Source: an optimization exercise on an open RTL-to-GDS flow (aim: small area). Production flows keep margins and buffers that such runs may drop. At most, simulation tests tie the RTL to the original design; equivalence was not proved. The series may have gaps, and a smaller design here may also do less where the tests do not look. The RTL of runs 4 to 6 was laid out without a check of its function.

### The metal 1 layer, run 1

Drawn at 2 px/µm. Supply wires on this layer in grey.
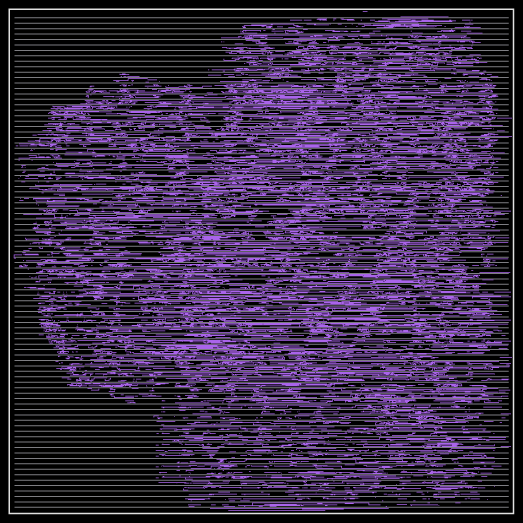
### Metal 2, run 1

Drawn at 2 px/µm.
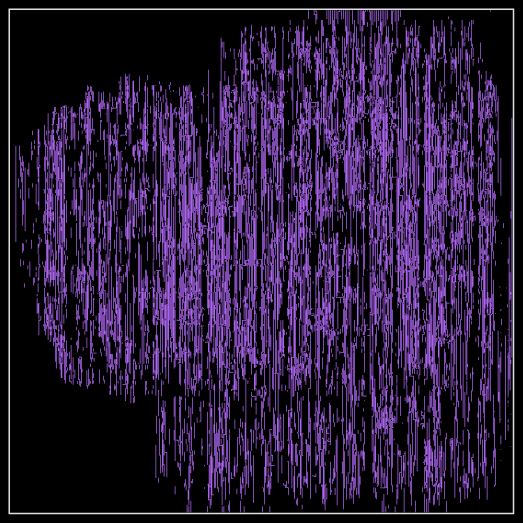
### M3 wires, run 1

Drawn at 3 px/µm.
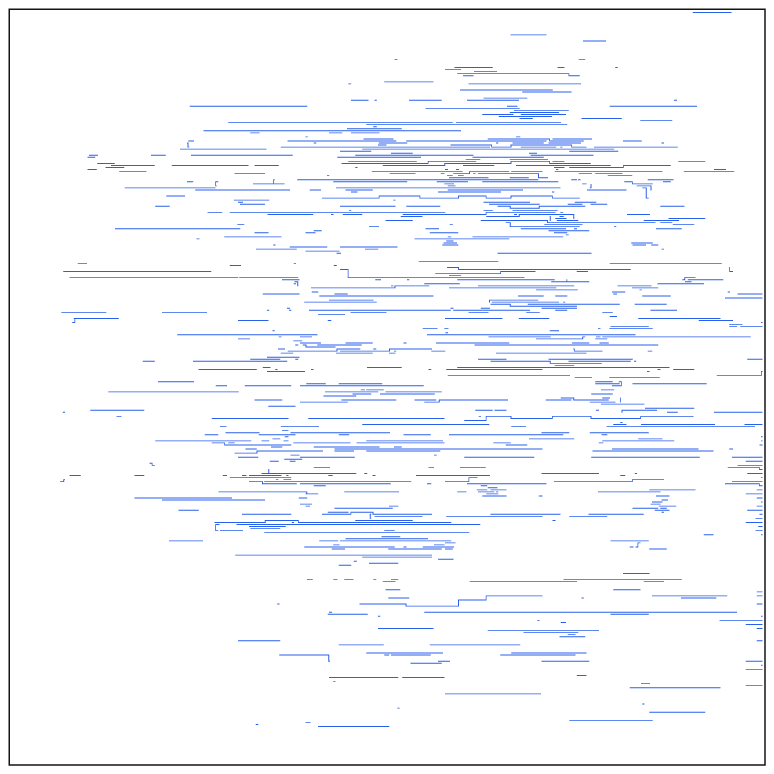
File: flow/config.mk
export PLATFORM = sky130hd
export DESIGN_NAME = dcpu16_cpu
export DESIGN_NICKNAME = dcpu16_cpu
export VERILOG_FILES = /design/flow/design.v
export SDC_FILE = /design/flow/constraint.sdc
export NUM_CORES = 4
export LEC_CHECK = 0
export CAP_MARGIN = 20
export CORE_MARGIN = 2
export CORE_UTILIZATION = 40
export SLEW_MARGIN = 20
File: flow/constraint.sdc
create_clock -name core_clock -period 10.0 [get_ports {clk}]
set_input_delay 2.0000 -clock core_clock [delete_from_list [all_inputs] [get_ports {clk}]]
set_output_delay 2.0000 -clock core_clock [all_outputs]
set_load 0.01 [all_outputs]
File: flow/design.v
module dcpu16_alu ( 
   m,
   x, y, z
   );
   output [23:0] m;
   input [15:0]  x;
   input [7:0] 	 y;
   input [15:0]  z;
   assign m = x * y + z;
endmodule  
module dcpu16_ctl ( 
   ireg, pha, opc, rra, rwa, rwe, bra,
   CC, wpc, f_dti, clk, ena, rst
   );
   output [15:0] ireg;
   output [1:0]  pha;
   output [3:0]  opc;
   output [2:0]  rra,
		 rwa;
   output 	 rwe;
   output 	 bra;
   input 	 CC;
   input 	 wpc;
   input [15:0]  f_dti;
   input 	 clk,
		 ena,
		 rst;
   reg 			bra;
   reg [15:0] 		ireg;
   reg [3:0] 		opc;
   reg [1:0] 		pha;
   reg [2:0] 		rra;
   reg [2:0] 		rwa;
   reg 			rwe;
   wire [5:0] 		decA, decB;
   wire [3:0] 		decO;
   assign {decB, decA, decO} = ireg;
   wire 		Fbra = (ireg[4:0] == 5'h10);
   always @(posedge clk)
     if (rst)
       pha <= 2'h0;
     else if (ena)
       pha <= pha + 1;
   always @(posedge clk)
     if (rst) begin
	ireg <= 16'h0;
	opc <= 4'h0;
     end else if (ena & (pha == 2'o2)) begin
	ireg <= (wpc | Fbra) ? 16'd1 : f_dti;
	opc <= ireg[3:0];
     end
   reg _bra;
   always @(posedge clk)
     if (rst) begin
	_bra <= 1'h0;
	bra <= 1'h0;
     end else if (ena) begin
	if (pha == 2'o0)
	  {bra, _bra} <= {_bra & CC, (ireg[5:0] == 6'h10)};
	else
	  bra <= 1'b0;
     end
   reg _rwe;
   always @(posedge clk)
     if (rst) begin
	_rwe <= 1'h0;
	rra <= 3'h0;
	rwa <= 3'h0;
	rwe <= 1'h0;
     end else if (ena) begin
	rra <= pha[0] ? decA[2:0] : decB[2:0];
	rwe <= (pha == 2'o0) & _rwe & CC & (opc[3:2] != 2'o3);
	if (pha == 2'o2) begin
	   rwa <= decA[2:0];
	   _rwe <= (decA[5:3] == 3'o0) & (decO != 4'h0);
	end
     end
endmodule  
module dcpu16_mbus ( 
   g_adr, g_stb, g_wre, f_adr, f_stb, f_wre, f_dto, ena, wpc, rwd,
   g_dti, g_ack, f_dti, f_ack, bra, rrd, ireg, opc, pha, clk, rst, CC
   );
   output [15:0] g_adr;
   output 	 g_stb,
		 g_wre;
   input [15:0]  g_dti;
   input 	 g_ack;
   output [15:0] f_adr;
   output 	 f_stb,
		 f_wre;
   output [15:0] f_dto;
   input [15:0]  f_dti;
   input 	 f_ack;
   output 	 ena;
   output 	 wpc;
   output [15:0] rwd;
   output 	 CC;
   input 	 bra;
   input [15:0]  rrd;
   input [15:0]  ireg;
   input [3:0] 	 opc;
   input [1:0] 	 pha;
   input 	 clk,
		 rst;
   reg 			g_stb;
   reg 			f_stb;
   reg 			f_wre;
   reg [15:0] 		regA;
   reg [15:0] 		regB;
   reg 			wpc;
   reg 			wsp;
   reg [15:0] 		regSP,
			regPC;
   reg 			CC;
   reg [15:0] 		regO;
   reg [15:0] 		regR;
   assign ena = (f_stb ~^ f_ack) & (g_stb ~^ g_ack);  
   wire [5:0] 		decA, decB;
   wire [3:0] 		decO;
   assign {decB, decA, decO} = ireg;
   wire 		Fjsr = (ireg[4:0] == 5'h10);
   wire [5:0] 		ed = (pha[0]) ? decB : decA;
   wire 		Eind = (ed[5:3] == 3'o1);  
   wire 		Enwr = (ed[5:3] == 3'o2);  
   wire 		Epop = (ed[5:0] == 6'h18);  
   wire 		Epek = (ed[5:0] == 6'h19);  
   wire 		Epsh = (ed[5:0] == 6'h1A);  
   wire 		Ersp = (ed[5:0] == 6'h1B);  
   wire 		Erpc = (ed[5:0] == 6'h1C);  
   wire 		Erro = (ed[5:0] == 6'h1D);  
   wire 		Enwi = (ed[5:0] == 6'h1E);  
   wire 		Esht = ed[5];  
   wire [5:0] 		fg = (pha[0]) ? decA : decB;
   wire 		Fdir = (fg[5:3] == 3'o0);  
   wire 		Find = (fg[5:3] == 3'o1);  
   wire 		Fnwr = (fg[5:3] == 3'o2);  
   wire 		Fspi = (fg[5:0] == 6'h18);  
   wire 		Fspr = (fg[5:0] == 6'h19);  
   wire 		Fspd = (fg[5:0] == 6'h1A);  
   wire 		Frsp = (fg[5:0] == 6'h1B);  
   wire 		Frpc = (fg[5:0] == 6'h1C);  
   wire 		Fnwi = (fg[5:0] == 6'h1E);  
   wire 		Fnwl = (fg[5:0] == 6'h1F);  
   wire 		Fnw = Fnwr | Fnwi | Fnwl;  
   wire 		Fmem = Find | Fnwr | Fspr | Fspi | Fspd | Fnwi;
   wire [15:0] 		pcInc = regPC + 16'd1;
   wire [15:0] 		pcDec = regPC - 16'd1;
   wire [15:0] 		rpc = (wpc) ? regR : (bra) ? regB : regPC;
   always @(posedge clk)
     if (rst) begin
	regPC <= 16'h0;
	wpc <= 1'h0;
     end else if (ena) begin
	case (pha)
	  2'o1: regPC <= rpc;
	  2'o2: regPC <= pcInc;
	  default: if (Fnw) regPC <= pcInc;
	endcase
	if (pha == 2'o1)
	  wpc <= Frpc & CC;
     end
   wire [15:0] 		spInc = regSP + 16'd1;
   wire [15:0] 		spDec = regSP - 16'd1;
   always @(posedge clk)
     if (rst) begin
	regSP <= 16'hFFFF;
	wsp <= 1'h0;
     end else if (ena) begin
	case (pha)
	  2'o1: if (wsp) regSP <= regR;
	  2'o3: if (Fspi | Fspd | Fjsr) regSP <= (fg[1] | Fjsr) ? spDec : spInc;
	  2'o0: if (Fspi | Fspd) regSP <= (fg[1] | Fjsr) ? spDec : spInc;
	  default: ;
	endcase
	if (pha == 2'o1)
	  wsp <= Frsp & CC;
     end
   wire 		spUp = (ed == 6'h18) & ~(pha[0] & Fjsr);
   wire 		spDn = Fjsr & (pha[0] ? (ed == 6'h18) : (ed == 6'h19));
   wire [15:0] 		spPrev = spUp ? spDec : spDn ? spInc : regSP;
   wire [15:0] 		nxB = (g_stb) ? g_dti : (_rd) ? rrd : regB;
   wire 		sub = pha[1] & (opc[0] | opc[2]);
   wire [15:0] 		adA = (pha[1]) ? regA : rrd;
   wire [15:0] 		adB = nxB ^ {(16){sub}};
   wire [16:0] 		adS = {1'b0, adA} + {1'b0, adB} + {16'd0, sub};
   reg [15:0] 		ec;
   always @* begin
      ec = (Eind) ? rrd :
	   (Enwr) ? adS[15:0] :
	   (Epsh) ? regSP :
	   (Epop | Epek) ? spPrev :
	   (Enwi) ? g_dti :
	   16'h0;
   end
   reg [15:0] 		eaN, eaF;
   always @(posedge clk)
     if (rst) begin
	eaN <= 16'h0;
	eaF <= 16'h0;
     end else if (ena) begin
	case (pha)
	  2'o0: eaN <= (Fjsr) ? regSP : ec;
	  2'o1: begin
	     eaN <= ec;
	     eaF <= eaN;
	  end
	  default: ;
	endcase
     end
   assign g_wre = 1'b0;
   assign g_adr = (pha == 2'o2) ? eaF :
		  (pha == 2'o3) ? eaN :
		  pcDec;
   always @(posedge clk)
     if (rst)
       g_stb <= 1'h0;
     else if (ena)
       g_stb <= (pha[0] ^ pha[1]) ? Fmem : Fnw;
   reg 			_wre;
   always @(posedge clk)
     if (rst) begin
	_wre <= 1'h0;
	f_stb <= 1'h0;
	f_wre <= 1'h0;
     end else if (ena) begin
	if (pha == 2'o1)
	  _wre <= Fmem | Fjsr;
	case (pha)
	  2'o1: {f_stb,f_wre} <= (Fjsr) ? 2'o0 : 2'o2;
	  2'o0: {f_stb,f_wre} <= {_wre, _wre & CC};
	  default: {f_stb,f_wre} <= 2'o0;
	endcase
     end
   assign f_adr = (pha == 2'o1) ? eaF : regPC;
   reg 			_rd;
   reg [15:0] 		opr;
   always @(posedge clk)
     if (rst)
       _rd <= 1'h0;
     else if (ena)
       _rd <= (pha[0] ^ pha[1]) & Fdir;
   always @(posedge clk)
     if (rst) begin
	regA <= 16'h0;
	regB <= 16'h0;
     end else if (ena) begin
	case (pha)
	  2'o0: regA <= opr;
	  2'o2: regA <= (g_stb) ? g_dti :
			(Fjsr) ? regPC :
			(_rd) ? rrd :
			regA;
	  default: ;
	endcase
	case (pha)
	  2'o1: regB <= opr;
	  2'o3: regB <= nxB;
	  default: ;
	endcase
     end
   always @* begin
      opr = (g_stb) ? g_dti :
	    (Ersp) ? regSP :
	    (Erpc) ? regPC :
	    (Erro) ? regO :
	    (Esht) ? {11'd0,ed[4:0]} :
	    16'h0;
   end
   wire 		oShl = (opc == 4'h7);
   wire 		oShr = (opc == 4'h8);
   wire [3:0] 		sht = (pha[1]) ? nxB[3:0] : regB[3:0];
   wire [3:0] 		shs = (oShr) ? -sht : sht;
   wire [7:0] 		yOh = (8'd1 << shs[2:0]) & {(8){shs[3] ^ pha[1]}};
   wire [7:0] 		yB = (pha[1]) ? nxB[7:0] : regB[15:8];
   wire [7:0] 		mY = (oShl | oShr) ? yOh : yB;
   reg [23:0] 		P;
   wire [23:0] 		mM;
   dcpu16_alu
     x0 (.m(mM), .x(regA), .y(mY), .z((pha[1]) ? 16'd0 : P[23:8]));
   wire [31:0] 		prod = {mM, P[7:0]};
   wire 		addOp = (opc[3:1] == 3'b001) | (opc[3:2] == 2'b11);
   always @(posedge clk)
     if (ena & (pha == 2'o3))
       P <= (addOp) ? {7'd0, adS[16] ^ sub, adS[15:0]} : mM;
   wire 		c = P[16];
   wire 		z16 = (P[15:0] == 16'd0);
   wire 		shlBig = |regB[15:5];
   wire 		shrBig = |regB[15:4];
   assign f_dto = regR;
   assign rwd = regR;
   always @(posedge clk)
     if (rst) begin
	CC <= 1'h0;
	regO <= 16'h0;
	regR <= 16'h0;
     end else if (ena & (pha == 2'o0)) begin
	case (opc)
	  4'h2: regO <= {15'd0,c};
	  4'h3: regO <= {(16){c}};
	  4'h4: regO <= prod[31:16];
	  4'h7: regO <= (shlBig) ? 16'd0 : (regB[4]) ? prod[15:0] : prod[31:16];
	  4'h8: regO <= (shrBig) ? 16'd0 : (regB[3:0] == 4'd0) ? prod[15:0] : prod[31:16];
	  default: ;
	endcase
	case (opc)
	  4'h0: regR <= regA;
	  4'h1: regR <= regB;
	  4'h2: regR <= P[15:0];
	  4'h3: regR <= P[15:0];
	  4'h4: regR <= prod[15:0];
	  4'h7: regR <= (shlBig | regB[4]) ? 16'd0 : prod[15:0];
	  4'h9: regR <= regA & regB;
	  4'hA: regR <= regA | regB;
	  4'hB: regR <= regA ^ regB;
	  default: regR <= 16'h0;
	endcase
	case (opc)
	  4'hC: CC <= z16;
	  4'hD: CC <= ~z16;
	  4'hE: CC <= ~c & ~z16;
	  4'hF: CC <= |(regA & regB);
	  default: CC <= 1'b1;
	endcase
     end
endmodule  
module dcpu16_regs ( 
   rrd,
   rwd, rra, rwa, rwe, ena, clk
   );
   output [15:0] rrd;  
   input [15:0]  rwd;  
   input [2:0] 	 rra,  
		 rwa;  
   input 	 rwe;  
   input 	 ena,
		 clk;
   reg [15:0] 	 file [0:7];
   assign rrd = file[rra];
   always @(posedge clk)
     if (ena & rwe)
       file[rwa] <= rwd;
endmodule  
module dcpu16_cpu ( 
   g_wre, g_stb, g_dto, g_adr, f_wre, f_stb, f_dto, f_adr,
   rst, g_dti, g_ack, f_dti, f_ack, clk
   );
   output [15:0] f_adr;
   output [15:0] f_dto;
   output 	 f_stb;
   output 	 f_wre;
   output [15:0] g_adr;
   output [15:0] g_dto;
   output 	 g_stb;
   output 	 g_wre;
   input 	 clk;
   input 	 f_ack;
   input [15:0]  f_dti;
   input 	 g_ack;
   input [15:0]  g_dti;
   input 	 rst;
   wire 	 CC, bra, ena, rwe, wpc;
   wire [15:0] 	 ireg, rrd, rwd;
   wire [3:0] 	 opc;
   wire [1:0] 	 pha;
   wire [2:0] 	 rra, rwa;
   assign g_dto = f_dto;
   dcpu16_ctl
     c0 (.ireg(ireg), .pha(pha), .opc(opc), .rra(rra), .rwa(rwa), .rwe(rwe),
	 .bra(bra), .CC(CC), .wpc(wpc), .f_dti(f_dti), .clk(clk), .ena(ena),
	 .rst(rst));
   dcpu16_mbus
     m0 (.g_adr(g_adr), .g_stb(g_stb), .g_wre(g_wre), .f_adr(f_adr),
	 .f_stb(f_stb), .f_wre(f_wre), .f_dto(f_dto), .ena(ena), .wpc(wpc),
	 .rwd(rwd), .g_dti(g_dti), .g_ack(g_ack), .f_dti(f_dti), .f_ack(f_ack),
	 .bra(bra), .rrd(rrd), .ireg(ireg), .opc(opc), .pha(pha), .clk(clk),
	 .rst(rst), .CC(CC));
   dcpu16_regs
     r0 (.rrd(rrd), .rwd(rwd), .rra(rra), .rwa(rwa), .rwe(rwe), .ena(ena),
	 .clk(clk));
endmodule  
File: flow/run.sh
#!/bin/bash
# synth_recipe.tcl (not shown) runs the flow's synth.tcl, then flattens the netlist and writes it again
# the make line also repeats each setting of config.mk as NAME=value (left out here)
make -C /OpenROAD-flow-scripts/flow DESIGN_CONFIG=/design/flow/config.mk WORK_HOME=/design/flow/orfs CLKGATE_MAP_FILE= SYNTH_SCRIPT=/design/flow/synth_recipe.tcl finish
==> metrics.md, run 1 <==
| Metric | Value |
|---|---|
| Predominant post-synthesis flop cell | `dfxtp_1` |
| Port Buffers | `102` |
| Setup crit end kind | `flop` |
| Post-synth net total | `3084` |
| WL met3 | `8.971 mm` |
| Initial antenna violation count | `3` |
| Largest net degree at the start of global routing | `74` |
| Die height | `251.4 µm` |
| Mux contribution to synthesized area | `6.337%` |
| Endpoints failing setup | `0` |
| Clock Latency Late Sink | `0.57 ns` |
| Final critical-path share of the clock period | `93.46%` |
| Final ANT Viol Nets | `0` |
| Die ar. | `0.06320 mm²` |
| Synth async-reset ratio | `0%` |
| Worst Skew | `0.01558 ns` |
| Slowest cell on crit path | `a31oi_1` |
| Top layer in use | `met5` |
| Cell Rows | `90` |
| Slew Viols, Final | `0` |
| Place WS | `-0.08135 ns` |
| Post-synthesis compound-gate area fraction | `20.39%` |
| Post-route setup TNS | `0 ns` |
| Mapped Cells | `2847` |
| Filler Cell Count | `5839` |
| Root Driver | `clkbuf_16` |
| Wire length per cell | `26.61 µm` |
| Max Clk Rate | `0.1070 GHz` |
| Initial core utilization | `40.49%` |
| Layout cells sized above 1 | `8.703%` |
| Crit-path max cell delay | `0.65 ns` |
| Setup bufs post-CTS | `0` |
| Metal2 WL | `42.67 mm` |
| DPL Wire Length | `73.12 mm` |
| Outcome | `complete, no violations` |
| TritonCTS clock tree | `yes` |
| Core ar. | `0.06047 mm²` |
| Synth Register Bits | `323` |
| RSZ-0062 raised after global routing | `no` |
| Vias in the first global route | `21760` |
| First-pass GRT wire length | `145.0 mm` |
| Initial DRC count | `2512` |
| Final worst slack | `0.6539 ns` |
| Global placer's final weighted congestion | `1.019` |
| Area delta synth->final | `12.89%` |
| DRC violations left | `0` |
| Utilization after layout | `45.71%` |
| Slew margin rel. | `23.71%` |
| # H-tree levels | `2` |
| GRT Residual Overflow | `0` |
Back to the opening pictures, 'The metal 1 layer':
The wires run mostly horizontal. 2901 nets have wire on it. The layer holds 41% of the routed length. The longest straight run is 89.2 µm. The layer carries 40.5 mm of wire.
routed wire length: 97.62 mm
Vias: 22820

Back to the opening pictures, 'Metal 2':
The layer holds 44% of the routed length. The layer carries 42.7 mm of wire. The wires run mostly vertical. 2537 nets have wire on it.

Back to the opening pictures, 'M3 wires':
The layer carries 8970 µm of wire. The longest straight run is 104 µm.

## run 1: worst max-delay path, delay by kind of cell
kind / cells / cell delay, ns
fa+ha+maj: 6 / 2.56
compound gates: 11 / 3.16
simple gates: 7 / 1.11
buf+inv: 5 / 0.95
## run 1: per-stage QoR
step / cell area, µm² / cells
2_1_floorplan: 24480 / 2847
3_3_place_gp: 26290 / 3597
3_5_place_dp: 26290 / 3597
4_1_cts: 27610 / 3665
5_1_grt: 27630 / 3666
6_report: 27640 / 3668
## run 1: synthesized netlist by cell type, drive strengths merged (44+ instances only)
library cell | count | area, µm²
inv | 188 | 705.7
nor3 | 70 | 350.3
dfxtp | 171 | 3423
a31oi | 47 | 294.0
nand2 | 341 | 1280
nand3 | 49 | 245.2
clkbuf | 169 | 634.4
and2 | 55 | 344.1
mux2i | 47 | 470.5
edfxtp | 152 | 4564
nor2 | 308 | 1156
o21ai | 164 | 832.1
buf | 50 | 275.3
a21oi | 172 | 860.8
ha | 100 | 1251
nand2b | 44 | 275.3
a22oi | 50 | 375.4
fa | 101 | 2022
## run 1: what timing repair did
action	in CTS	in global routing
endpoints found under the hold margin	0	0
endpoints found under the setup margin	0	2
gates resized for setup	0	1
## run 1: cell type report
cell class | count | area, µm² | share of cell area [%]
multi-input combinational | 2117 | 14970 | 54.18
inverter | 188 | 705.7 | 2.553
timing repair buffer | 188 | 1662 | 6.012
clock buffer | 44 | 993.5 | 3.594
sequential | 323 | 7990 | 28.91
clock inverter | 24 | 330.3 | 1.195
tap | 782 | 978.4 | 3.540
antenna | 2 | 5.005 | 0.01811
## run 1: cells in the final DEF, fill, tap and decap left out, drive strengths merged, types with 49 or more instances in the layout
| cell | synthesis | layout |
|---|---|---|
| nand2 | 341 | 341 |
| nor2 | 308 | 308 |
| inv | 188 | 190 |
| a21oi | 172 | 172 |
| dfxtp | 171 | 171 |
| o21ai | 164 | 164 |
| edfxtp | 152 | 152 |
| fa | 101 | 101 |
| clkdlybuf4s50 | 0 | 101 |
| ha | 100 | 100 |
| buf | 50 | 87 |
| nor3 | 70 | 70 |
| and2 | 55 | 55 |
| a22oi | 50 | 50 |
| nand3 | 49 | 49 |
## run 1: registers in the layout, indices dropped and copies added, names as in the netlist, 16 cells and up, named ones only
name	flops
m0.regA	16
m0.regSP	16
m0.regB	16
m0.regO	16
m0.P	24
m0.eaN	16
c0.ireg	16
m0.eaF	16
m0.regR	16
r0.file	128
m0.regPC	16
## run 1: metal layers
| layer | track usage (%) | vias to the layer above |
|---|---|---|
| li1 | - | 10190 |
| met1 | 41.67 | 11210 |
| met2 | 46.48 | 1176 |
| met3 | 6.026 | 246 |
| met4 | 15.58 | 4 |
| met5 | 0 | - |
## run 1: final timing paths
kind	start	endpoint	slack (ns)
worst min register to register	m0.f_wre	m0.f_wre	0.46
worst max register to register	flop	m0.regO[12]	1.20
worst max-delay path	g_dti[0]	m0.regO[12]	0.65
worst min-delay path	m0.f_wre	m0.f_wre	0.46
## run 1: cells by family (layout without fill, tap and decap cells)
kind of cell,after synthesis,after routing
AO/OA/AOI/OAI,749,749
XOR/XNOR,65,65
adder cells (fa/ha/maj),201,201
buffers and inverters,407,444
flip-flops,323,323
multiplexers,111,111
other,1,3
AND/OR/NAND/NOR,990,990
### Met4 routing, run 1

Drawn at 2 px/µm. Supply wires on this layer in grey.
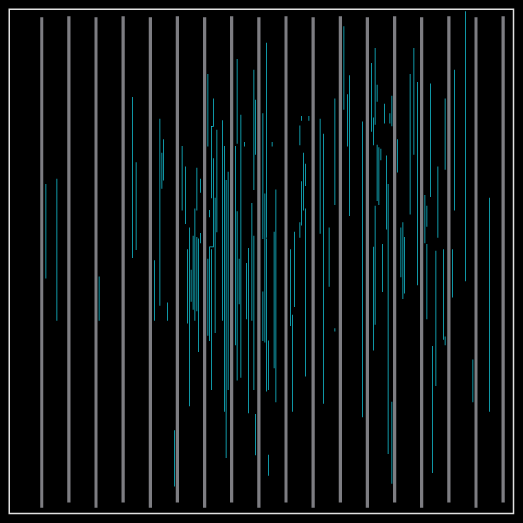

==> run 1 -> run 2 <==
--- a/flow/design.v
+++ b/flow/design.v
@@ -145,6 +145,6 @@
    wire 		Fmem = Find | Fnwr | Fspr | Fspi | Fspd | Fnwi;
    wire [15:0] 		pcInc = regPC + 16'd1;
-   wire [15:0] 		pcDec = regPC - 16'd1;
-   wire [15:0] 		rpc = (wpc) ? regR : (bra) ? regB : regPC;
+   wire 		pcUp = (pha == 2'o2) | (g_stb & ~pha[1]);
+   wire [15:0] 		rpc = (wpc) ? regR : (bra) ? regB : (pcUp) ? pcInc : regPC;
    always @(posedge clk)
      if (rst) begin
@@ -152,14 +152,10 @@
 	wpc <= 1'h0;
      end else if (ena) begin
-	case (pha)
-	  2'o1: regPC <= rpc;
-	  2'o2: regPC <= pcInc;
-	  default: if (Fnw) regPC <= pcInc;
-	endcase
+	regPC <= (pha == 2'o1) ? rpc : (pcUp) ? pcInc : regPC;
 	if (pha == 2'o1)
 	  wpc <= Frpc & CC;
      end
-   wire [15:0] 		spInc = regSP + 16'd1;
-   wire [15:0] 		spDec = regSP - 16'd1;
+   wire 		spDn = (pha == 2'o1) ? ~Fjsr : (fg[1] | Fjsr);
+   wire [15:0] 		spAdj = regSP + {{(15){spDn}}, 1'b1};
    always @(posedge clk)
      if (rst) begin
@@ -169,6 +165,6 @@
 	case (pha)
 	  2'o1: if (wsp) regSP <= regR;
-	  2'o3: if (Fspi | Fspd | Fjsr) regSP <= (fg[1] | Fjsr) ? spDec : spInc;
-	  2'o0: if (Fspi | Fspd) regSP <= (fg[1] | Fjsr) ? spDec : spInc;
+	  2'o3: if (Fspi | Fspd | Fjsr) regSP <= spAdj;
+	  2'o0: if (Fspi | Fspd) regSP <= spAdj;
 	  default: ;
 	endcase
@@ -176,7 +172,4 @@
 	  wsp <= Frsp & CC;
      end
-   wire 		spUp = (ed == 6'h18) & ~(pha[0] & Fjsr);
-   wire 		spDn = Fjsr & (pha[0] ? (ed == 6'h18) : (ed == 6'h19));
-   wire [15:0] 		spPrev = spUp ? spDec : spDn ? spInc : regSP;
    wire [15:0] 		nxB = (g_stb) ? g_dti : (_rd) ? rrd : regB;
    wire 		sub = pha[1] & (opc[0] | opc[2]);
@@ -188,17 +181,16 @@
       ec = (Eind) ? rrd :
 	   (Enwr) ? adS[15:0] :
-	   (Epsh) ? regSP :
-	   (Epop | Epek) ? spPrev :
+	   (Epsh | Epek) ? regSP :
+	   (Epop) ? spAdj :
 	   (Enwi) ? g_dti :
 	   16'h0;
    end
    reg [15:0] 		eaN, eaF;
+   wire 		aStk = (decA[5:1] == 5'b01100) & ~Fjsr;  
    always @(posedge clk)
-     if (rst) begin
-	eaN <= 16'h0;
-	eaF <= 16'h0;
-     end else if (ena) begin
+     if (ena) begin
 	case (pha)
-	  2'o0: eaN <= (Fjsr) ? regSP : ec;
+	  2'o3: eaN <= regSP;
+	  2'o0: if (~aStk) eaN <= (Fjsr) ? regSP : ec;
 	  2'o1: begin
 	     eaN <= ec;
@@ -211,5 +203,5 @@
    assign g_adr = (pha == 2'o2) ? eaF :
 		  (pha == 2'o3) ? eaN :
-		  pcDec;
+		  regPC;
    always @(posedge clk)
      if (rst)
--- a/flow/config.mk
+++ b/flow/config.mk
@@ -9,3 +9,4 @@
 export CORE_MARGIN = 2
 export CORE_UTILIZATION = 40
+export CTS_BUF_LIST = sky130_fd_sc_hd__clkbuf_4
 export SLEW_MARGIN = 20
### Met4 routing, run 2

Drawn at 2 px/µm. Supply wires on this layer in grey.
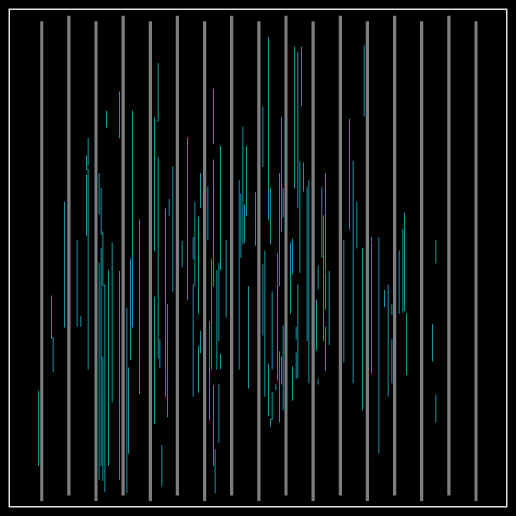
The longest straight run is 111 µm. The layer carries 5410 µm of wire.
routed wire length: 95.47 mm
Vias: 21650

### Placed standard cells, run 2

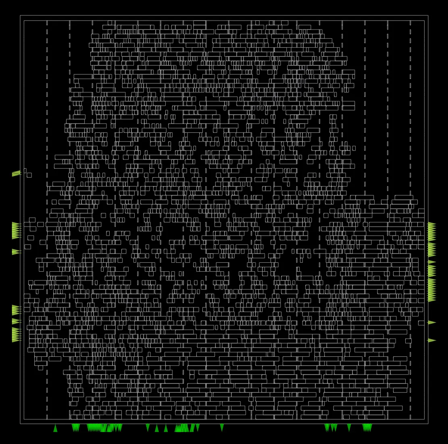
utilization after layout: 45.61%
non-filler cells, final: 3544
Core ar.: 0.05891 mm²
Filler Cell Count: 5636

==> metrics.md, run 2 <==
| Metric | Value |
|---|---|
| Outcome | `complete, no violations` |
| Max Clk Rate | `0.1063 GHz` |
| Synth Register Bits | `323` |
| Endpoints failing setup | `0` |
| Max reg flops | `128` |
| Cell Rows | `89` |
| Port Buffers | `102` |
| Post-synth top area cell | `edfxtp_1` |
| Worst Skew | `0.09858 ns` |
| Setup crit end kind | `flop` |
| Area occupied by registers | `0.008310 mm²` |
| Slew margin rel. | `16.94%` |
| Die height | `248.0 µm` |
| Die ar. | `0.06148 mm²` |
| Largest registers | `r0.file (128), m0.P (24)` |
| Vias in the first global route | `20160` |
| RSZ-0062 raised after global routing | `no` |
| Post-synth top cells | `nand2_1, nor2_1, inv_1` |
| Slowest cell on crit path | `a21boi_1` |
| Area delta synth->final | `12.87%` |
| Largest net degree at the start of global routing | `56` |
| Leading cell type in the layout, fill and taps excluded | `nand2_1` |
| Initial core utilization | `40.41%` |
| DPL Wire Length | `71.86 mm` |
| Final worst slack | `0.5915 ns` |
### The metal 1 layer, run 2

Drawn at 2 px/µm. Supply wires on this layer in grey.
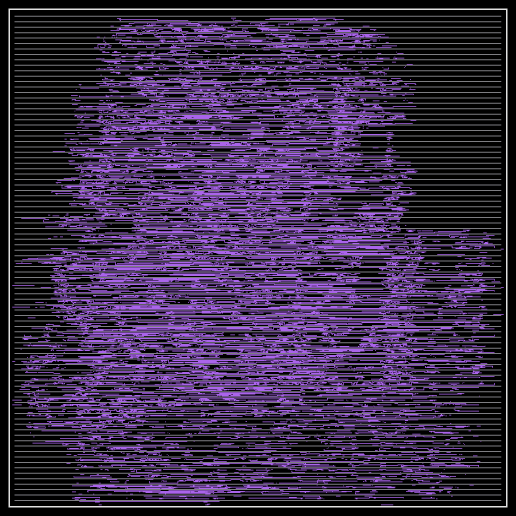
The layer holds 42% of the routed length. The longest straight run is 89.6 µm.

-- run 2: cell count changes in the layout (fill, tap and decap cells not counted), moves of 23 or more --
cell | previous run | this run
nor3_1 | 65 | 29
clkbuf_4 | 0 | 137
nor2_1 | 308 | 213
dfxtp_1 | 169 | 137
and2_1 | 55 | 78
edfxtp_1 | 152 | 184
clkbuf_16 | 38 | 0
nand2_1 | 341 | 317
nand3_1 | 49 | 24
-- run 2: cell type report --
class | instances | share of cell area, %
Sequential cell | 323 | 30.93
Tap cell | 773 | 3.600
Timing Repair Buffer | 182 | 6.026
Antenna cell | 6 | 0.05588
Inverter | 195 | 2.724
Clock buffer | 137 | 3.828
Multi-Input combinational cell | 1895 | 52.25
Clock inverter | 33 | 0.5867
-- run 2: cells by family (layout without fill, tap and decap cells) --
family	Yosys count	after routing	synth area share, %
buffers and inverters	383	547	6.491
AO/OA/AOI/OAI	707	707	19.45
flip-flops	323	323	34.90
XOR/XNOR	69	69	2.617
adder cells (fa/ha/maj)	213	213	14.41
multiplexers	124	124	7.190
other	1	7	0.01575
AND/OR/NAND/NOR	781	781	14.93
-- run 2: final timing paths --
kind | from | to | slack (ns) | cells after the start
max | g_dti[0] | m0.P[23] | 0.59 | 30
min | m0.eaN[4] | m0.eaF[4] | 0.43 | 0
max reg2reg | flop | m0.P[23] | 1.05 | 29
min reg2reg | m0.eaN[4] | m0.eaF[4] | 0.43 | 0
-- run 2: metal layers --
metal	GRT usage (%)	vias up	part of all wire, %
li1	-	9486	-
met1	44.20	10480	42
met2	41.87	1398	40
met3	9.916	275	13
met4	15.94	6	5.7
met5	1.431	-	0.15
-- run 2: stage by stage --
step	instance area, µm²	std cells	hold slack (ns)
final	26870	3544	0.4312
after global routing	26860	3541	0.4256
after CTS	26850	3538	0.4236
after detailed placement	25670	3368	0.4381
after global placement	25670	3368	0.4326
after floorplan	23810	2601	0.4248
-- run 2: critical path, delay by kind of cell --
kind	cells	cell delay, ns
xor+xnor	2	0.30
buf+inv	6	1.08
simple gates	4	0.40
compound gates	12	3.57
fa+ha+maj	6	2.58
### Metal 2, run 2

Drawn at 2 px/µm.
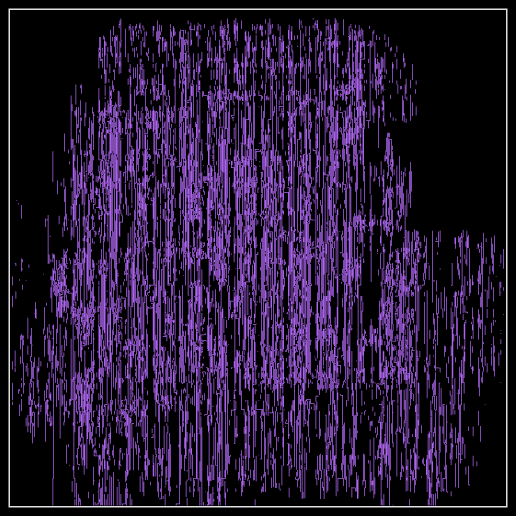

==> run 2 -> run 3 <==
--- a/flow/config.mk
+++ b/flow/config.mk
@@ -9,4 +9,3 @@
 export CORE_MARGIN = 2
 export CORE_UTILIZATION = 40
-export CTS_BUF_LIST = sky130_fd_sc_hd__clkbuf_4
 export SLEW_MARGIN = 20
### Metal 2, run 3

Drawn at 2 px/µm.
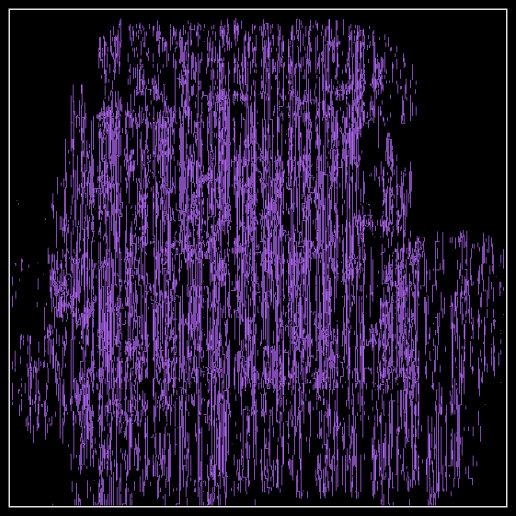
The layer carries 37.5 mm of wire. The longest straight run is 71.4 µm. The wires run mostly vertical. 2336 nets have wire on it. The layer holds 40% of the routed length.

### M3 wires, run 3

Drawn at 3 px/µm.
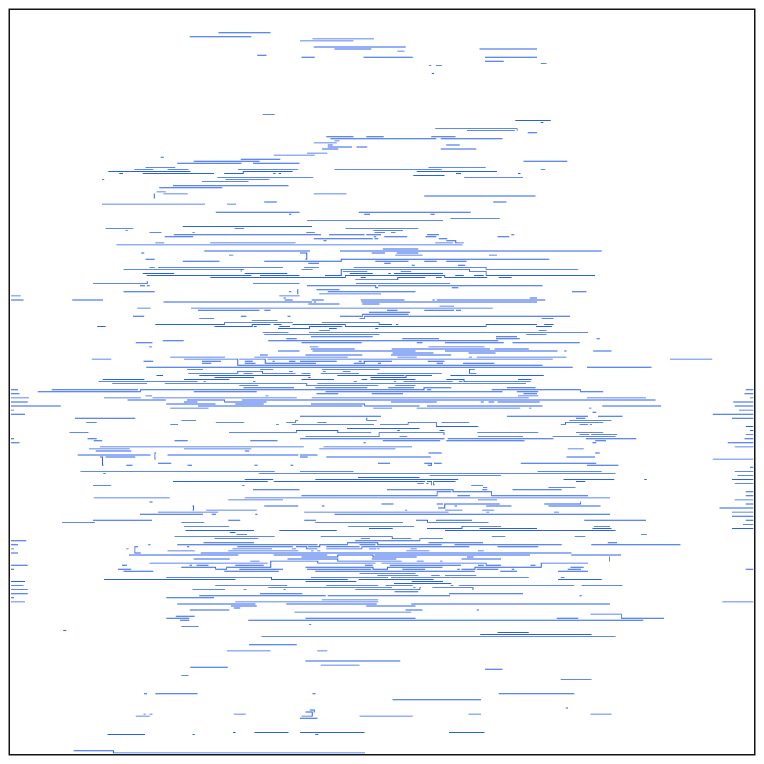
The layer carries 11400 µm of wire. The longest straight run is 142 µm.

### Met4 routing, run 3

Drawn at 2 px/µm. Supply wires on this layer in grey.
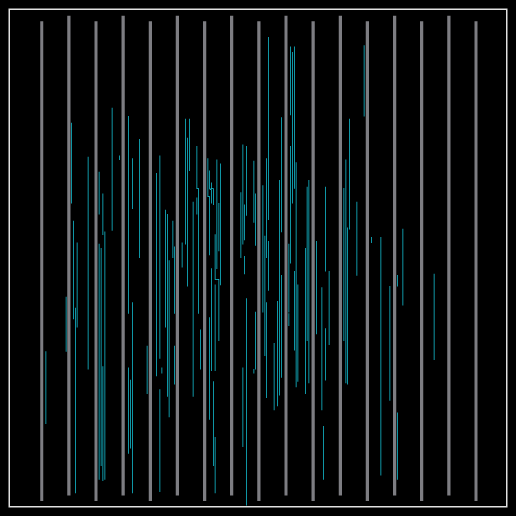
The wires run mostly vertical. The layer holds 5.7% of the routed length.
routed wire length: 94.75 mm
Vias: 21210

==> metrics.md, run 3 <==
| Metric | Value |
|---|---|
| RSZ-0062 raised after global routing | `no` |
| Biggest register | `r0.file` |
| Initial antenna violation count | `7` |
| Synth async-reset ratio | `0%` |
| Hold depth | `0` |
| Crit-path max cell delay | `0.70 ns` |
| Setup bufs post-CTS | `0` |
| Slew Viols, Final | `0` |
| Predominant post-synthesis flop cell | `edfxtp_1` |
| Most common cell in the netlist | `nand2_1` |
| Initial core utilization | `40.41%` |
| Area delta synth->final | `13.21%` |
| Reg-to-reg endpoint | `m0.P[23]` |
| Slowest cell on crit path | `a21boi_1` |
| # H-tree levels | `2` |
| Area post-placement | `0.02567 mm²` |
| DPL Wire Length | `71.86 mm` |
| Non-filler cells, final | `3440` |
| Slew margin rel. | `19.53%` |
| Setup crit end kind | `flop` |
| GRT Residual Overflow | `0` |
| Clock Latency Late Sink | `0.61 ns` |
| Flop2flop setup slack | `1.14 ns` |
| Outcome | `complete, no violations` |
| Global placer's final weighted congestion | `1.044` |
| Post-synth net total | `2850` |
| Endpoints failing setup | `0` |
| PostCTS Resize Cnt | `0` |
| Max reg flops | `128` |
| Post-synth top area share | `23.21%` |
| Post-synth top cells | `nand2_1, nor2_1, inv_1` |
| Port Buffers | `102` |
| Crit. Startpoint | `g_dti[0]` |
| Layout cells sized above 1 | `9.719%` |
| Cell Rows | `89` |
[run 3: worst max-delay path: cells and delay by family]
kind                     cells  cell delay (ns)
XOR/XNOR                     2             0.30
adder cells (fa/ha/maj)      6             2.56
AO/OA/AOI/OAI               11             3.35
buffers and inverters        6             1.03
AND/OR/NAND/NOR              5             0.66
[run 3: per-layer routing]
| layer | vias to the layer above | part of all wire (%) | GRT usage, % |
|---|---|---|---|
| li1 | 9298 | - | - |
| met1 | 10380 | 43 | 44.25 |
| met2 | 1291 | 40 | 41.61 |
| met3 | 237 | 12 | 8.878 |
| met4 | 6 | 5.7 | 15.85 |
| met5 | - | 0.097 | 1.272 |
[run 3: area by class of cell]
type | instances | area, µm² | share of cell area, %
Sequential cell | 323 | 8310 | 30.83
Antenna cell | 2 | 5.005 | 0.01857
Tap cell | 773 | 967.2 | 3.589
Clock buffer | 52 | 1023 | 3.797
Timing Repair Buffer | 182 | 1619 | 6.007
Clock inverter | 18 | 255.2 | 0.9470
Multi-Input combinational cell | 1895 | 14040 | 52.09
Inverter | 195 | 732.0 | 2.716
[run 3: logic make-up after synthesis]
kind of cell | Yosys count | share of synthesized area (%)
compound gates | 707 | 19.45
xor+xnor | 69 | 2.617
fa+ha+maj | 213 | 14.41
buf+inv | 383 | 6.491
flops | 323 | 34.90
mux | 124 | 7.190
other cells | 1 | 0.01575
simple gates | 781 | 14.93
[run 3: worst max path at each step]
| stage | to |
|---|---|
| after floorplan | m0.P[23] |
| after global placement | m0.P[23] |
| after detailed placement | m0.P[23] |
| after CTS | m0.P[23] |
| after global routing | m0.P[23] |
| final | m0.P[23] |
[run 3: stage by stage]
stage                     setup WS (ns)  utilization, %
after floorplan                   1.409               -
after global placement          0.07520           43.57
after detailed placement       -0.03978           43.57
after CTS                        0.5192           45.74
after global routing            0.05550           45.75
final                            0.3909           45.75
### Placed standard cells, run 3

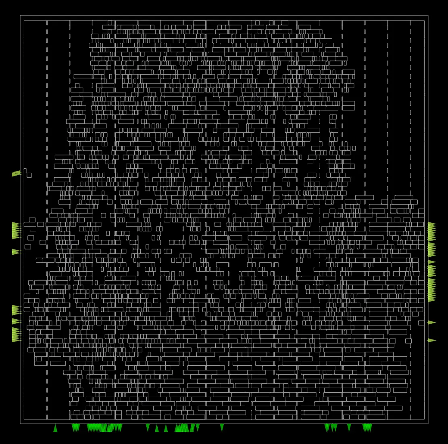

==> run 3 -> run 4 <==
--- a/flow/design.v
+++ b/flow/design.v
@@ -52,8 +52,5 @@
    reg _bra;
    always @(posedge clk)
-     if (rst) begin
-	_bra <= 1'h0;
-	bra <= 1'h0;
-     end else if (ena) begin
+     if (ena) begin
 	if (pha == 2'o0)
 	  {bra, _bra} <= {_bra & CC, (ireg[5:0] == 6'h10)};
@@ -63,12 +60,11 @@
    reg _rwe;
    always @(posedge clk)
-     if (rst) begin
-	_rwe <= 1'h0;
-	rra <= 3'h0;
-	rwa <= 3'h0;
-	rwe <= 1'h0;
-     end else if (ena) begin
+     if (rst)
+       rwe <= 1'h0;
+     else if (ena)
+       rwe <= (pha == 2'o0) & _rwe & CC & (opc[3:2] != 2'o3);
+   always @(posedge clk)
+     if (ena) begin
 	rra <= pha[0] ? decA[2:0] : decB[2:0];
-	rwe <= (pha == 2'o0) & _rwe & CC & (opc[3:2] != 2'o3);
 	if (pha == 2'o2) begin
 	   rwa <= decA[2:0];
@@ -173,12 +169,9 @@
      end
    wire [15:0] 		nxB = (g_stb) ? g_dti : (_rd) ? rrd : regB;
-   wire 		sub = pha[1] & (opc[0] | opc[2]);
-   wire [15:0] 		adA = (pha[1]) ? regA : rrd;
-   wire [15:0] 		adB = nxB ^ {(16){sub}};
-   wire [16:0] 		adS = {1'b0, adA} + {1'b0, adB} + {16'd0, sub};
+   wire [15:0] 		nwr = rrd + g_dti;
    reg [15:0] 		ec;
    always @* begin
       ec = (Eind) ? rrd :
-	   (Enwr) ? adS[15:0] :
+	   (Enwr) ? nwr :
 	   (Epsh | Epek) ? regSP :
 	   (Epop) ? spAdj :
@@ -228,13 +221,10 @@
    reg [15:0] 		opr;
    always @(posedge clk)
-     if (rst)
-       _rd <= 1'h0;
-     else if (ena)
+     if (ena)
        _rd <= (pha[0] ^ pha[1]) & Fdir;
    always @(posedge clk)
-     if (rst) begin
-	regA <= 16'h0;
-	regB <= 16'h0;
-     end else if (ena) begin
+     if (rst)
+       regA <= 16'h0;
+     else if (ena) begin
 	case (pha)
 	  2'o0: regA <= opr;
@@ -261,20 +251,27 @@
    wire 		oShl = (opc == 4'h7);
    wire 		oShr = (opc == 4'h8);
+   wire 		oMul = (opc == 4'h4);
+   wire 		oSub = (opc == 4'h3) | (opc[3:2] == 2'b11);
+   wire 		oOne = (opc == 4'h2) | oSub;
+   wire 		oZb = oOne;
    wire [3:0] 		sht = (pha[1]) ? nxB[3:0] : regB[3:0];
    wire [3:0] 		shs = (oShr) ? -sht : sht;
    wire [7:0] 		yOh = (8'd1 << shs[2:0]) & {(8){shs[3] ^ pha[1]}};
    wire [7:0] 		yB = (pha[1]) ? nxB[7:0] : regB[15:8];
-   wire [7:0] 		mY = (oShl | oShr) ? yOh : yB;
+   wire [7:0] 		mY = (oShl | oShr) ? yOh :
+			     (oMul) ? yB :
+			     {7'd0, oOne & pha[1]};
+   wire [15:0] 		mX = regA ^ {(16){oSub & pha[1]}};
+   wire [15:0] 		mZ = (pha[1]) ? (nxB & {(16){oZb}}) : P[23:8];
    reg [23:0] 		P;
    wire [23:0] 		mM;
    dcpu16_alu
-     x0 (.m(mM), .x(regA), .y(mY), .z((pha[1]) ? 16'd0 : P[23:8]));
+     x0 (.m(mM), .x(mX), .y(mY), .z(mZ));
    wire [31:0] 		prod = {mM, P[7:0]};
-   wire 		addOp = (opc[3:1] == 3'b001) | (opc[3:2] == 2'b11);
    always @(posedge clk)
      if (ena & (pha == 2'o3))
-       P <= (addOp) ? {7'd0, adS[16] ^ sub, adS[15:0]} : mM;
-   wire 		c = P[16];
-   wire 		z16 = (P[15:0] == 16'd0);
+       P <= mM;
+   wire 		c = prod[16];
+   wire 		zz = (prod[15:0] == 16'hFFFF);  
    wire 		shlBig = |regB[15:5];
    wire 		shrBig = |regB[15:4];
@@ -298,7 +295,6 @@
 	  4'h0: regR <= regA;
 	  4'h1: regR <= regB;
-	  4'h2: regR <= P[15:0];
-	  4'h3: regR <= P[15:0];
-	  4'h4: regR <= prod[15:0];
+	  4'h2, 4'h4: regR <= prod[15:0];
+	  4'h3: regR <= ~prod[15:0];
 	  4'h7: regR <= (shlBig | regB[4]) ? 16'd0 : prod[15:0];
 	  4'h9: regR <= regA & regB;
@@ -308,7 +304,7 @@
 	endcase
 	case (opc)
-	  4'hC: CC <= z16;
-	  4'hD: CC <= ~z16;
-	  4'hE: CC <= ~c & ~z16;
+	  4'hC: CC <= zz;
+	  4'hD: CC <= ~zz;
+	  4'hE: CC <= ~c & ~zz;
 	  4'hF: CC <= |(regA & regB);
 	  default: CC <= 1'b1;
==> flow/flow/run.sh (new file) <==
#!/bin/bash
# Standard ORFS layout, with the port buffers made from the smallest buffer
# cell instead of the platform default. Each tool's output is logged by ORFS
# under orfs/logs; this script's own output goes to run_flow.log.
set -e
export BUFFER_PORTS_ARGS="-buffer_cell sky130_fd_sc_hd__buf_1"
bash standard.sh > run_flow.log 2>&1
==> flow/standard.sh (new file) <==
#!/bin/bash
# synth_recipe.tcl (not shown) runs the flow's synth.tcl, then flattens the netlist and writes it again
# the make line also repeats each setting of config.mk as NAME=value (left out here)
make -C /OpenROAD-flow-scripts/flow DESIGN_CONFIG=/design/flow/config.mk WORK_HOME=/design/flow/orfs CLKGATE_MAP_FILE= SYNTH_SCRIPT=/design/flow/synth_recipe.tcl "${@:-finish}"
removed: flow/run.sh
### Placed standard cells, run 4

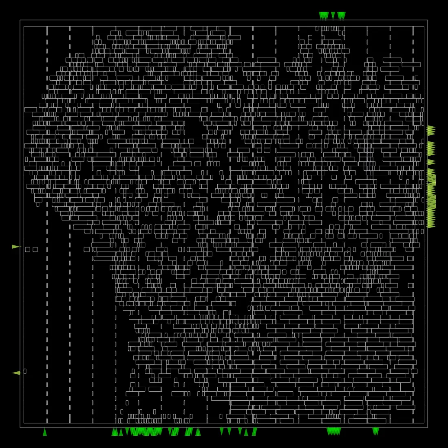
Core ar.: 0.05781 mm²
sequential cell count: 323
Filler Cell Count: 5554
Cell Rows: 88
utilization after layout: 44.77%

### Met4 routing, run 4

Drawn at 2 px/µm. Supply wires on this layer in grey.
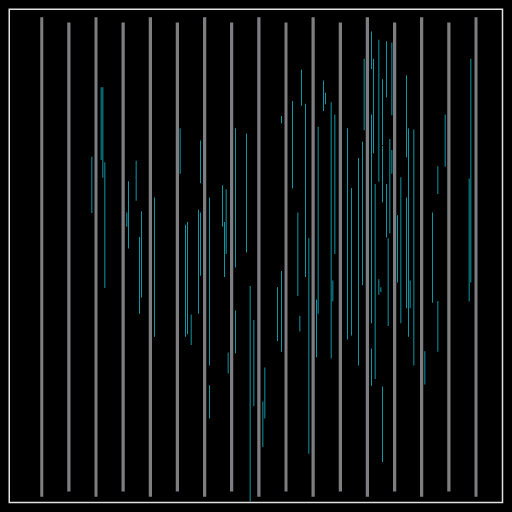
63 nets have wire on it. The longest straight run is 128 µm. The layer holds 4.3% of the routed length.

### M3 wires, run 4

Drawn at 3 px/µm.
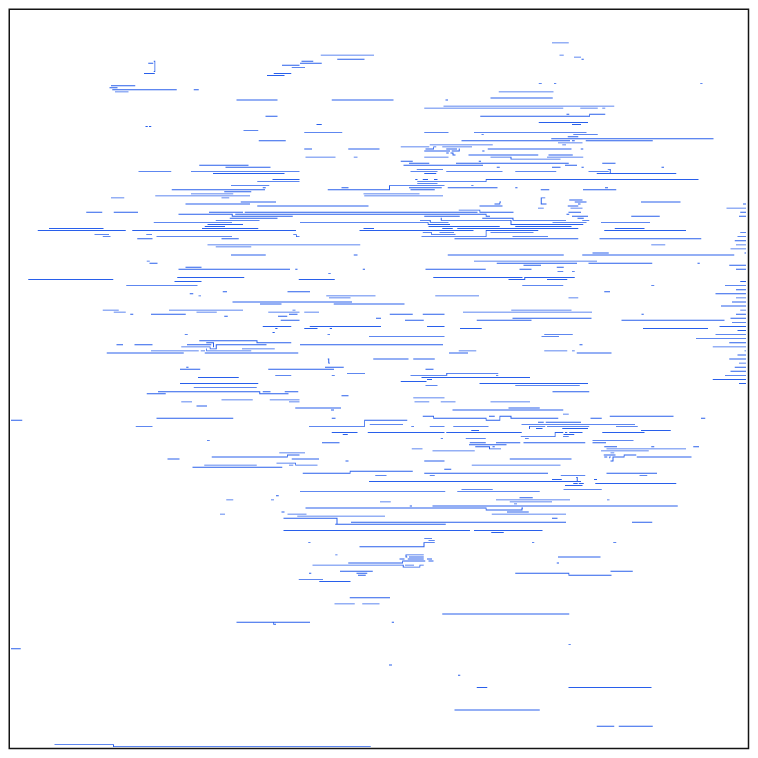
The layer carries 6400 µm of wire. The wires run mostly horizontal. The layer holds 7.5% of the routed length. 306 nets have wire on it. The longest straight run is 85.6 µm.
M3 GR Usage: 3.940%
routed wire length: 85.47 mm
Vias: 19920

==> metrics.md, run 4 <==
| Metric | Value |
|---|---|
| Outcome | `complete, no violations` |
| Leading cell type in the layout, fill and taps excluded | `nor2_1` |
| DRC violations left | `0` |
| Final worst slack | `1.086 ns` |
| Synth Area in XOR/XNOR | `3.330%` |
| Max Clk Rate | `0.1122 GHz` |
| Global placer's final weighted congestion | `0.9946` |
| Slowest cell on crit path | `o221ai_2` |
| Flop2flop setup slack | `1.50 ns` |
| GRT Residual Overflow | `0` |
| Vias in the first global route | `19700` |
| Die ar. | `0.06046 mm²` |
| Synth async-reset ratio | `0%` |
| Most common cell in the netlist | `nor2_1` |
| Biggest register | `r0.file` |
| Wire length per cell | `26.05 µm` |
| Post-synthesis simple-gate area fraction | `13.27%` |
| Place WS | `0.5126 ns` |
| Reg-to-reg endpoint | `m0.regO[15]` |
| Cell Count Post-Placement | `3212` |
| Initial core utilization | `40.49%` |
| Area delta synth->final | `10.56%` |
| Slew margin rel. | `30.29%` |
| Worst Hold Path EP | `m0.eaF[7]` |
| Post-synthesis compound-gate area fraction | `18.52%` |
| Predominant post-synthesis flop cell | `edfxtp_1` |
| Multi-input gate area | `0.01349 mm²` |
| Most frequent cells in the layout | `nor2_1, edfxtp_1, nand2_1` |
| Hold depth | `0` |
| Post-synth net total | `2686` |
| Area post-placement | `0.02465 mm²` |
| Layout cells sized above 1 | `9.618%` |
| Slew Viols, Final | `0` |
| TritonCTS clock tree | `yes` |
| Setup crit end kind | `flop` |
| Synth Register Bits | `323` |
| Largest registers | `r0.file (128), m0.P (24)` |
==> run 4: cell types whose count changed in the layout (fill, tap and decap cells not counted), sizes merged, moves of 20 or more <==
cell           previous run  this run
nand2                   317       209
clkdlybuf4s50           101         0
buf                      81       170
o21ai                   179       112
and2                     78        13
nor2                    225       264
a22oi                    63        34
dfxtp                   139       113
edfxtp                  184       210
xnor2                    40        64
nor3                     37        57
==> run 4: area by class of cell <==
class,count,share of cell area (%)
multi-input cells,1757,52.12
inverters,197,2.858
clock buffers,52,3.989
clock inverters,16,0.7301
repair buffers,171,3.486
flip-flops and latches,323,33.12
well taps,765,3.699
==> run 4: routing by layer <==
layer / track usage, % / wire (µm) / vias to the layer above
li1: - / - / 8904
met1: 38.00 / 35670 / 9887
met2: 46.24 / 39720 / 942
met3: 3.940 / 6402 / 184
met4: 11.52 / 3675 / 0
met5: 0 / 0 / -
==> run 4: cell families (layout without fill, tap and decap cells) <==
family                   count (synthesis)  count (layout)
buffers and inverters                  357             436
AND/OR/NAND/NOR                        696             696
flip-flops                             323             323
other                                    1               1
multiplexers                           125             125
AO/OA/AOI/OAI                          633             633
adder cells (fa/ha/maj)                213             213
XOR/XNOR                                89              89
==> run 4: critical path, delay by kind of cell <==
family	cells	cell delay, ns
buffers and inverters	5	0.74
AND/OR/NAND/NOR	6	1.27
adder cells (fa/ha/maj)	5	2.41
multiplexers	1	0.16
AO/OA/AOI/OAI	9	2.77
==> run 4: how the worst max path moves through the flow <==
stage	depth (start not counted)	end	slack, ns
finish	26	m0.regO[15]	1.09
detailed placement	26	m0.regO[15]	0.51
floorplan	26	m0.regO[15]	1.89
CTS	26	m0.regO[15]	1.10
global placement	27	m0.regO[15]	0.66
global route	27	m0.regO[15]	0.55
### The metal 1 layer, run 4

Drawn at 2 px/µm. Supply wires on this layer in grey.
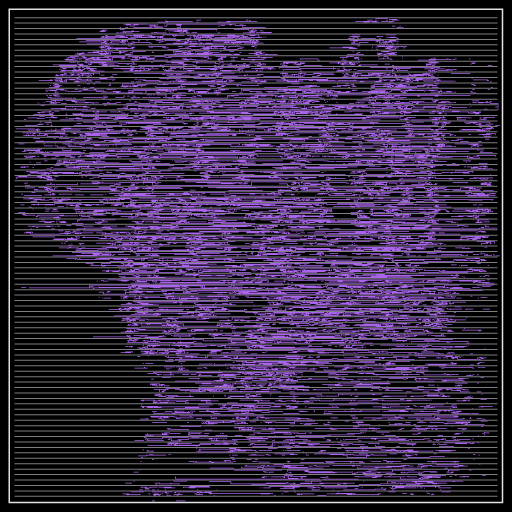

==> run 4 -> run 5 <==
--- a/flow/design.v
+++ b/flow/design.v
@@ -256,5 +256,5 @@
    wire 		oZb = oOne;
    wire [3:0] 		sht = (pha[1]) ? nxB[3:0] : regB[3:0];
-   wire [3:0] 		shs = (oShr) ? -sht : sht;
+   wire [3:0] 		shs = sht ^ {(4){oShr}};
    wire [7:0] 		yOh = (8'd1 << shs[2:0]) & {(8){shs[3] ^ pha[1]}};
    wire [7:0] 		yB = (pha[1]) ? nxB[7:0] : regB[15:8];
@@ -289,5 +289,5 @@
 	  4'h4: regO <= prod[31:16];
 	  4'h7: regO <= (shlBig) ? 16'd0 : (regB[4]) ? prod[15:0] : prod[31:16];
-	  4'h8: regO <= (shrBig) ? 16'd0 : (regB[3:0] == 4'd0) ? prod[15:0] : prod[31:16];
+	  4'h8: regO <= (shrBig) ? 16'd0 : prod[30:15];
 	  default: ;
 	endcase
--- a/flow/config.mk
+++ b/flow/config.mk
@@ -9,3 +9,6 @@
 export CORE_MARGIN = 2
 export CORE_UTILIZATION = 40
+export CTS_BUF_LIST = sky130_fd_sc_hd__clkbuf_16
+export CTS_CLUSTER_DIAMETER = 100
+export CTS_CLUSTER_SIZE = 20
 export SLEW_MARGIN = 20
### The metal 1 layer, run 5

Drawn at 2 px/µm. Supply wires on this layer in grey.
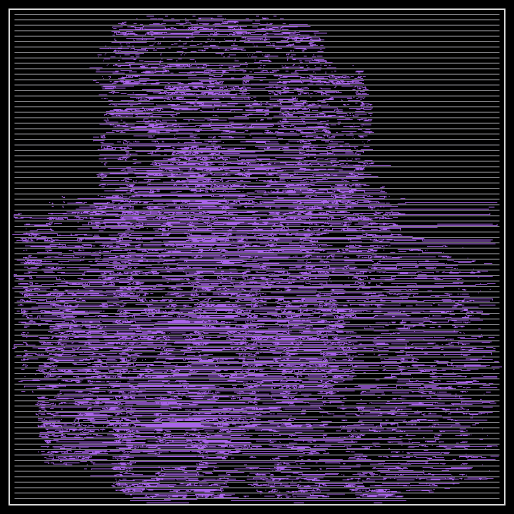
The longest straight run is 105 µm. The wires run mostly horizontal. The layer carries 36.3 mm of wire. 2550 nets have wire on it. The layer holds 43% of the routed length.

### Metal 2, run 5

Drawn at 2 px/µm.
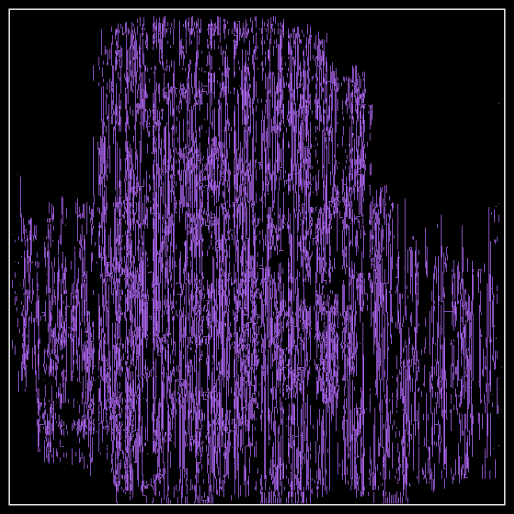
The wires run mostly vertical. The layer holds 44% of the routed length.
routed wire length: 84.65 mm
Vias: 19950

==> metrics.md, run 5 <==
| Metric | Value |
|---|---|
| Crit-path max cell delay | `0.61 ns` |
| DRC violations left | `0` |
| Post-synth net total | `2733` |
| Vias in the first global route | `19190` |
| Area post-placement | `0.02474 mm²` |
| Synth Register Bits | `323` |
| Post-synthesis compound-gate area fraction | `19.05%` |
| Adder-cell share of the synthesized area | `14.47%` |
| Area delta synth->final | `7.448%` |
| Slew margin rel. | `18.63%` |
| Post-synthesis simple-gate area fraction | `13.02%` |
| Layout cells sized above 1 | `7.705%` |
| Crit. Startpoint | `g_dti[2]` |
| CP Capture Point | `m0.regO[8]` |
| Post-synth top cells | `nand2_1, nor2_1, edfxtp_1` |
| Die height | `247.0 µm` |
| RSZ-0062 raised after global routing | `no` |
| Die ar. | `0.06101 mm²` |
| Largest net degree at the start of global routing | `63` |
| Predominant post-synthesis flop cell | `edfxtp_1` |
| Initial DRC count | `2770` |
| Post-route setup TNS | `0 ns` |
| Top cells by area, synth | `edfxtp_1, dfxtp_1, fa_1, ha_1, nand2_1` |
| Top layer in use | `met5` |
| Final ANT Viol Nets | `0` |
| Leading cell type in the layout, fill and taps excluded | `nand2_1` |
| Largest family of logic cells by synthesized area | `compound AO/OA/AOI/OAI gates` |
| Outcome | `complete, no violations` |
| Max Clk Rate | `0.1185 GHz` |
| Top Family by Delay on Critical Path | `compound AO/OA/AOI/OAI gates` |
| Met1 WL | `36.35 mm` |
| Wire length per cell | `25.71 µm` |
| Post-synth top area share | `26.70%` |
| Setup bufs post-CTS | `0` |
| Worst Skew | `0.05471 ns` |
| Clock Latency Late Sink | `0.58 ns` |
| Critical path buffer and inverter count | `4` |
| Mux contribution to synthesized area | `7.501%` |
| Mapped Cells | `2485` |
| Area occupied by registers | `0.008571 mm²` |
| Biggest register | `r0.file` |
| Hold depth | `0` |
| Most common cell in the netlist | `nand2_1` |
| Cell Rows | `89` |
| Port Buffers | `102` |
| Slowest cell on crit path | `o221ai_2` |
| DPL Wire Length | `64.29 mm` |
| Synth async-reset ratio | `0%` |
| Max reg flops | `128` |
| Core ar. | `0.05869 mm²` |
| Initial antenna violation count | `3` |
### Met4 routing, run 5

Drawn at 2 px/µm. Supply wires on this layer in grey.
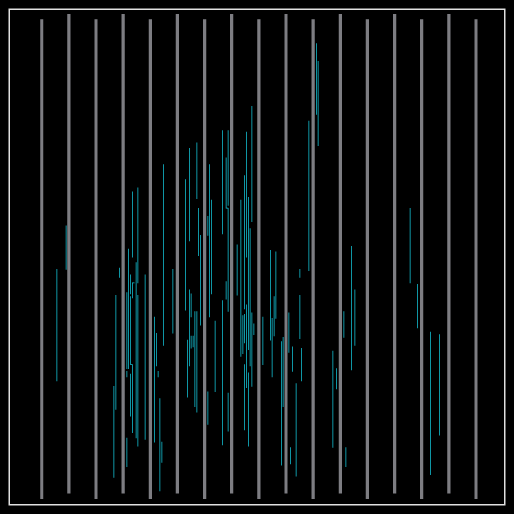
The longest straight run is 90.4 µm. The wires run mostly vertical. 66 nets have wire on it. The layer carries 3340 µm of wire.

## run 5: how the worst min path moves through the flow
stage,from,end
finish,m0.eaN[7],m0.eaF[7]
global route,m0.eaN[7],m0.eaF[7]
CTS,m0.eaN[7],m0.eaF[7]
detailed placement,m0.eaN[10],m0.eaF[10]
global placement,m0.eaN[10],m0.eaF[10]
floorplan,c0.rra[0],flop
## run 5: metal layers
metal	vias to the layer above	global-route usage (%)
li1	8974	-
met1	9856	38.64
met4	4	8.912
met3	184	4.916
met2	935	42.74
met5	-	0
## run 5: cell type report
cell class              instances  share of cell area, %
diodes                          1               0.009860
clock buffers                  21                  2.071
clock inverters                17                 0.3846
inverters                     207                  3.062
multi-input cells            1791                  53.68
flip-flops and latches        323                  33.77
well taps                     773                  3.811
repair buffers                159                  3.210
## run 5: stage by stage
step / setup WS, ns / cells / util [%] / hold WS [ns]
2_1_floorplan: 2.339 / 2485 / - / 0.4178
3_3_place_gp: 1.209 / 3253 / 42.16 / 0.4285
3_5_place_dp: 1.070 / 3253 / 42.16 / 0.4350
4_1_cts: 1.584 / 3291 / 43.22 / 0.4553
5_1_grt: 1.033 / 3291 / 43.24 / 0.4712
6_report: 1.558 / 3292 / 43.24 / 0.4533
## run 5: cell families after synthesis
kind of cell	Yosys count
DFF	323
and+or+nand+nor	694
xor gates and xnor gates	87
muxes	130
adders and majority gates	212
AOI/OAI and AO/OA	667
buffers and inverters	371
other	1
### M3 wires, run 5

Drawn at 3 px/µm.
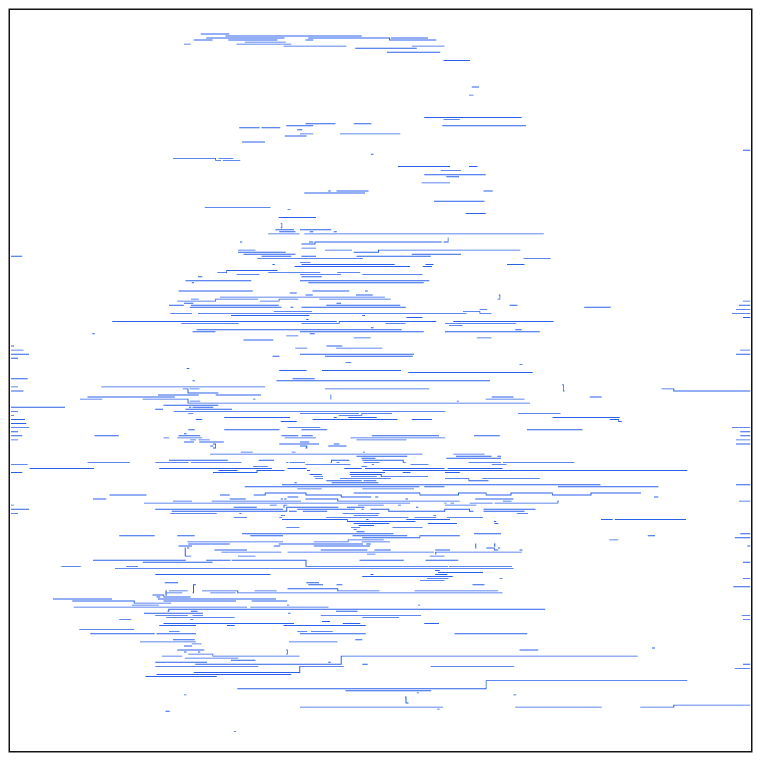

==> run 5 -> run 6 <==
--- a/flow/design.v
+++ b/flow/design.v
@@ -256,5 +256,5 @@
    wire 		oZb = oOne;
    wire [3:0] 		sht = (pha[1]) ? nxB[3:0] : regB[3:0];
-   wire [3:0] 		shs = sht ^ {(4){oShr}};
+   wire [3:0] 		shs = (oShr) ? -sht : sht;
    wire [7:0] 		yOh = (8'd1 << shs[2:0]) & {(8){shs[3] ^ pha[1]}};
    wire [7:0] 		yB = (pha[1]) ? nxB[7:0] : regB[15:8];
@@ -289,5 +289,5 @@
 	  4'h4: regO <= prod[31:16];
 	  4'h7: regO <= (shlBig) ? 16'd0 : (regB[4]) ? prod[15:0] : prod[31:16];
-	  4'h8: regO <= (shrBig) ? 16'd0 : prod[30:15];
+	  4'h8: regO <= (shrBig) ? 16'd0 : (regB[3:0] == 4'd0) ? prod[15:0] : prod[31:16];
 	  default: ;
 	endcase
==> flow/run.sh (new file) <==
#!/bin/bash
# synth_recipe.tcl (not shown) runs the flow's synth.tcl, then flattens the netlist and writes it again
# the make line also repeats each setting of config.mk as NAME=value (left out here)
make -C /OpenROAD-flow-scripts/flow DESIGN_CONFIG=/design/flow/config.mk WORK_HOME=/design/flow/orfs CLKGATE_MAP_FILE= SYNTH_SCRIPT=/design/flow/synth_recipe.tcl finish
removed: flow/flow/run.sh
removed: flow/standard.sh
### M3 wires, run 6

Drawn at 3 px/µm.
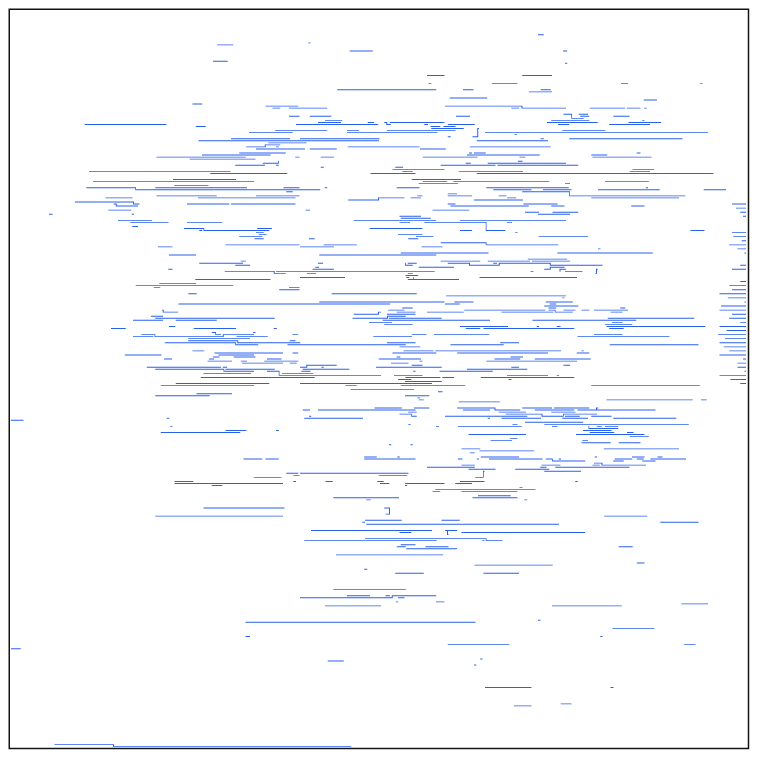
The layer holds 8.1% of the routed length. The longest straight run is 79.1 µm. The layer carries 6950 µm of wire.
routed wire length: 85.31 mm
Vias: 19920
M3 GR Usage: 2.947%

### Met4 routing, run 6

Drawn at 2 px/µm. Supply wires on this layer in grey.
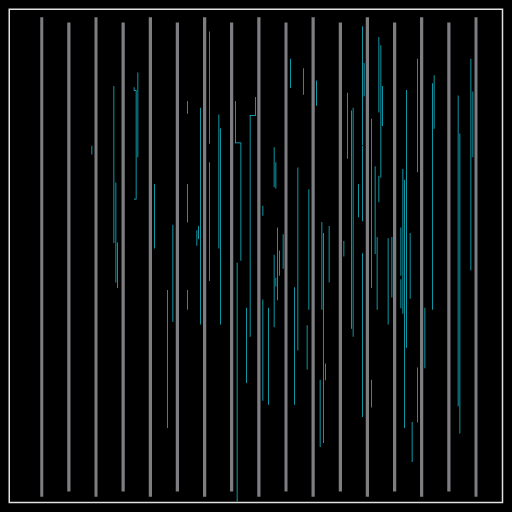
64 nets have wire on it. The wires run mostly vertical. The layer holds 4.6% of the routed length. The longest straight run is 155 µm. The layer carries 3900 µm of wire.

### Placed standard cells, run 6

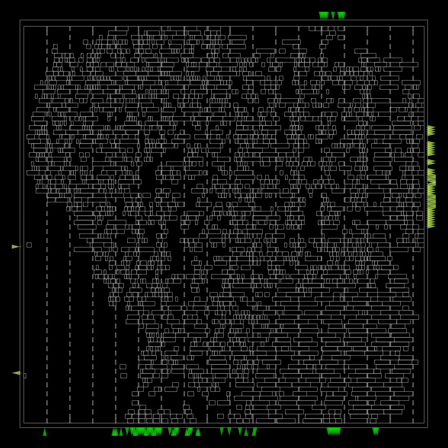
Filler Cell Count: 5486
utilization after layout: 44.78%
n_taps: 765
non-filler cells, final: 3246
Seq/total area: 33.11%

==> metrics.md, run 6 <==
| Metric | Value |
|---|---|
| DPL Wire Length | `63.46 mm` |
| Die ar. | `0.06046 mm²` |
| Cell Rows | `88` |
| Ant diodes | `0` |
| Slowest cell on crit path | `o221ai_2` |
| Setup crit end kind | `flop` |
| Outcome | `complete, no violations` |
| Initial core utilization | `40.49%` |
| Final worst slack | `0.6975 ns` |
| Worst Skew | `0.05014 ns` |
| Leading cell type in the layout, fill and taps excluded | `nor2_1` |
| Post-synth net total | `2686` |
| Slew margin rel. | `21.56%` |
| Initial DRC count | `2487` |
| Final critical-path share of the clock period | `93.02%` |
| PostCTS Resize Cnt | `0` |
| Wire length per cell | `26.28 µm` |
| Area post-placement | `0.02526 mm²` |
| Hold slack | `0.4478 ns` |
| Crit-path max cell delay | `0.69 ns` |
| Post-synth top area share | `26.94%` |
| Clock Latency Late Sink | `0.58 ns` |
| Layout cells sized above 1 | `8.545%` |
| Synth async-reset ratio | `0%` |
| Post-synth top cells | `nor2_1, edfxtp_1, nand2_1` |
| Top cells by area, synth | `edfxtp_1, dfxtp_1, fa_1, ha_1, nor2_1` |
| Port Buffers | `102` |
| Place WS | `0.2035 ns` |
| TritonCTS clock tree | `yes` |
| Most common cell in the netlist | `nor2_1` |
| Cell Count Post-Placement | `3208` |
| Post-route setup TNS | `0 ns` |
| DRC violations left | `0` |
run 6: changes by cell type after synthesis, moves of 9 or more:
cell and delta:
o21ai_0 -51, nand2_1 -39, a21oi_1 +25, o211ai_1 -20
nor2_1 +19, nor3_1 +19, a221o_1 -14, xor2_1 +9
run 6: final cells by class:
type / count / share of cell area (%)
Clock buffer: 21 / 2.030
Clock inverter: 17 / 0.3818
Inverter: 197 / 2.857
Multi-Input combinational cell: 1757 / 52.13
Sequential cell: 323 / 33.11
Tap cell: 765 / 3.698
Timing Repair Buffer: 166 / 5.791
run 6: cell families (layout without fill, tap and decap cells):
group                      after synthesis  after routing  share of synthesized area (%)
xor gates and xnor gates                89             89                          3.330
muxes                                  125            125                          7.356
AOI/OAI and AO/OA                      633            633                          18.52
other                                    1              1                        0.01602
DFF                                    323            323                          36.61
adders and majority gates              213            213                          14.66
and+or+nand+nor                        696            696                          13.27
buffers and inverters                  357            401                          6.244
run 6: final timing paths:
kind	from	end	slack, ns	cells past startpoint
max reg2reg	flop	m0.regO[15]	1.20	26
min reg2reg	c0.rra[2]	flop	0.45	2
max	g_dti[0]	m0.regO[15]	0.70	27
min	c0.rra[2]	flop	0.45	2
run 6: critical path: cells and delay by family:
kind	cells	cell delay [ns]
AO/OA/AOI/OAI	8	2.49
XOR/XNOR	1	0.29
adder cells (fa/ha/maj)	6	2.69
buffers and inverters	5	1.09
multiplexers	1	0.15
AND/OR/NAND/NOR	6	1.03
run 6: per-layer routing:
metal	vias to the layer above	global-route usage (%)	part of all wire (%)
li1	8847	-	-
met5	-	0	0
met3	176	2.947	8.1
met1	9846	37.74	41
met2	1054	46.36	47
met4	0	11.03	4.6
### Metal 2, run 6

Drawn at 2 px/µm.
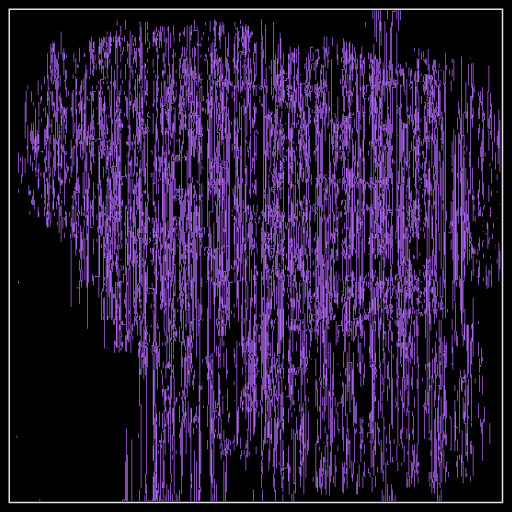

==> run 6 -> run 7 <==
--- a/flow/design.v
+++ b/flow/design.v
@@ -1,12 +1,20 @@
-module dcpu16_alu ( 
-   m,
-   x, y, z
-   );
-   output [23:0] m;
-   input [15:0]  x;
-   input [7:0] 	 y;
-   input [15:0]  z;
-   assign m = x * y + z;
-endmodule  
+module dcpu16_alu(output [23:0] m, input [15:0] x, input [7:0] y, input [15:0] z);
+  wire [23:0] s [0:8];
+  wire [23:0] c [0:8];
+  assign s[0] = {8'd0, z};
+  assign c[0] = 24'd0;
+  genvar j, i;
+  generate
+    for (j = 0; j < 8; j = j + 1) begin : row
+      wire [23:0] pp = {8'd0, x & {16{y[j]}}} << j;
+      for (i = 0; i < 24; i = i + 1) begin : col
+        wire a = s[j][i], b = pp[i], ci = (i > 0) ? c[j][i-1] : 1'b0;
+        assign s[j+1][i] = a ^ b ^ ci;
+        assign c[j+1][i] = (a & b) | (a & ci) | (b & ci);
+      end
+    end
+  endgenerate
+  assign m = s[8] + {c[8][22:0], 1'b0};
+endmodule
 module dcpu16_ctl ( 
    ireg, pha, opc, rra, rwa, rwe, bra,
@@ -256,5 +264,5 @@
    wire 		oZb = oOne;
    wire [3:0] 		sht = (pha[1]) ? nxB[3:0] : regB[3:0];
-   wire [3:0] 		shs = (oShr) ? -sht : sht;
+   wire [3:0] 		shs = sht ^ {(4){oShr}};
    wire [7:0] 		yOh = (8'd1 << shs[2:0]) & {(8){shs[3] ^ pha[1]}};
    wire [7:0] 		yB = (pha[1]) ? nxB[7:0] : regB[15:8];
@@ -289,5 +297,5 @@
 	  4'h4: regO <= prod[31:16];
 	  4'h7: regO <= (shlBig) ? 16'd0 : (regB[4]) ? prod[15:0] : prod[31:16];
-	  4'h8: regO <= (shrBig) ? 16'd0 : (regB[3:0] == 4'd0) ? prod[15:0] : prod[31:16];
+	  4'h8: regO <= (shrBig) ? 16'd0 : prod[30:15];
 	  default: ;
 	endcase
==> flow/flow/run.sh (new file) <==
#!/bin/bash
# Standard ORFS layout, with the port buffers made from the smallest buffer
# cell instead of the platform default. Each tool's output is logged by ORFS
# under orfs/logs; this script's own output goes to run_flow.log.
set -e
export BUFFER_PORTS_ARGS="-buffer_cell sky130_fd_sc_hd__buf_1"
bash standard.sh > run_flow.log 2>&1
==> flow/standard.sh (new file) <==
#!/bin/bash
# synth_recipe.tcl (not shown) runs the flow's synth.tcl, then flattens the netlist and writes it again
# the make line also repeats each setting of config.mk as NAME=value (left out here)
make -C /OpenROAD-flow-scripts/flow DESIGN_CONFIG=/design/flow/config.mk WORK_HOME=/design/flow/orfs CLKGATE_MAP_FILE= SYNTH_SCRIPT=/design/flow/synth_recipe.tcl "${@:-finish}"
--- a/flow/config.mk
+++ b/flow/config.mk
@@ -6,9 +6,9 @@
 export NUM_CORES = 4
 export LEC_CHECK = 0
-export CAP_MARGIN = 20
+export CAP_MARGIN = 0
 export CORE_MARGIN = 2
-export CORE_UTILIZATION = 40
+export CORE_UTILIZATION = 60
 export CTS_BUF_LIST = sky130_fd_sc_hd__clkbuf_16
 export CTS_CLUSTER_DIAMETER = 100
 export CTS_CLUSTER_SIZE = 20
-export SLEW_MARGIN = 20
+export SLEW_MARGIN = 0
removed: flow/run.sh
### Metal 2, run 7

Drawn at 3 px/µm.
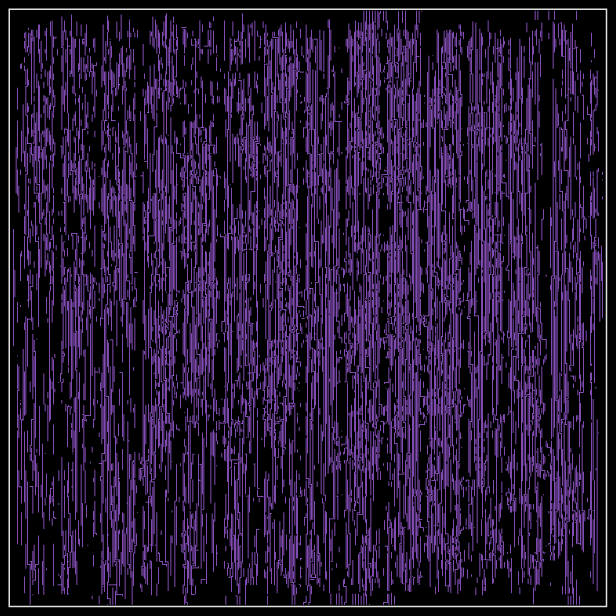
The wires run mostly vertical. The longest straight run is 86.0 µm. The layer holds 44% of the routed length.

### The metal 1 layer, run 7

Drawn at 3 px/µm. Supply wires on this layer in grey.
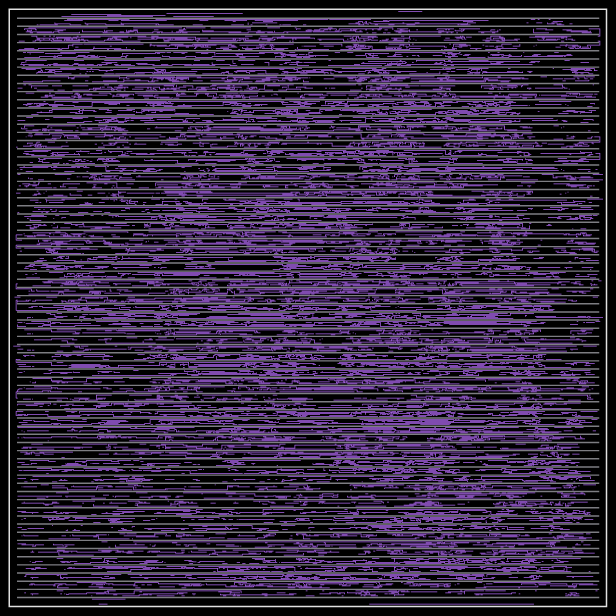
The wires run mostly horizontal. The layer holds 39% of the routed length.
met1 usage: 54.27%
Vias: 19450
routed wire length: 79.92 mm

### Met4 routing, run 7

Drawn at 3 px/µm. Supply wires on this layer in grey.
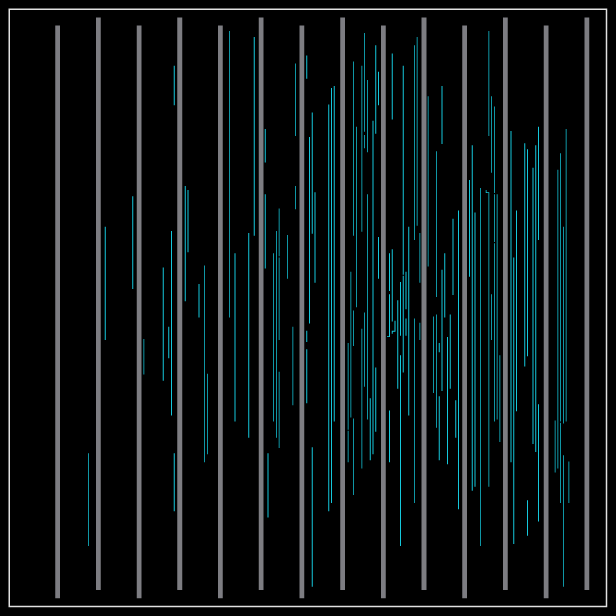
The layer carries 5270 µm of wire. The wires run mostly vertical.

==> metrics.md, run 7 <==
| Metric | Value |
|---|---|
| Outcome | `complete, no violations` |
| Cell Count Post-Placement | `2858` |
| DRC violations left | `0` |
| Top cells by area, synth | `edfxtp_1, dfxtp_1, fa_1, ha_1, nor2_1` |
| Worst Skew | `0.03895 ns` |
| Most frequent cells in the layout | `nor2_1, edfxtp_1, nand2_1` |
| Largest registers | `r0.file (128), m0.P (24)` |
| Vias in the first global route | `18400` |
| Crit-path max cell delay | `0.54 ns` |
| Global placer's final weighted congestion | `1.037` |
| Clock Latency Late Sink | `0.57 ns` |
| DPL Wire Length | `59.67 mm` |
| Port Buffers | `102` |
| Ant diodes | `0` |
| Root Driver | `clkbuf_16` |
| Biggest register | `r0.file` |
| TritonCTS clock tree | `yes` |
| Layout cells sized above 1 | `10.28%` |
| Non-filler cells, final | `2894` |
| Mapped Cells | `2291` |
| RSZ-0062 raised after global routing | `no` |
| Max reg flops | `128` |
| Post-synth top cells | `nor2_1, edfxtp_1, nand2_1` |
| Initial DRC count | `2294` |
| Largest net degree at the start of global routing | `63` |
[run 7: cell count changes in the layout (fill, tap and decap cells not counted), sizes merged, moves of 19 or more]
cell           change
clkdlybuf4s50    -101
buf              +147
a21oi             -47
nand2             -25
inv               -73
nor3              -21
nor2              +22
a221oi            +19
[run 7: final timing paths]
path | start | to | slack (ns) | depth (start not counted)
worst max register to register | flop | m0.regO[15] | 0.65 | 32
worst min-delay path | m0.eaN[4] | m0.eaF[4] | 0.45 | 0
worst max-delay path | g_dti[0] | m0.regO[15] | 0.45 | 33
worst min register to register | m0.eaN[4] | m0.eaF[4] | 0.45 | 0
[run 7: routing by layer]
metal | track usage, % | vias to the layer above | wire length, µm
met5 | 0 | - | 0
met4 | 22.17 | 0 | 5274
met3 | 7.799 | 263 | 8533
met2 | 63.23 | 1131 | 35320
met1 | 54.27 | 9485 | 30790
li1 | - | 8572 | -
[run 7: critical path: cells and delay by family]
family	cells	cell delay, ns
adder cells (fa/ha/maj)	10	4.40
AND/OR/NAND/NOR	4	0.62
AO/OA/AOI/OAI	10	2.32
buffers and inverters	9	0.66
[run 7: kinds of logic (layout without fill, tap and decap cells)]
family / count (synthesis) / after routing / share of synthesized area, %
AO/OA/AOI/OAI: 621 / 621 / 19.19
XOR/XNOR: 65 / 65 / 2.507
adder cells (fa/ha/maj): 212 / 212 / 15.25
buffers and inverters: 281 / 373 / 5.052
flip-flops: 323 / 323 / 37.73
multiplexers: 121 / 121 / 7.266
other: 1 / 1 / 0.01651
AND/OR/NAND/NOR: 667 / 667 / 13.00
[run 7: final cells by class]
class	count	area [µm²]
Clock inverter	16	85.08
Tap cell	511	639.4
Clock buffer	20	500.5
Sequential cell	323	8573
Fill cell	3001	12900
Timing Repair Buffer	212	1235
Multi-Input combinational cell	1687	13080
Inverter	125	469.2
[run 7: metrics by stage]
| stage | util [%] | instance area [µm²] |
|---|---|---|
| floorplan | - | 22710 |
| global placement | 63.94 | 23970 |
| detailed placement | 63.94 | 23970 |
| CTS | 65.50 | 24560 |
| global route | 65.58 | 24580 |
| finish | 65.58 | 24580 |
[run 7: timing repair]
item	CTS	global route
hold buffers	0	0
gates resized for setup	0	5
endpoints found under the setup margin	0	2
### M3 wires, run 7

Drawn at 3 px/µm.
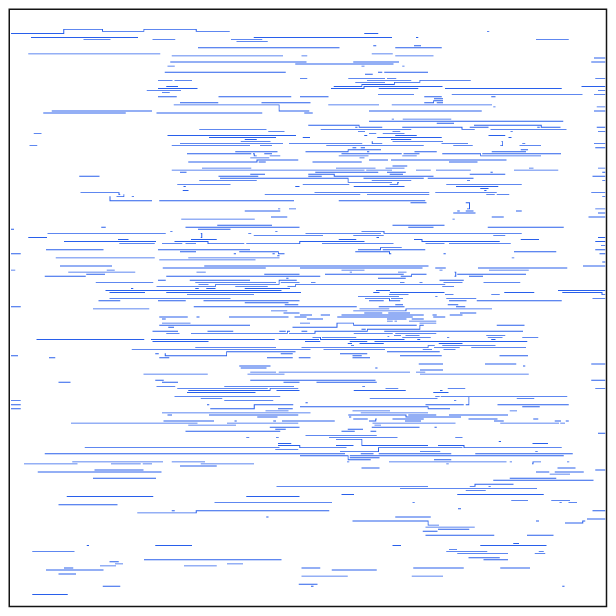

==> run 7 -> run 8 <==
--- a/flow/config.mk
+++ b/flow/config.mk
@@ -8,5 +8,5 @@
 export CAP_MARGIN = 0
 export CORE_MARGIN = 2
-export CORE_UTILIZATION = 60
+export CORE_UTILIZATION = 70
 export CTS_BUF_LIST = sky130_fd_sc_hd__clkbuf_16
 export CTS_CLUSTER_DIAMETER = 100
### M3 wires, run 8

Drawn at 4 px/µm.
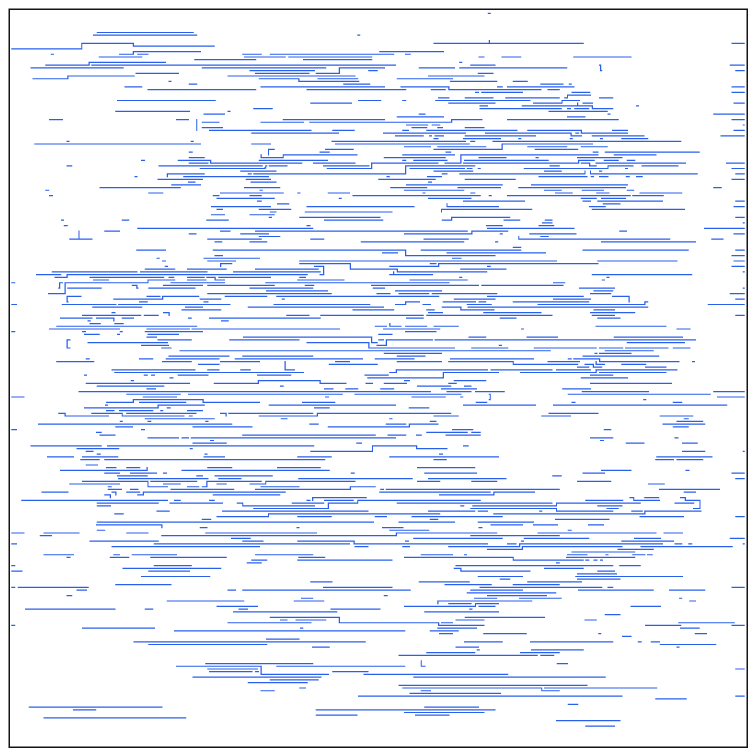
The layer carries 11400 µm of wire. The wires run mostly horizontal. The layer holds 14% of the routed length.

### Placed standard cells, run 8

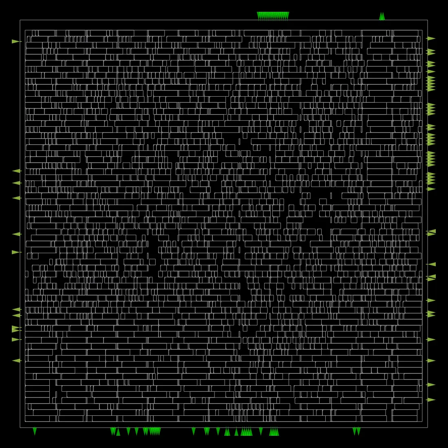
non-filler cells, final: 2770
n_taps: 402
Core ar.: 0.03172 mm²
Seq/total area: 35.16%
Filler Cell Count: 2144

### Metal 2, run 8

Drawn at 3 px/µm.
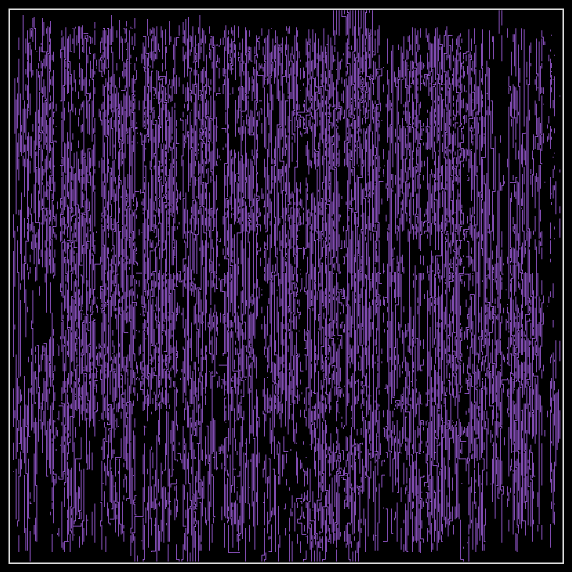
The longest straight run is 74.6 µm. The wires run mostly vertical. The layer carries 33.3 mm of wire. The layer holds 42% of the routed length. 2217 nets have wire on it.

==> metrics.md, run 8 <==
| Metric | Value |
|---|---|
| Outcome | `complete, no violations` |
| Post-synth top cells | `nor2_1, edfxtp_1, nand2_1` |
| Max reg flops | `128` |
| # H-tree levels | `1` |
| Clock Latency Late Sink | `0.54 ns` |
| # clock sinks | `323` |
| Global placer's final weighted congestion | `1.070` |
| Mapped Cells | `2291` |
| Slew margin rel. | `6.917%` |
| Layout cells sized above 1 | `9.848%` |
| Slew Viols, Final | `0` |
| Most common cell in the netlist | `nor2_1` |
| CTS Hold Buffers Added | `0` |
| Initial core utilization | `71.61%` |
| Worst Skew | `0.02272 ns` |
| Leading cell type in the layout, fill and taps excluded | `nor2_1` |
| Endpoints failing setup | `0` |
| GRT Residual Overflow | `0` |
| Cell Rows | `65` |
| Routed wire length | `78.95 mm` |
| Slowest cell on crit path | `fa_1` |
| Wire length per cell | `28.50 µm` |
| Utilization after layout | `76.86%` |
| Max Clk Rate | `0.1023 GHz` |
| First-pass GRT wire length | `117.4 mm` |
| Final ANT Viol Nets | `0` |
| Predominant post-synthesis flop cell | `edfxtp_1` |
| Die ar. | `0.03390 mm²` |
| Area delta synth->final | `7.332%` |
| Post-synth net total | `2539` |
| Setup crit end kind | `flop` |
| Synth async-reset ratio | `0%` |
| Most frequent cells in the layout | `nor2_1, edfxtp_1, nand2_1` |
| Crit-path max cell delay | `0.60 ns` |
| Largest net degree at the start of global routing | `65` |
| First-pass DRT Iterations | `7` |
| Die height | `184.1 µm` |
| Initial DRC count | `3375` |
| Top cells by area, synth | `edfxtp_1, dfxtp_1, fa_1, ha_1, nor2_1` |
| Post-synth top area share | `27.77%` |
| Biggest register | `r0.file` |
| Vias | `20220` |
| DPL Wire Length | `58.32 mm` |
| Vias in the first global route | `19230` |
| Root Driver | `clkbuf_16` |
| Port Buffers | `102` |
| TritonCTS clock tree | `yes` |
| Post-synth top area cell | `edfxtp_1` |
| Final critical-path share of the clock period | `97.71%` |
run 8: final cells by class:
cell class / count / area (µm²) / area share, %
Timing Repair Buffer: 195 / 1120 / 4.594
Multi-Input combinational cell: 1687 / 13120 / 53.81
Clock buffer: 21 / 525.5 / 2.156
Inverter: 125 / 469.2 / 1.925
Antenna cell: 2 / 5.005 / 0.02053
Tap cell: 402 / 503.0 / 2.063
Clock inverter: 15 / 67.56 / 0.2772
Sequential cell: 323 / 8571 / 35.16
run 8: per-layer routing:
| metal | part of all wire [%] | GRT usage, % |
|---|---|---|
| met1 | 35 | 60.93 |
| met2 | 42 | 69.58 |
| met3 | 14 | 12.94 |
| met4 | 8.5 | 30.46 |
| met5 | 0 | 0 |
run 8: per-stage QoR:
step / cell area (µm²) / hold WS, ns / TNS (ns) / worst slack, ns
2_1_floorplan: 22710 / 0.4178 / 0 / 0.1374
3_3_place_gp: 23720 / 0.4307 / -0.1427 / -0.1218
3_5_place_dp: 23720 / 0.4393 / -2.205 / -0.3986
4_1_cts: 24310 / 0.4558 / 0 / 0.1527
5_1_grt: 24370 / 0.4608 / -0.2365 / -0.1056
6_report: 24380 / 0.4548 / 0 / 0.2286
run 8: kinds of logic after synthesis:
kind of cell / Yosys count / synth area share [%]
DFF: 323 / 37.73
and+or+nand+nor: 667 / 13.00
AOI/OAI and AO/OA: 621 / 19.19
adders and majority gates: 212 / 15.25
muxes: 121 / 7.266
xor gates and xnor gates: 65 / 2.507
buffers and inverters: 281 / 5.052
other: 1 / 0.01651
run 8: final timing paths:
check	from	endpoint	slack [ns]	depth (start not counted)
hold reg to reg	m0.eaN[0]	m0.eaF[0]	0.45	0
hold / removal	m0.eaN[0]	m0.eaF[0]	0.45	0
setup / recovery	g_dti[0]	m0.regO[14]	0.23	31
setup reg to reg	flop	m0.regO[14]	0.44	30
run 8: timing repair:
action / 4_1_cts / 5_1_grt
gates resized for setup: 0 / 11
setup buffers: 0 / 1
endpoints found under the setup margin: 0 / 11
run 8: worst max-delay path, delay by kind of cell:
kind	cells	cell delay (ns)
AOI/OAI and AO/OA	9	2.09
adders and majority gates	9	4.37
buffers and inverters	8	0.77
and+or+nand+nor	5	0.98
### The metal 1 layer, run 8

Drawn at 3 px/µm. Supply wires on this layer in grey.
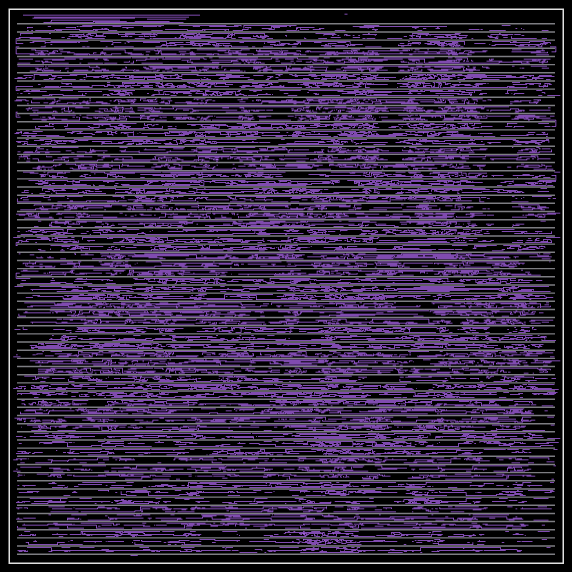

==> run 8 -> run 9 <==
--- a/flow/config.mk
+++ b/flow/config.mk
@@ -6,9 +6,9 @@
 export NUM_CORES = 4
 export LEC_CHECK = 0
-export CAP_MARGIN = 0
+export CAP_MARGIN = 20
 export CORE_MARGIN = 2
-export CORE_UTILIZATION = 70
+export CORE_UTILIZATION = 40
 export CTS_BUF_LIST = sky130_fd_sc_hd__clkbuf_16
 export CTS_CLUSTER_DIAMETER = 100
 export CTS_CLUSTER_SIZE = 20
-export SLEW_MARGIN = 0
+export SLEW_MARGIN = 20
### The metal 1 layer, run 9

Drawn at 2 px/µm. Supply wires on this layer in grey.
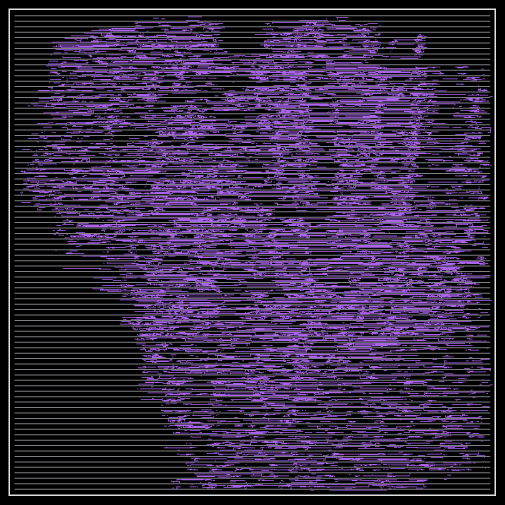
The layer carries 34.9 mm of wire. The wires run mostly horizontal. The layer holds 42% of the routed length. The longest straight run is 75.9 µm.
routed wire length: 83.65 mm
met1 usage: 37.66%
Vias: 19280

### Met4 routing, run 9

Drawn at 2 px/µm. Supply wires on this layer in grey.
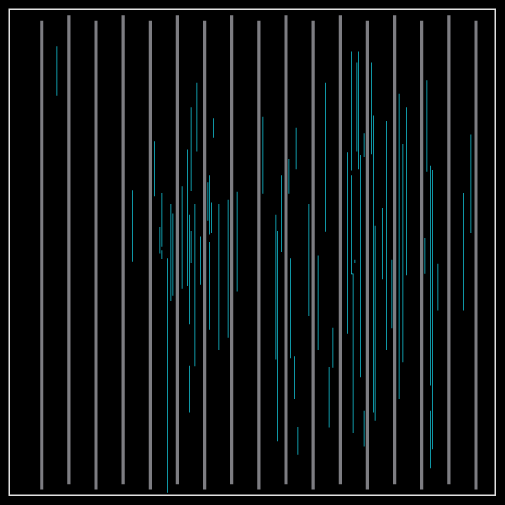
The wires run mostly vertical. 52 nets have wire on it. The longest straight run is 152 µm. The layer carries 3450 µm of wire.

==> metrics.md, run 9 <==
| Metric | Value |
|---|---|
| Crit. Startpoint | `g_dti[3]` |
| Area post-placement | `0.02442 mm²` |
| Largest net degree at the start of global routing | `63` |
| Worst Skew | `0.03554 ns` |
| TritonCTS clock tree | `yes` |
| Clock Latency Late Sink | `0.58 ns` |
| # H-tree levels | `1` |
| Most frequent cells in the layout | `nor2_1, edfxtp_1, nand2_1` |
| M3 GR Usage | `3.977%` |
| Crit-path max cell delay | `0.55 ns` |
| GRT Residual Overflow | `0` |
| Die height | `242.3 µm` |
| # clock sinks | `323` |
| Leading cell type in the layout, fill and taps excluded | `nor2_1` |
| Reg-to-reg endpoint | `m0.regO[14]` |
| Setup crit end kind | `flop` |
| Die ar. | `0.05870 mm²` |
| Global placer's final weighted congestion | `0.9806` |
| Final ANT Viol Nets | `0` |
| Cell Rows | `87` |
| Utilization after layout | `44.50%` |
| Outcome | `complete, no violations` |
| Core ar. | `0.05628 mm²` |
| Most common cell in the netlist | `nor2_1` |
| Max reg flops | `128` |
| Vias in the first global route | `18820` |
| Worst r2r path cells | `29` |
| Layout cells sized above 1 | `11.24%` |
| RSZ-0062 raised after global routing | `no` |
| Wire length per cell | `26.47 µm` |
| Fin area | `0.02505 mm²` |
| Root Driver | `clkbuf_16` |
| Post-synth top cells | `nor2_1, edfxtp_1, nand2_1` |
| DRC violations left | `0` |
| First-pass DRT Iterations | `9` |
| Post-synth top area cell | `edfxtp_1` |
| Slew Viols, Final | `0` |
| Crit path depth | `31` |
| DPL Wire Length | `63.28 mm` |
| Final worst slack | `0.4335 ns` |
| Top cells by area, synth | `edfxtp_1, dfxtp_1, fa_1, ha_1, nor2_1` |
| CTS Hold Buffers Added | `0` |
| Met2 Usage GRT | `46.02%` |
| Critical path buffer and inverter count | `7` |
| Filler Cell Count | `5425` |
### Metal 2, run 9

Drawn at 2 px/µm.
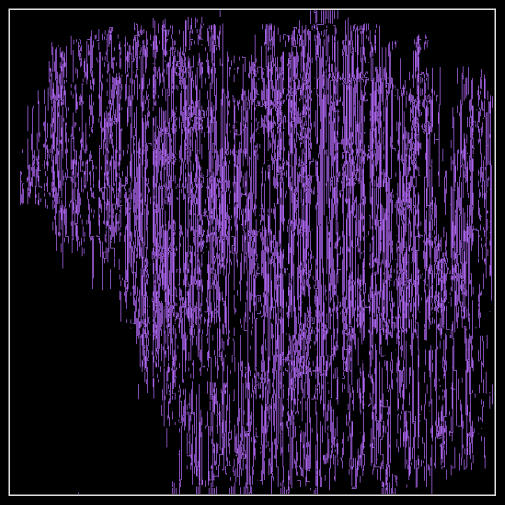
The wires run mostly vertical. The longest straight run is 116 µm. 2215 nets have wire on it. The layer carries 38.8 mm of wire. The layer holds 46% of the routed length.

## run 9: logic make-up (layout without fill, tap and decap cells)
family / count (synthesis) / count (layout) / share of synthesized area (%)
mux: 121 / 121 / 7.266
compound gates: 621 / 621 / 19.19
fa+ha+maj: 212 / 212 / 15.25
simple gates: 667 / 667 / 13.00
buf+inv: 281 / 393 / 5.052
other cells: 1 / 2 / 0.01651
xor+xnor: 65 / 65 / 2.507
flops: 323 / 323 / 37.73
## run 9: worst max-delay path by stage
stage | endpoint
after floorplan | m0.regO[15]
after global placement | m0.regO[15]
after detailed placement | m0.regO[15]
after CTS | m0.regO[15]
after global routing | m0.regO[15]
final | m0.regO[15]
## run 9: cell type report
class	count	area, µm²	share of cell area, %
antenna	1	2.502	0.009991
clock buffer	20	500.5	1.998
clock inverter	16	97.59	0.3897
inverter	125	469.2	1.873
multi-input combinational	1687	13100	52.29
sequential	323	8571	34.22
tap	756	945.9	3.777
timing repair buffer	232	1363	5.440
## run 9: metal layers
metal,up-vias,part of all wire [%]
li1,8596,-
met1,9664,42
met2,877,46
met3,143,7.8
met4,2,4.1
met5,-,0.013
## run 9: through the flow
stage                     cells  hold slack, ns
after floorplan            2291          0.4178
after global placement     3123          0.4331
after detailed placement   3123          0.4378
after CTS                  3159          0.4586
after global routing       3159          0.4691
final                      3160          0.4565
## run 9: timing repair
item	CTS	global route
endpoints found under the setup margin	0	7
setup buffers	0	0
resized for setup	0	4
## run 9: worst reg2reg max path, delay by kind of cell, from the launching register on
family | cells | cell delay (ns)
adder cells (fa/ha/maj) | 9 | 4.33
AO/OA/AOI/OAI | 8 | 1.39
buffers and inverters | 6 | 1.30
multiplexers | 3 | 1.17
AND/OR/NAND/NOR | 3 | 0.57
flip-flops | 1 | 0.53
### M3 wires, run 9

Drawn at 3 px/µm.
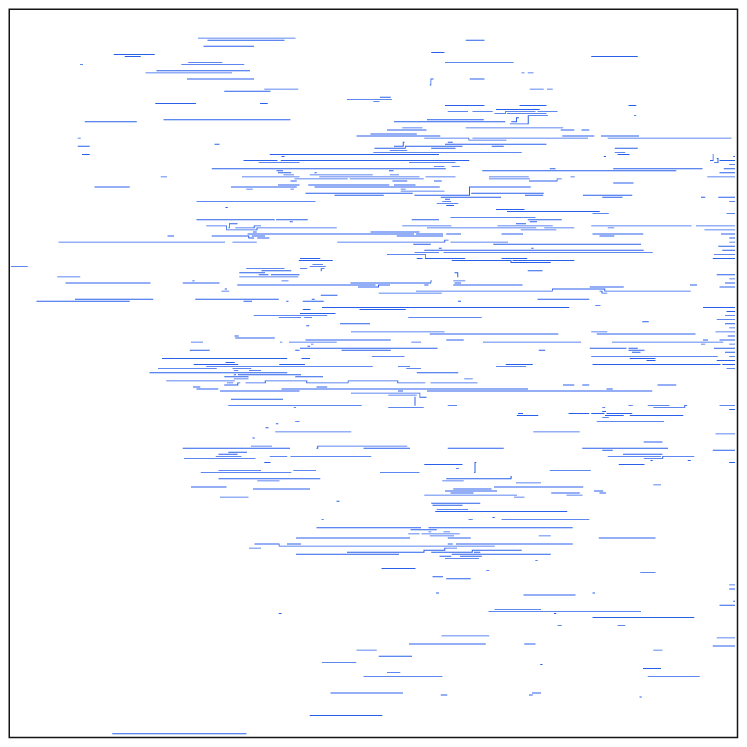

==> run 9 -> run 10 <==
==> flow/flow/run.sh (replaced) <==
#!/bin/bash
# Standard ORFS layout (standard.sh) with two changes:
#  - port buffers use the smallest buffer cell instead of the platform default
#  - timing-driven global placement does not keep its virtual resizing
# Each tool's output is logged by ORFS under orfs/logs; this script's own
# output goes to run_flow.log.
set -e
export BUFFER_PORTS_ARGS="-buffer_cell sky130_fd_sc_hd__buf_1"
export GPL_KEEP_OVERFLOW=0
bash standard.sh > run_flow.log 2>&1
--- a/flow/config.mk
+++ b/flow/config.mk
@@ -6,9 +6,9 @@
 export NUM_CORES = 4
 export LEC_CHECK = 0
-export CAP_MARGIN = 20
+export CAP_MARGIN = 0
 export CORE_MARGIN = 2
-export CORE_UTILIZATION = 40
+export CORE_UTILIZATION = 60
 export CTS_BUF_LIST = sky130_fd_sc_hd__clkbuf_16
 export CTS_CLUSTER_DIAMETER = 100
 export CTS_CLUSTER_SIZE = 20
-export SLEW_MARGIN = 20
+export SLEW_MARGIN = 0
### M3 wires, run 10

Drawn at 3 px/µm.
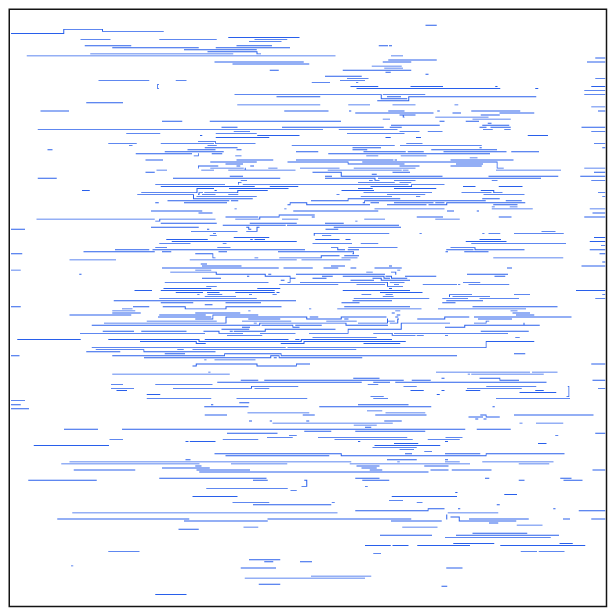
388 nets have wire on it. The wires run mostly horizontal.

### Met4 routing, run 10

Drawn at 3 px/µm. Supply wires on this layer in grey.
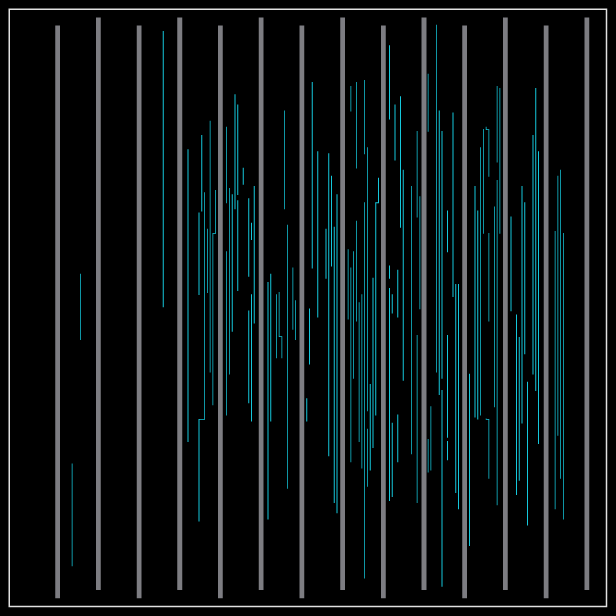
The layer holds 6.8% of the routed length. 90 nets have wire on it. The longest straight run is 125 µm.
routed wire length: 78.79 mm
Vias: 19360

==> metrics.md, run 10 <==
| Metric | Value |
|---|---|
| Final ANT Viol Nets | `0` |
| Post-route setup TNS | `0 ns` |
| Post-synth top area share | `27.77%` |
| Ant diodes | `0` |
| Slew Viols, Final | `1` |
| Flop2flop setup slack | `0.37 ns` |
| Slowest cell on crit path | `fa_1` |
| Die height | `198.6 µm` |
| SO Viols | `capacitance limit, slew limit` |
| Worst r2r path cells | `32` |
| Most frequent cells in the layout | `nor2_1, edfxtp_1, nand2_1` |
| Final critical-path share of the clock period | `97.20%` |
| First-pass DRT Iterations | `6` |
| Outcome | `failed layout checks` |
| Hold_sp | `c0.rra[1]` |
| MaxCap Viol Count | `1` |
| Slew margin rel. | `-0.3878%` |
| Crit path top cell by count | `fa_1` |
| Port Buffers | `102` |
| Crit-path max cell delay | `0.56 ns` |
| Predominant post-synthesis flop cell | `edfxtp_1` |
| Largest registers | `r0.file (128), m0.P (24)` |
| DPL Wire Length | `57.84 mm` |
| Post-synth top cells | `nor2_1, edfxtp_1, nand2_1` |
| Hold depth | `2` |
| Synth async-reset ratio | `0%` |
| Mapped Cells | `2291` |
| Largest net degree at the start of global routing | `61` |
| Initial antenna violation count | `3` |
| Worst Skew | `0.03152 ns` |
| Initial DRC count | `2346` |
| Layout cells sized above 1 | `8.788%` |
| Initial core utilization | `60.58%` |
| DRC violations left | `0` |
| First-pass GRT wire length | `114.7 mm` |
| Max reg flops | `128` |
| Final worst slack | `0.2803 ns` |
| Biggest register | `r0.file` |
| Setup crit end kind | `flop` |
| Most common cell in the netlist | `nor2_1` |
| Clock Latency Late Sink | `0.57 ns` |
| Place WS | `-1.024 ns` |
| Area delta synth->final | `7.845%` |
| Reg-to-reg endpoint | `m0.regO[15]` |
| Wire length per cell | `27.93 µm` |
| Post-synth top area cell | `edfxtp_1` |
| Global placer's final weighted congestion | `1.045` |
| Die ar. | `0.03943 mm²` |
| CTS Hold Buffers Added | `0` |
| # clock sinks | `323` |
| Root Driver | `clkbuf_16` |
| Vias in the first global route | `18010` |
| Post-synth net total | `2539` |
| Endpoints failing setup | `0` |
### Placed standard cells, run 10

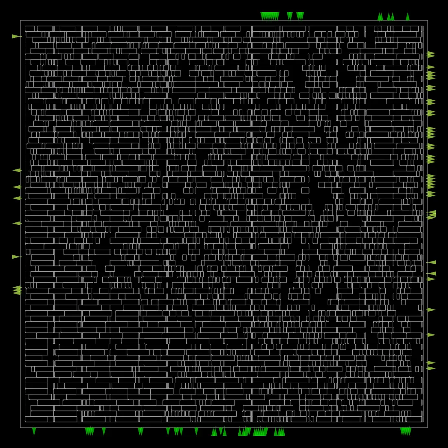
Cell Rows: 71
Core ar.: 0.03749 mm²
n_taps: 511
Filler Cell Count: 3053

[run 10: changes by cell type in the layout (fill, tap and decap cells not counted), sizes merged]
cell | before | now
inv | 136 | 134
diode | 1 | 0
clkinvlp | 0 | 2
clkinv | 5 | 4
clkbuf | 21 | 24
buf | 231 | 135
o211a | 4 | 5
[run 10: critical path, delay by kind of cell]
family | cells | cell delay (ns)
fa+ha+maj | 10 | 4.46
compound gates | 10 | 2.26
simple gates | 4 | 0.65
buf+inv | 9 | 0.77
[run 10: through the flow]
| stage | hold slack [ns] | utilization [%] | std cells | area [µm²] |
|---|---|---|---|---|
| after global placement | 0.4237 | 61.50 | 2748 | 23060 |
| after global routing | 0.4615 | 65.34 | 2821 | 24490 |
| after floorplan | 0.4178 | - | 2291 | 22710 |
| final | 0.4490 | 65.34 | 2821 | 24490 |
| after CTS | 0.4520 | 64.53 | 2806 | 24190 |
| after detailed placement | 0.4373 | 62.58 | 2768 | 23460 |
[run 10: logic make-up (layout without fill, tap and decap cells)]
kind of cell / after synthesis / after routing / synth area share, %
and+or+nand+nor: 667 / 667 / 13.00
AOI/OAI and AO/OA: 621 / 622 / 19.19
DFF: 323 / 323 / 37.73
buffers and inverters: 281 / 299 / 5.052
adders and majority gates: 212 / 212 / 15.25
muxes: 121 / 121 / 7.266
xor gates and xnor gates: 65 / 65 / 2.507
other: 1 / 1 / 0.01651
[run 10: what timing repair did]
item,4_1_cts,5_1_grt
cloned,0,2
buffers inserted,2,11
endpoints found under the setup margin,20,17
pin swaps,1,6
resized for setup,16,25
[run 10: routing by layer]
layer  vias to the layer above  GRT usage [%]  wire length [µm]
li1                       8442              -                 -
met1                      9487          52.55             30040
met2                      1180          60.14             34370
met3                       246          9.580              9031
met4                         0          22.22              5347
met5                         -              0                 0
[run 10: layout make-up]
| cell class | instances | area, µm² |
|---|---|---|
| clock buffer | 22 | 550.5 |
| clock inverter | 14 | 68.82 |
| fill | 3053 | 13000 |
| inverter | 125 | 474.2 |
| multi-input combinational | 1688 | 13320 |
| sequential | 323 | 8579 |
| tap | 511 | 639.4 |
| timing repair buffer | 137 | 854.6 |
| timing repair inverter | 1 | 5.005 |
[run 10: how the worst max path moves through the flow]
stage	startpoint	cells past startpoint	slack, ns	end
2_1_floorplan	g_dti[0]	32	0.14	m0.regO[15]
3_3_place_gp	m0.g_stb	28	-2.32	m0.regO[13]
3_5_place_dp	flop	29	-1.02	m0.regO[13]
4_1_cts	c0.opc[0]	29	-0.02	m0.regO[15]
5_1_grt	c0.opc[0]	29	-0.08	m0.regO[15]
6_report	g_dti[0]	33	0.28	m0.regO[15]
### Metal 2, run 10

Drawn at 3 px/µm.
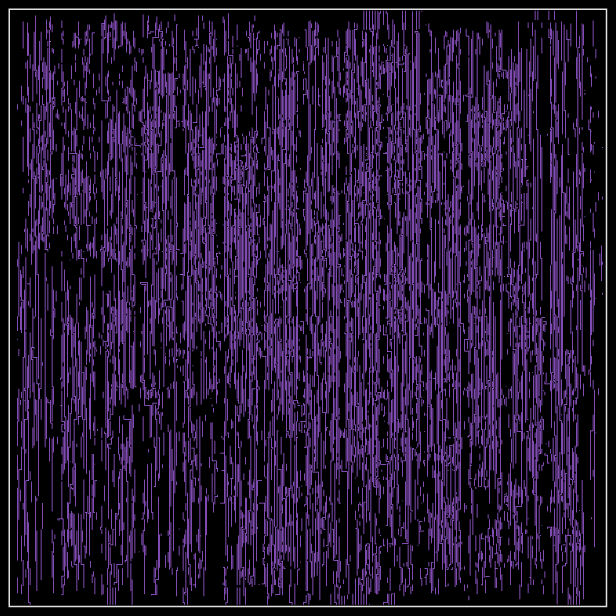

==> run 10 -> run 11 <==
--- a/flow/config.mk
+++ b/flow/config.mk
@@ -6,5 +6,5 @@
 export NUM_CORES = 4
 export LEC_CHECK = 0
-export CAP_MARGIN = 0
+export CAP_MARGIN = 20
 export CORE_MARGIN = 2
 export CORE_UTILIZATION = 60
@@ -12,3 +12,3 @@
 export CTS_CLUSTER_DIAMETER = 100
 export CTS_CLUSTER_SIZE = 20
-export SLEW_MARGIN = 0
+export SLEW_MARGIN = 20
### Metal 2, run 11

Drawn at 3 px/µm.
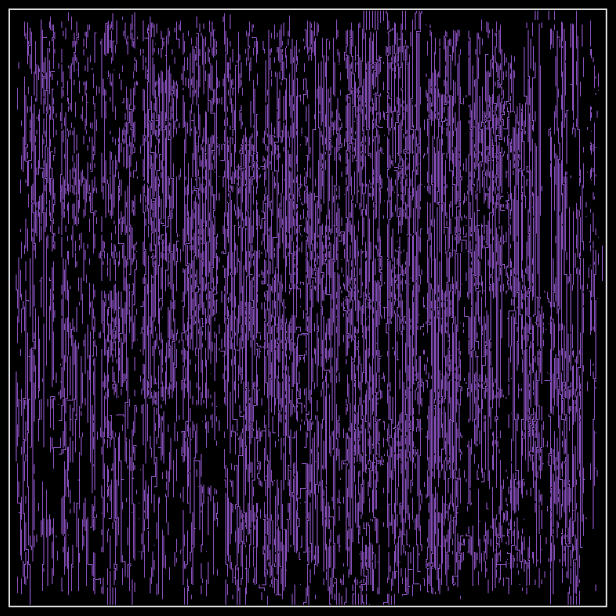
The layer carries 34.6 mm of wire. The wires run mostly vertical.
routed wire length: 79.19 mm
Vias: 19280
met2 Usage GRT: 60.80%

### Placed standard cells, run 11

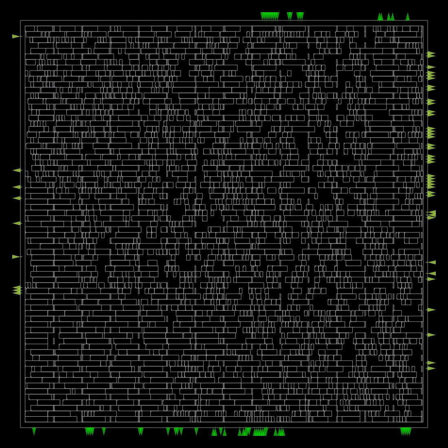
non-filler cells, final: 2832
utilization after layout: 65.32%
Filler Cell Count: 3034
Seq/total area: 35.05%

### Met4 routing, run 11

Drawn at 3 px/µm. Supply wires on this layer in grey.
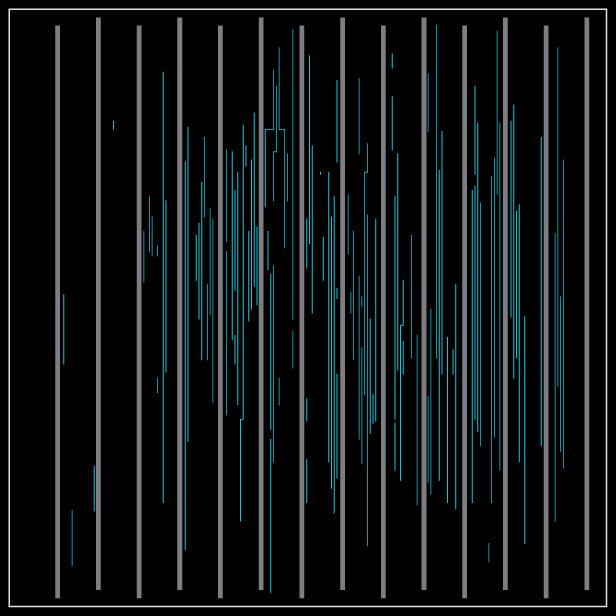
The wires run mostly vertical. The layer carries 5380 µm of wire.

==> metrics.md, run 11 <==
| Metric | Value |
|---|---|
| Fin area | `0.02449 mm²` |
| Post-route setup TNS | `0 ns` |
| # H-tree levels | `1` |
| Max Clk Rate | `0.1028 GHz` |
| Area occupied by registers | `0.008583 mm²` |
| Global routing's busiest layer | `met2` |
| Post-synth top cells | `nor2_1, edfxtp_1, nand2_1` |
| Initial core utilization | `60.58%` |
| Initial DRC count | `2587` |
| Synth async-reset ratio | `0%` |
| # clock sinks | `323` |
| Largest registers | `r0.file (128), m0.P (24)` |
| Worst r2r path cells | `27` |
| Endpoints failing setup | `0` |
| Die height | `198.6 µm` |
| Vias in the first global route | `18280` |
| MaxCap Viol Count | `0` |
| Slew Viols, Final | `0` |
| Slew margin rel. | `20.57%` |
| Leading cell type in the layout, fill and taps excluded | `nor2_1` |
| Root Driver | `clkbuf_16` |
| Port Buffers | `102` |
| Final critical-path share of the clock period | `97.27%` |
| Post-synth net total | `2539` |
| Post-synth top area cell | `edfxtp_1` |
| GRT Residual Overflow | `0` |
| Met1 usage | `52.64%` |
| M3 GR Usage | `9.410%` |
| Die ar. | `0.03943 mm²` |
| Place WS | `-0.9488 ns` |
| Hold depth | `2` |
| First-pass DRT Iterations | `7` |
| First-pass GRT wire length | `115.7 mm` |
| DPL Wire Length | `57.85 mm` |
| Worst Skew | `0.02627 ns` |
| Layout cells sized above 1 | `9.698%` |
| Clock Latency Late Sink | `0.56 ns` |
| Outcome | `complete, no violations` |
-- run 11: what timing repair did --
item,in CTS,in global routing
buffers inserted,1,16
gates cloned,0,3
endpoints found under the setup margin,20,14
hold endpoints to repair,0,0
hold buffers,0,0
gates resized for setup,13,20
pin swaps,0,7
-- run 11: logic make-up (layout without fill, tap and decap cells) --
family	count (synthesis)	count (layout)	synth area share, %
other	1	2	0.01651
and+or+nand+nor	667	667	13.00
AOI/OAI and AO/OA	621	623	19.19
buffers and inverters	281	308	5.052
adders and majority gates	212	212	15.25
xor gates and xnor gates	65	65	2.507
muxes	121	121	7.266
DFF	323	323	37.73
-- run 11: through the flow --
| stage | hold slack [ns] |
|---|---|
| floorplan | 0.4178 |
| global route | 0.4576 |
| global placement | 0.4237 |
| detailed placement | 0.4340 |
| finish | 0.4501 |
| CTS | 0.4530 |
-- run 11: metal layers --
metal | vias up | part of all wire (%)
met5 | - | 0.069
met4 | 8 | 6.8
met3 | 237 | 12
met2 | 1199 | 44
met1 | 9368 | 38
li1 | 8465 | -
-- run 11: critical path, stage by stage --
cell	delay [ns]
buf_1	0.19
o311a_1	0.37
xnor2_2	0.44
nand2b_1	0.31
o211a_4	0.28
buf_4	0.19
nor2_1	0.06
ha_1	0.32
fa_1	0.55
fa_1	0.57
fa_1	0.53
fa_1	0.52
fa_1	0.52
fa_1	0.52
fa_1	0.49
ha_1	0.37
a21oi_1	0.25
a21boi_0	0.30
a311o_1	0.20
a41oi_2	0.13
a311oi_1	0.28
o31ai_1	0.14
a221o_1	0.35
a211o_1	0.29
-- run 11: cell type report --
class,instances,share of cell area [%]
inverters,125,1.942
clock inverters,14,0.2861
diodes,1,0.01022
well taps,511,2.611
clock buffers,22,2.248
flip-flops and latches,323,35.05
multi-input cells,1689,54.44
repair buffers,146,3.388
repair inverters,1,0.02044
-- run 11: worst paths after layout --
kind | from | to | slack, ns
max | g_dti[2] | m0.regO[15] | 0.27
min | c0.rra[1] | flop | 0.45
max reg2reg | flop | m0.regO[15] | 0.33
min reg2reg | c0.rra[1] | flop | 0.45

==> notes/layouts.md <==
Pictures saved along the way, in no particular order.

The metal 1 layer.
(a)
Drawn at 3 px/µm. Supply wires on this layer in grey.
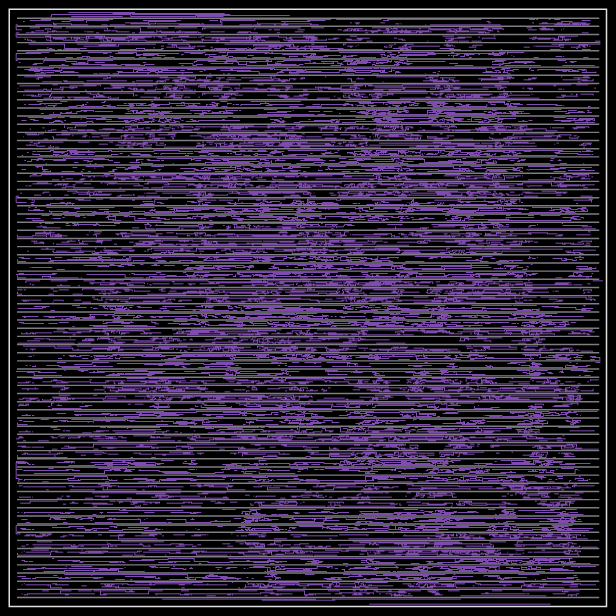
(b)
Drawn at 2 px/µm. Supply wires on this layer in grey.
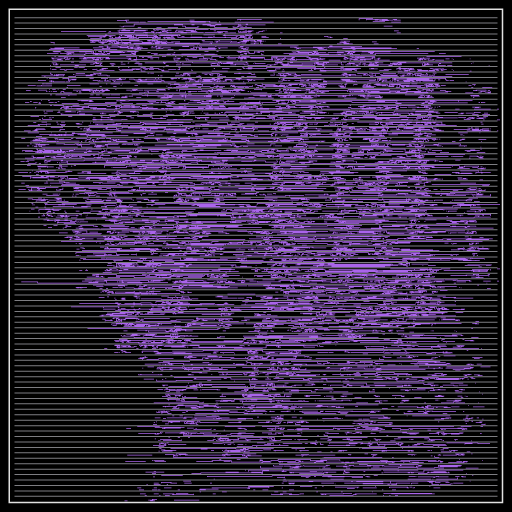
(c)
Drawn at 2 px/µm. Supply wires on this layer in grey.
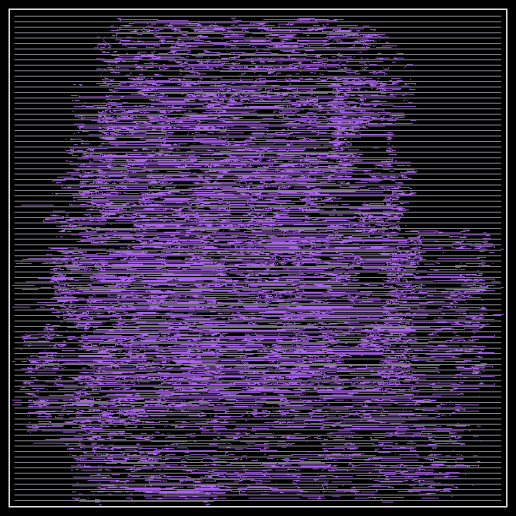
(c) comes from run 3.
(a) comes from run 11.
(b) comes from run 6.
Of these, smallest die: (a)

Key to (b):
The layer carries 34.8 mm of wire. The longest straight run is 99.8 µm.

what the ideal ports hide:
The flow's constraints put no driver on any port. The routed layouts listed below were extracted and timed again, unchanged, in two steps. Step 1, drivers: a clkbuf_16 drives clk and a buf_2 each remaining input, both assumed. Step 2 moves the port delays by t, midway between the first and last clock arrival at a register: inputs arrive t later, outputs are due t later. That takes back most of the time a late clock gives input paths. Three values: no drivers, after step 1, after step 2; two values: the first two.
run | t (ns) | setup WS [ns] | latest minus earliest clock arrival (ns)
run 1 | 0.630 | 0.654 / 0.688 / 0.058 | 0.016 / 0.016
run 2 | 0.929 | 0.592 / 0.576 / -0.354 | 0.099 / 0.099
run 3 | 0.643 | 0.391 / 0.377 / -0.267 | 0.037 / 0.037
run 4 | 0.621 | 1.086 / 1.111 / 0.490 | 0.016 / 0.016
run 5 | 0.618 | 1.558 / 1.559 / 0.974 | 0.056 / 0.056
run 6 | 0.618 | 0.698 / 0.730 / 0.112 | 0.051 / 0.050
run 7 | 0.607 | 0.451 / 0.477 / -0.130 | 0.039 / 0.039
run 8 | 0.589 | 0.229 / 0.256 / -0.332 | 0.023 / 0.023
run 9 | 0.625 | 0.434 / 0.468 / -0.157 | 0.035 / 0.035
run 10 | 0.611 | 0.280 / 0.310 / -0.302 | 0.033 / 0.033
run 11 | 0.608 | 0.273 / 0.271 / -0.337 | 0.026 / 0.026
The setup slack of run 2, which loses most, moves by -0.016 ns with the drivers and by -0.946 ns with both steps.
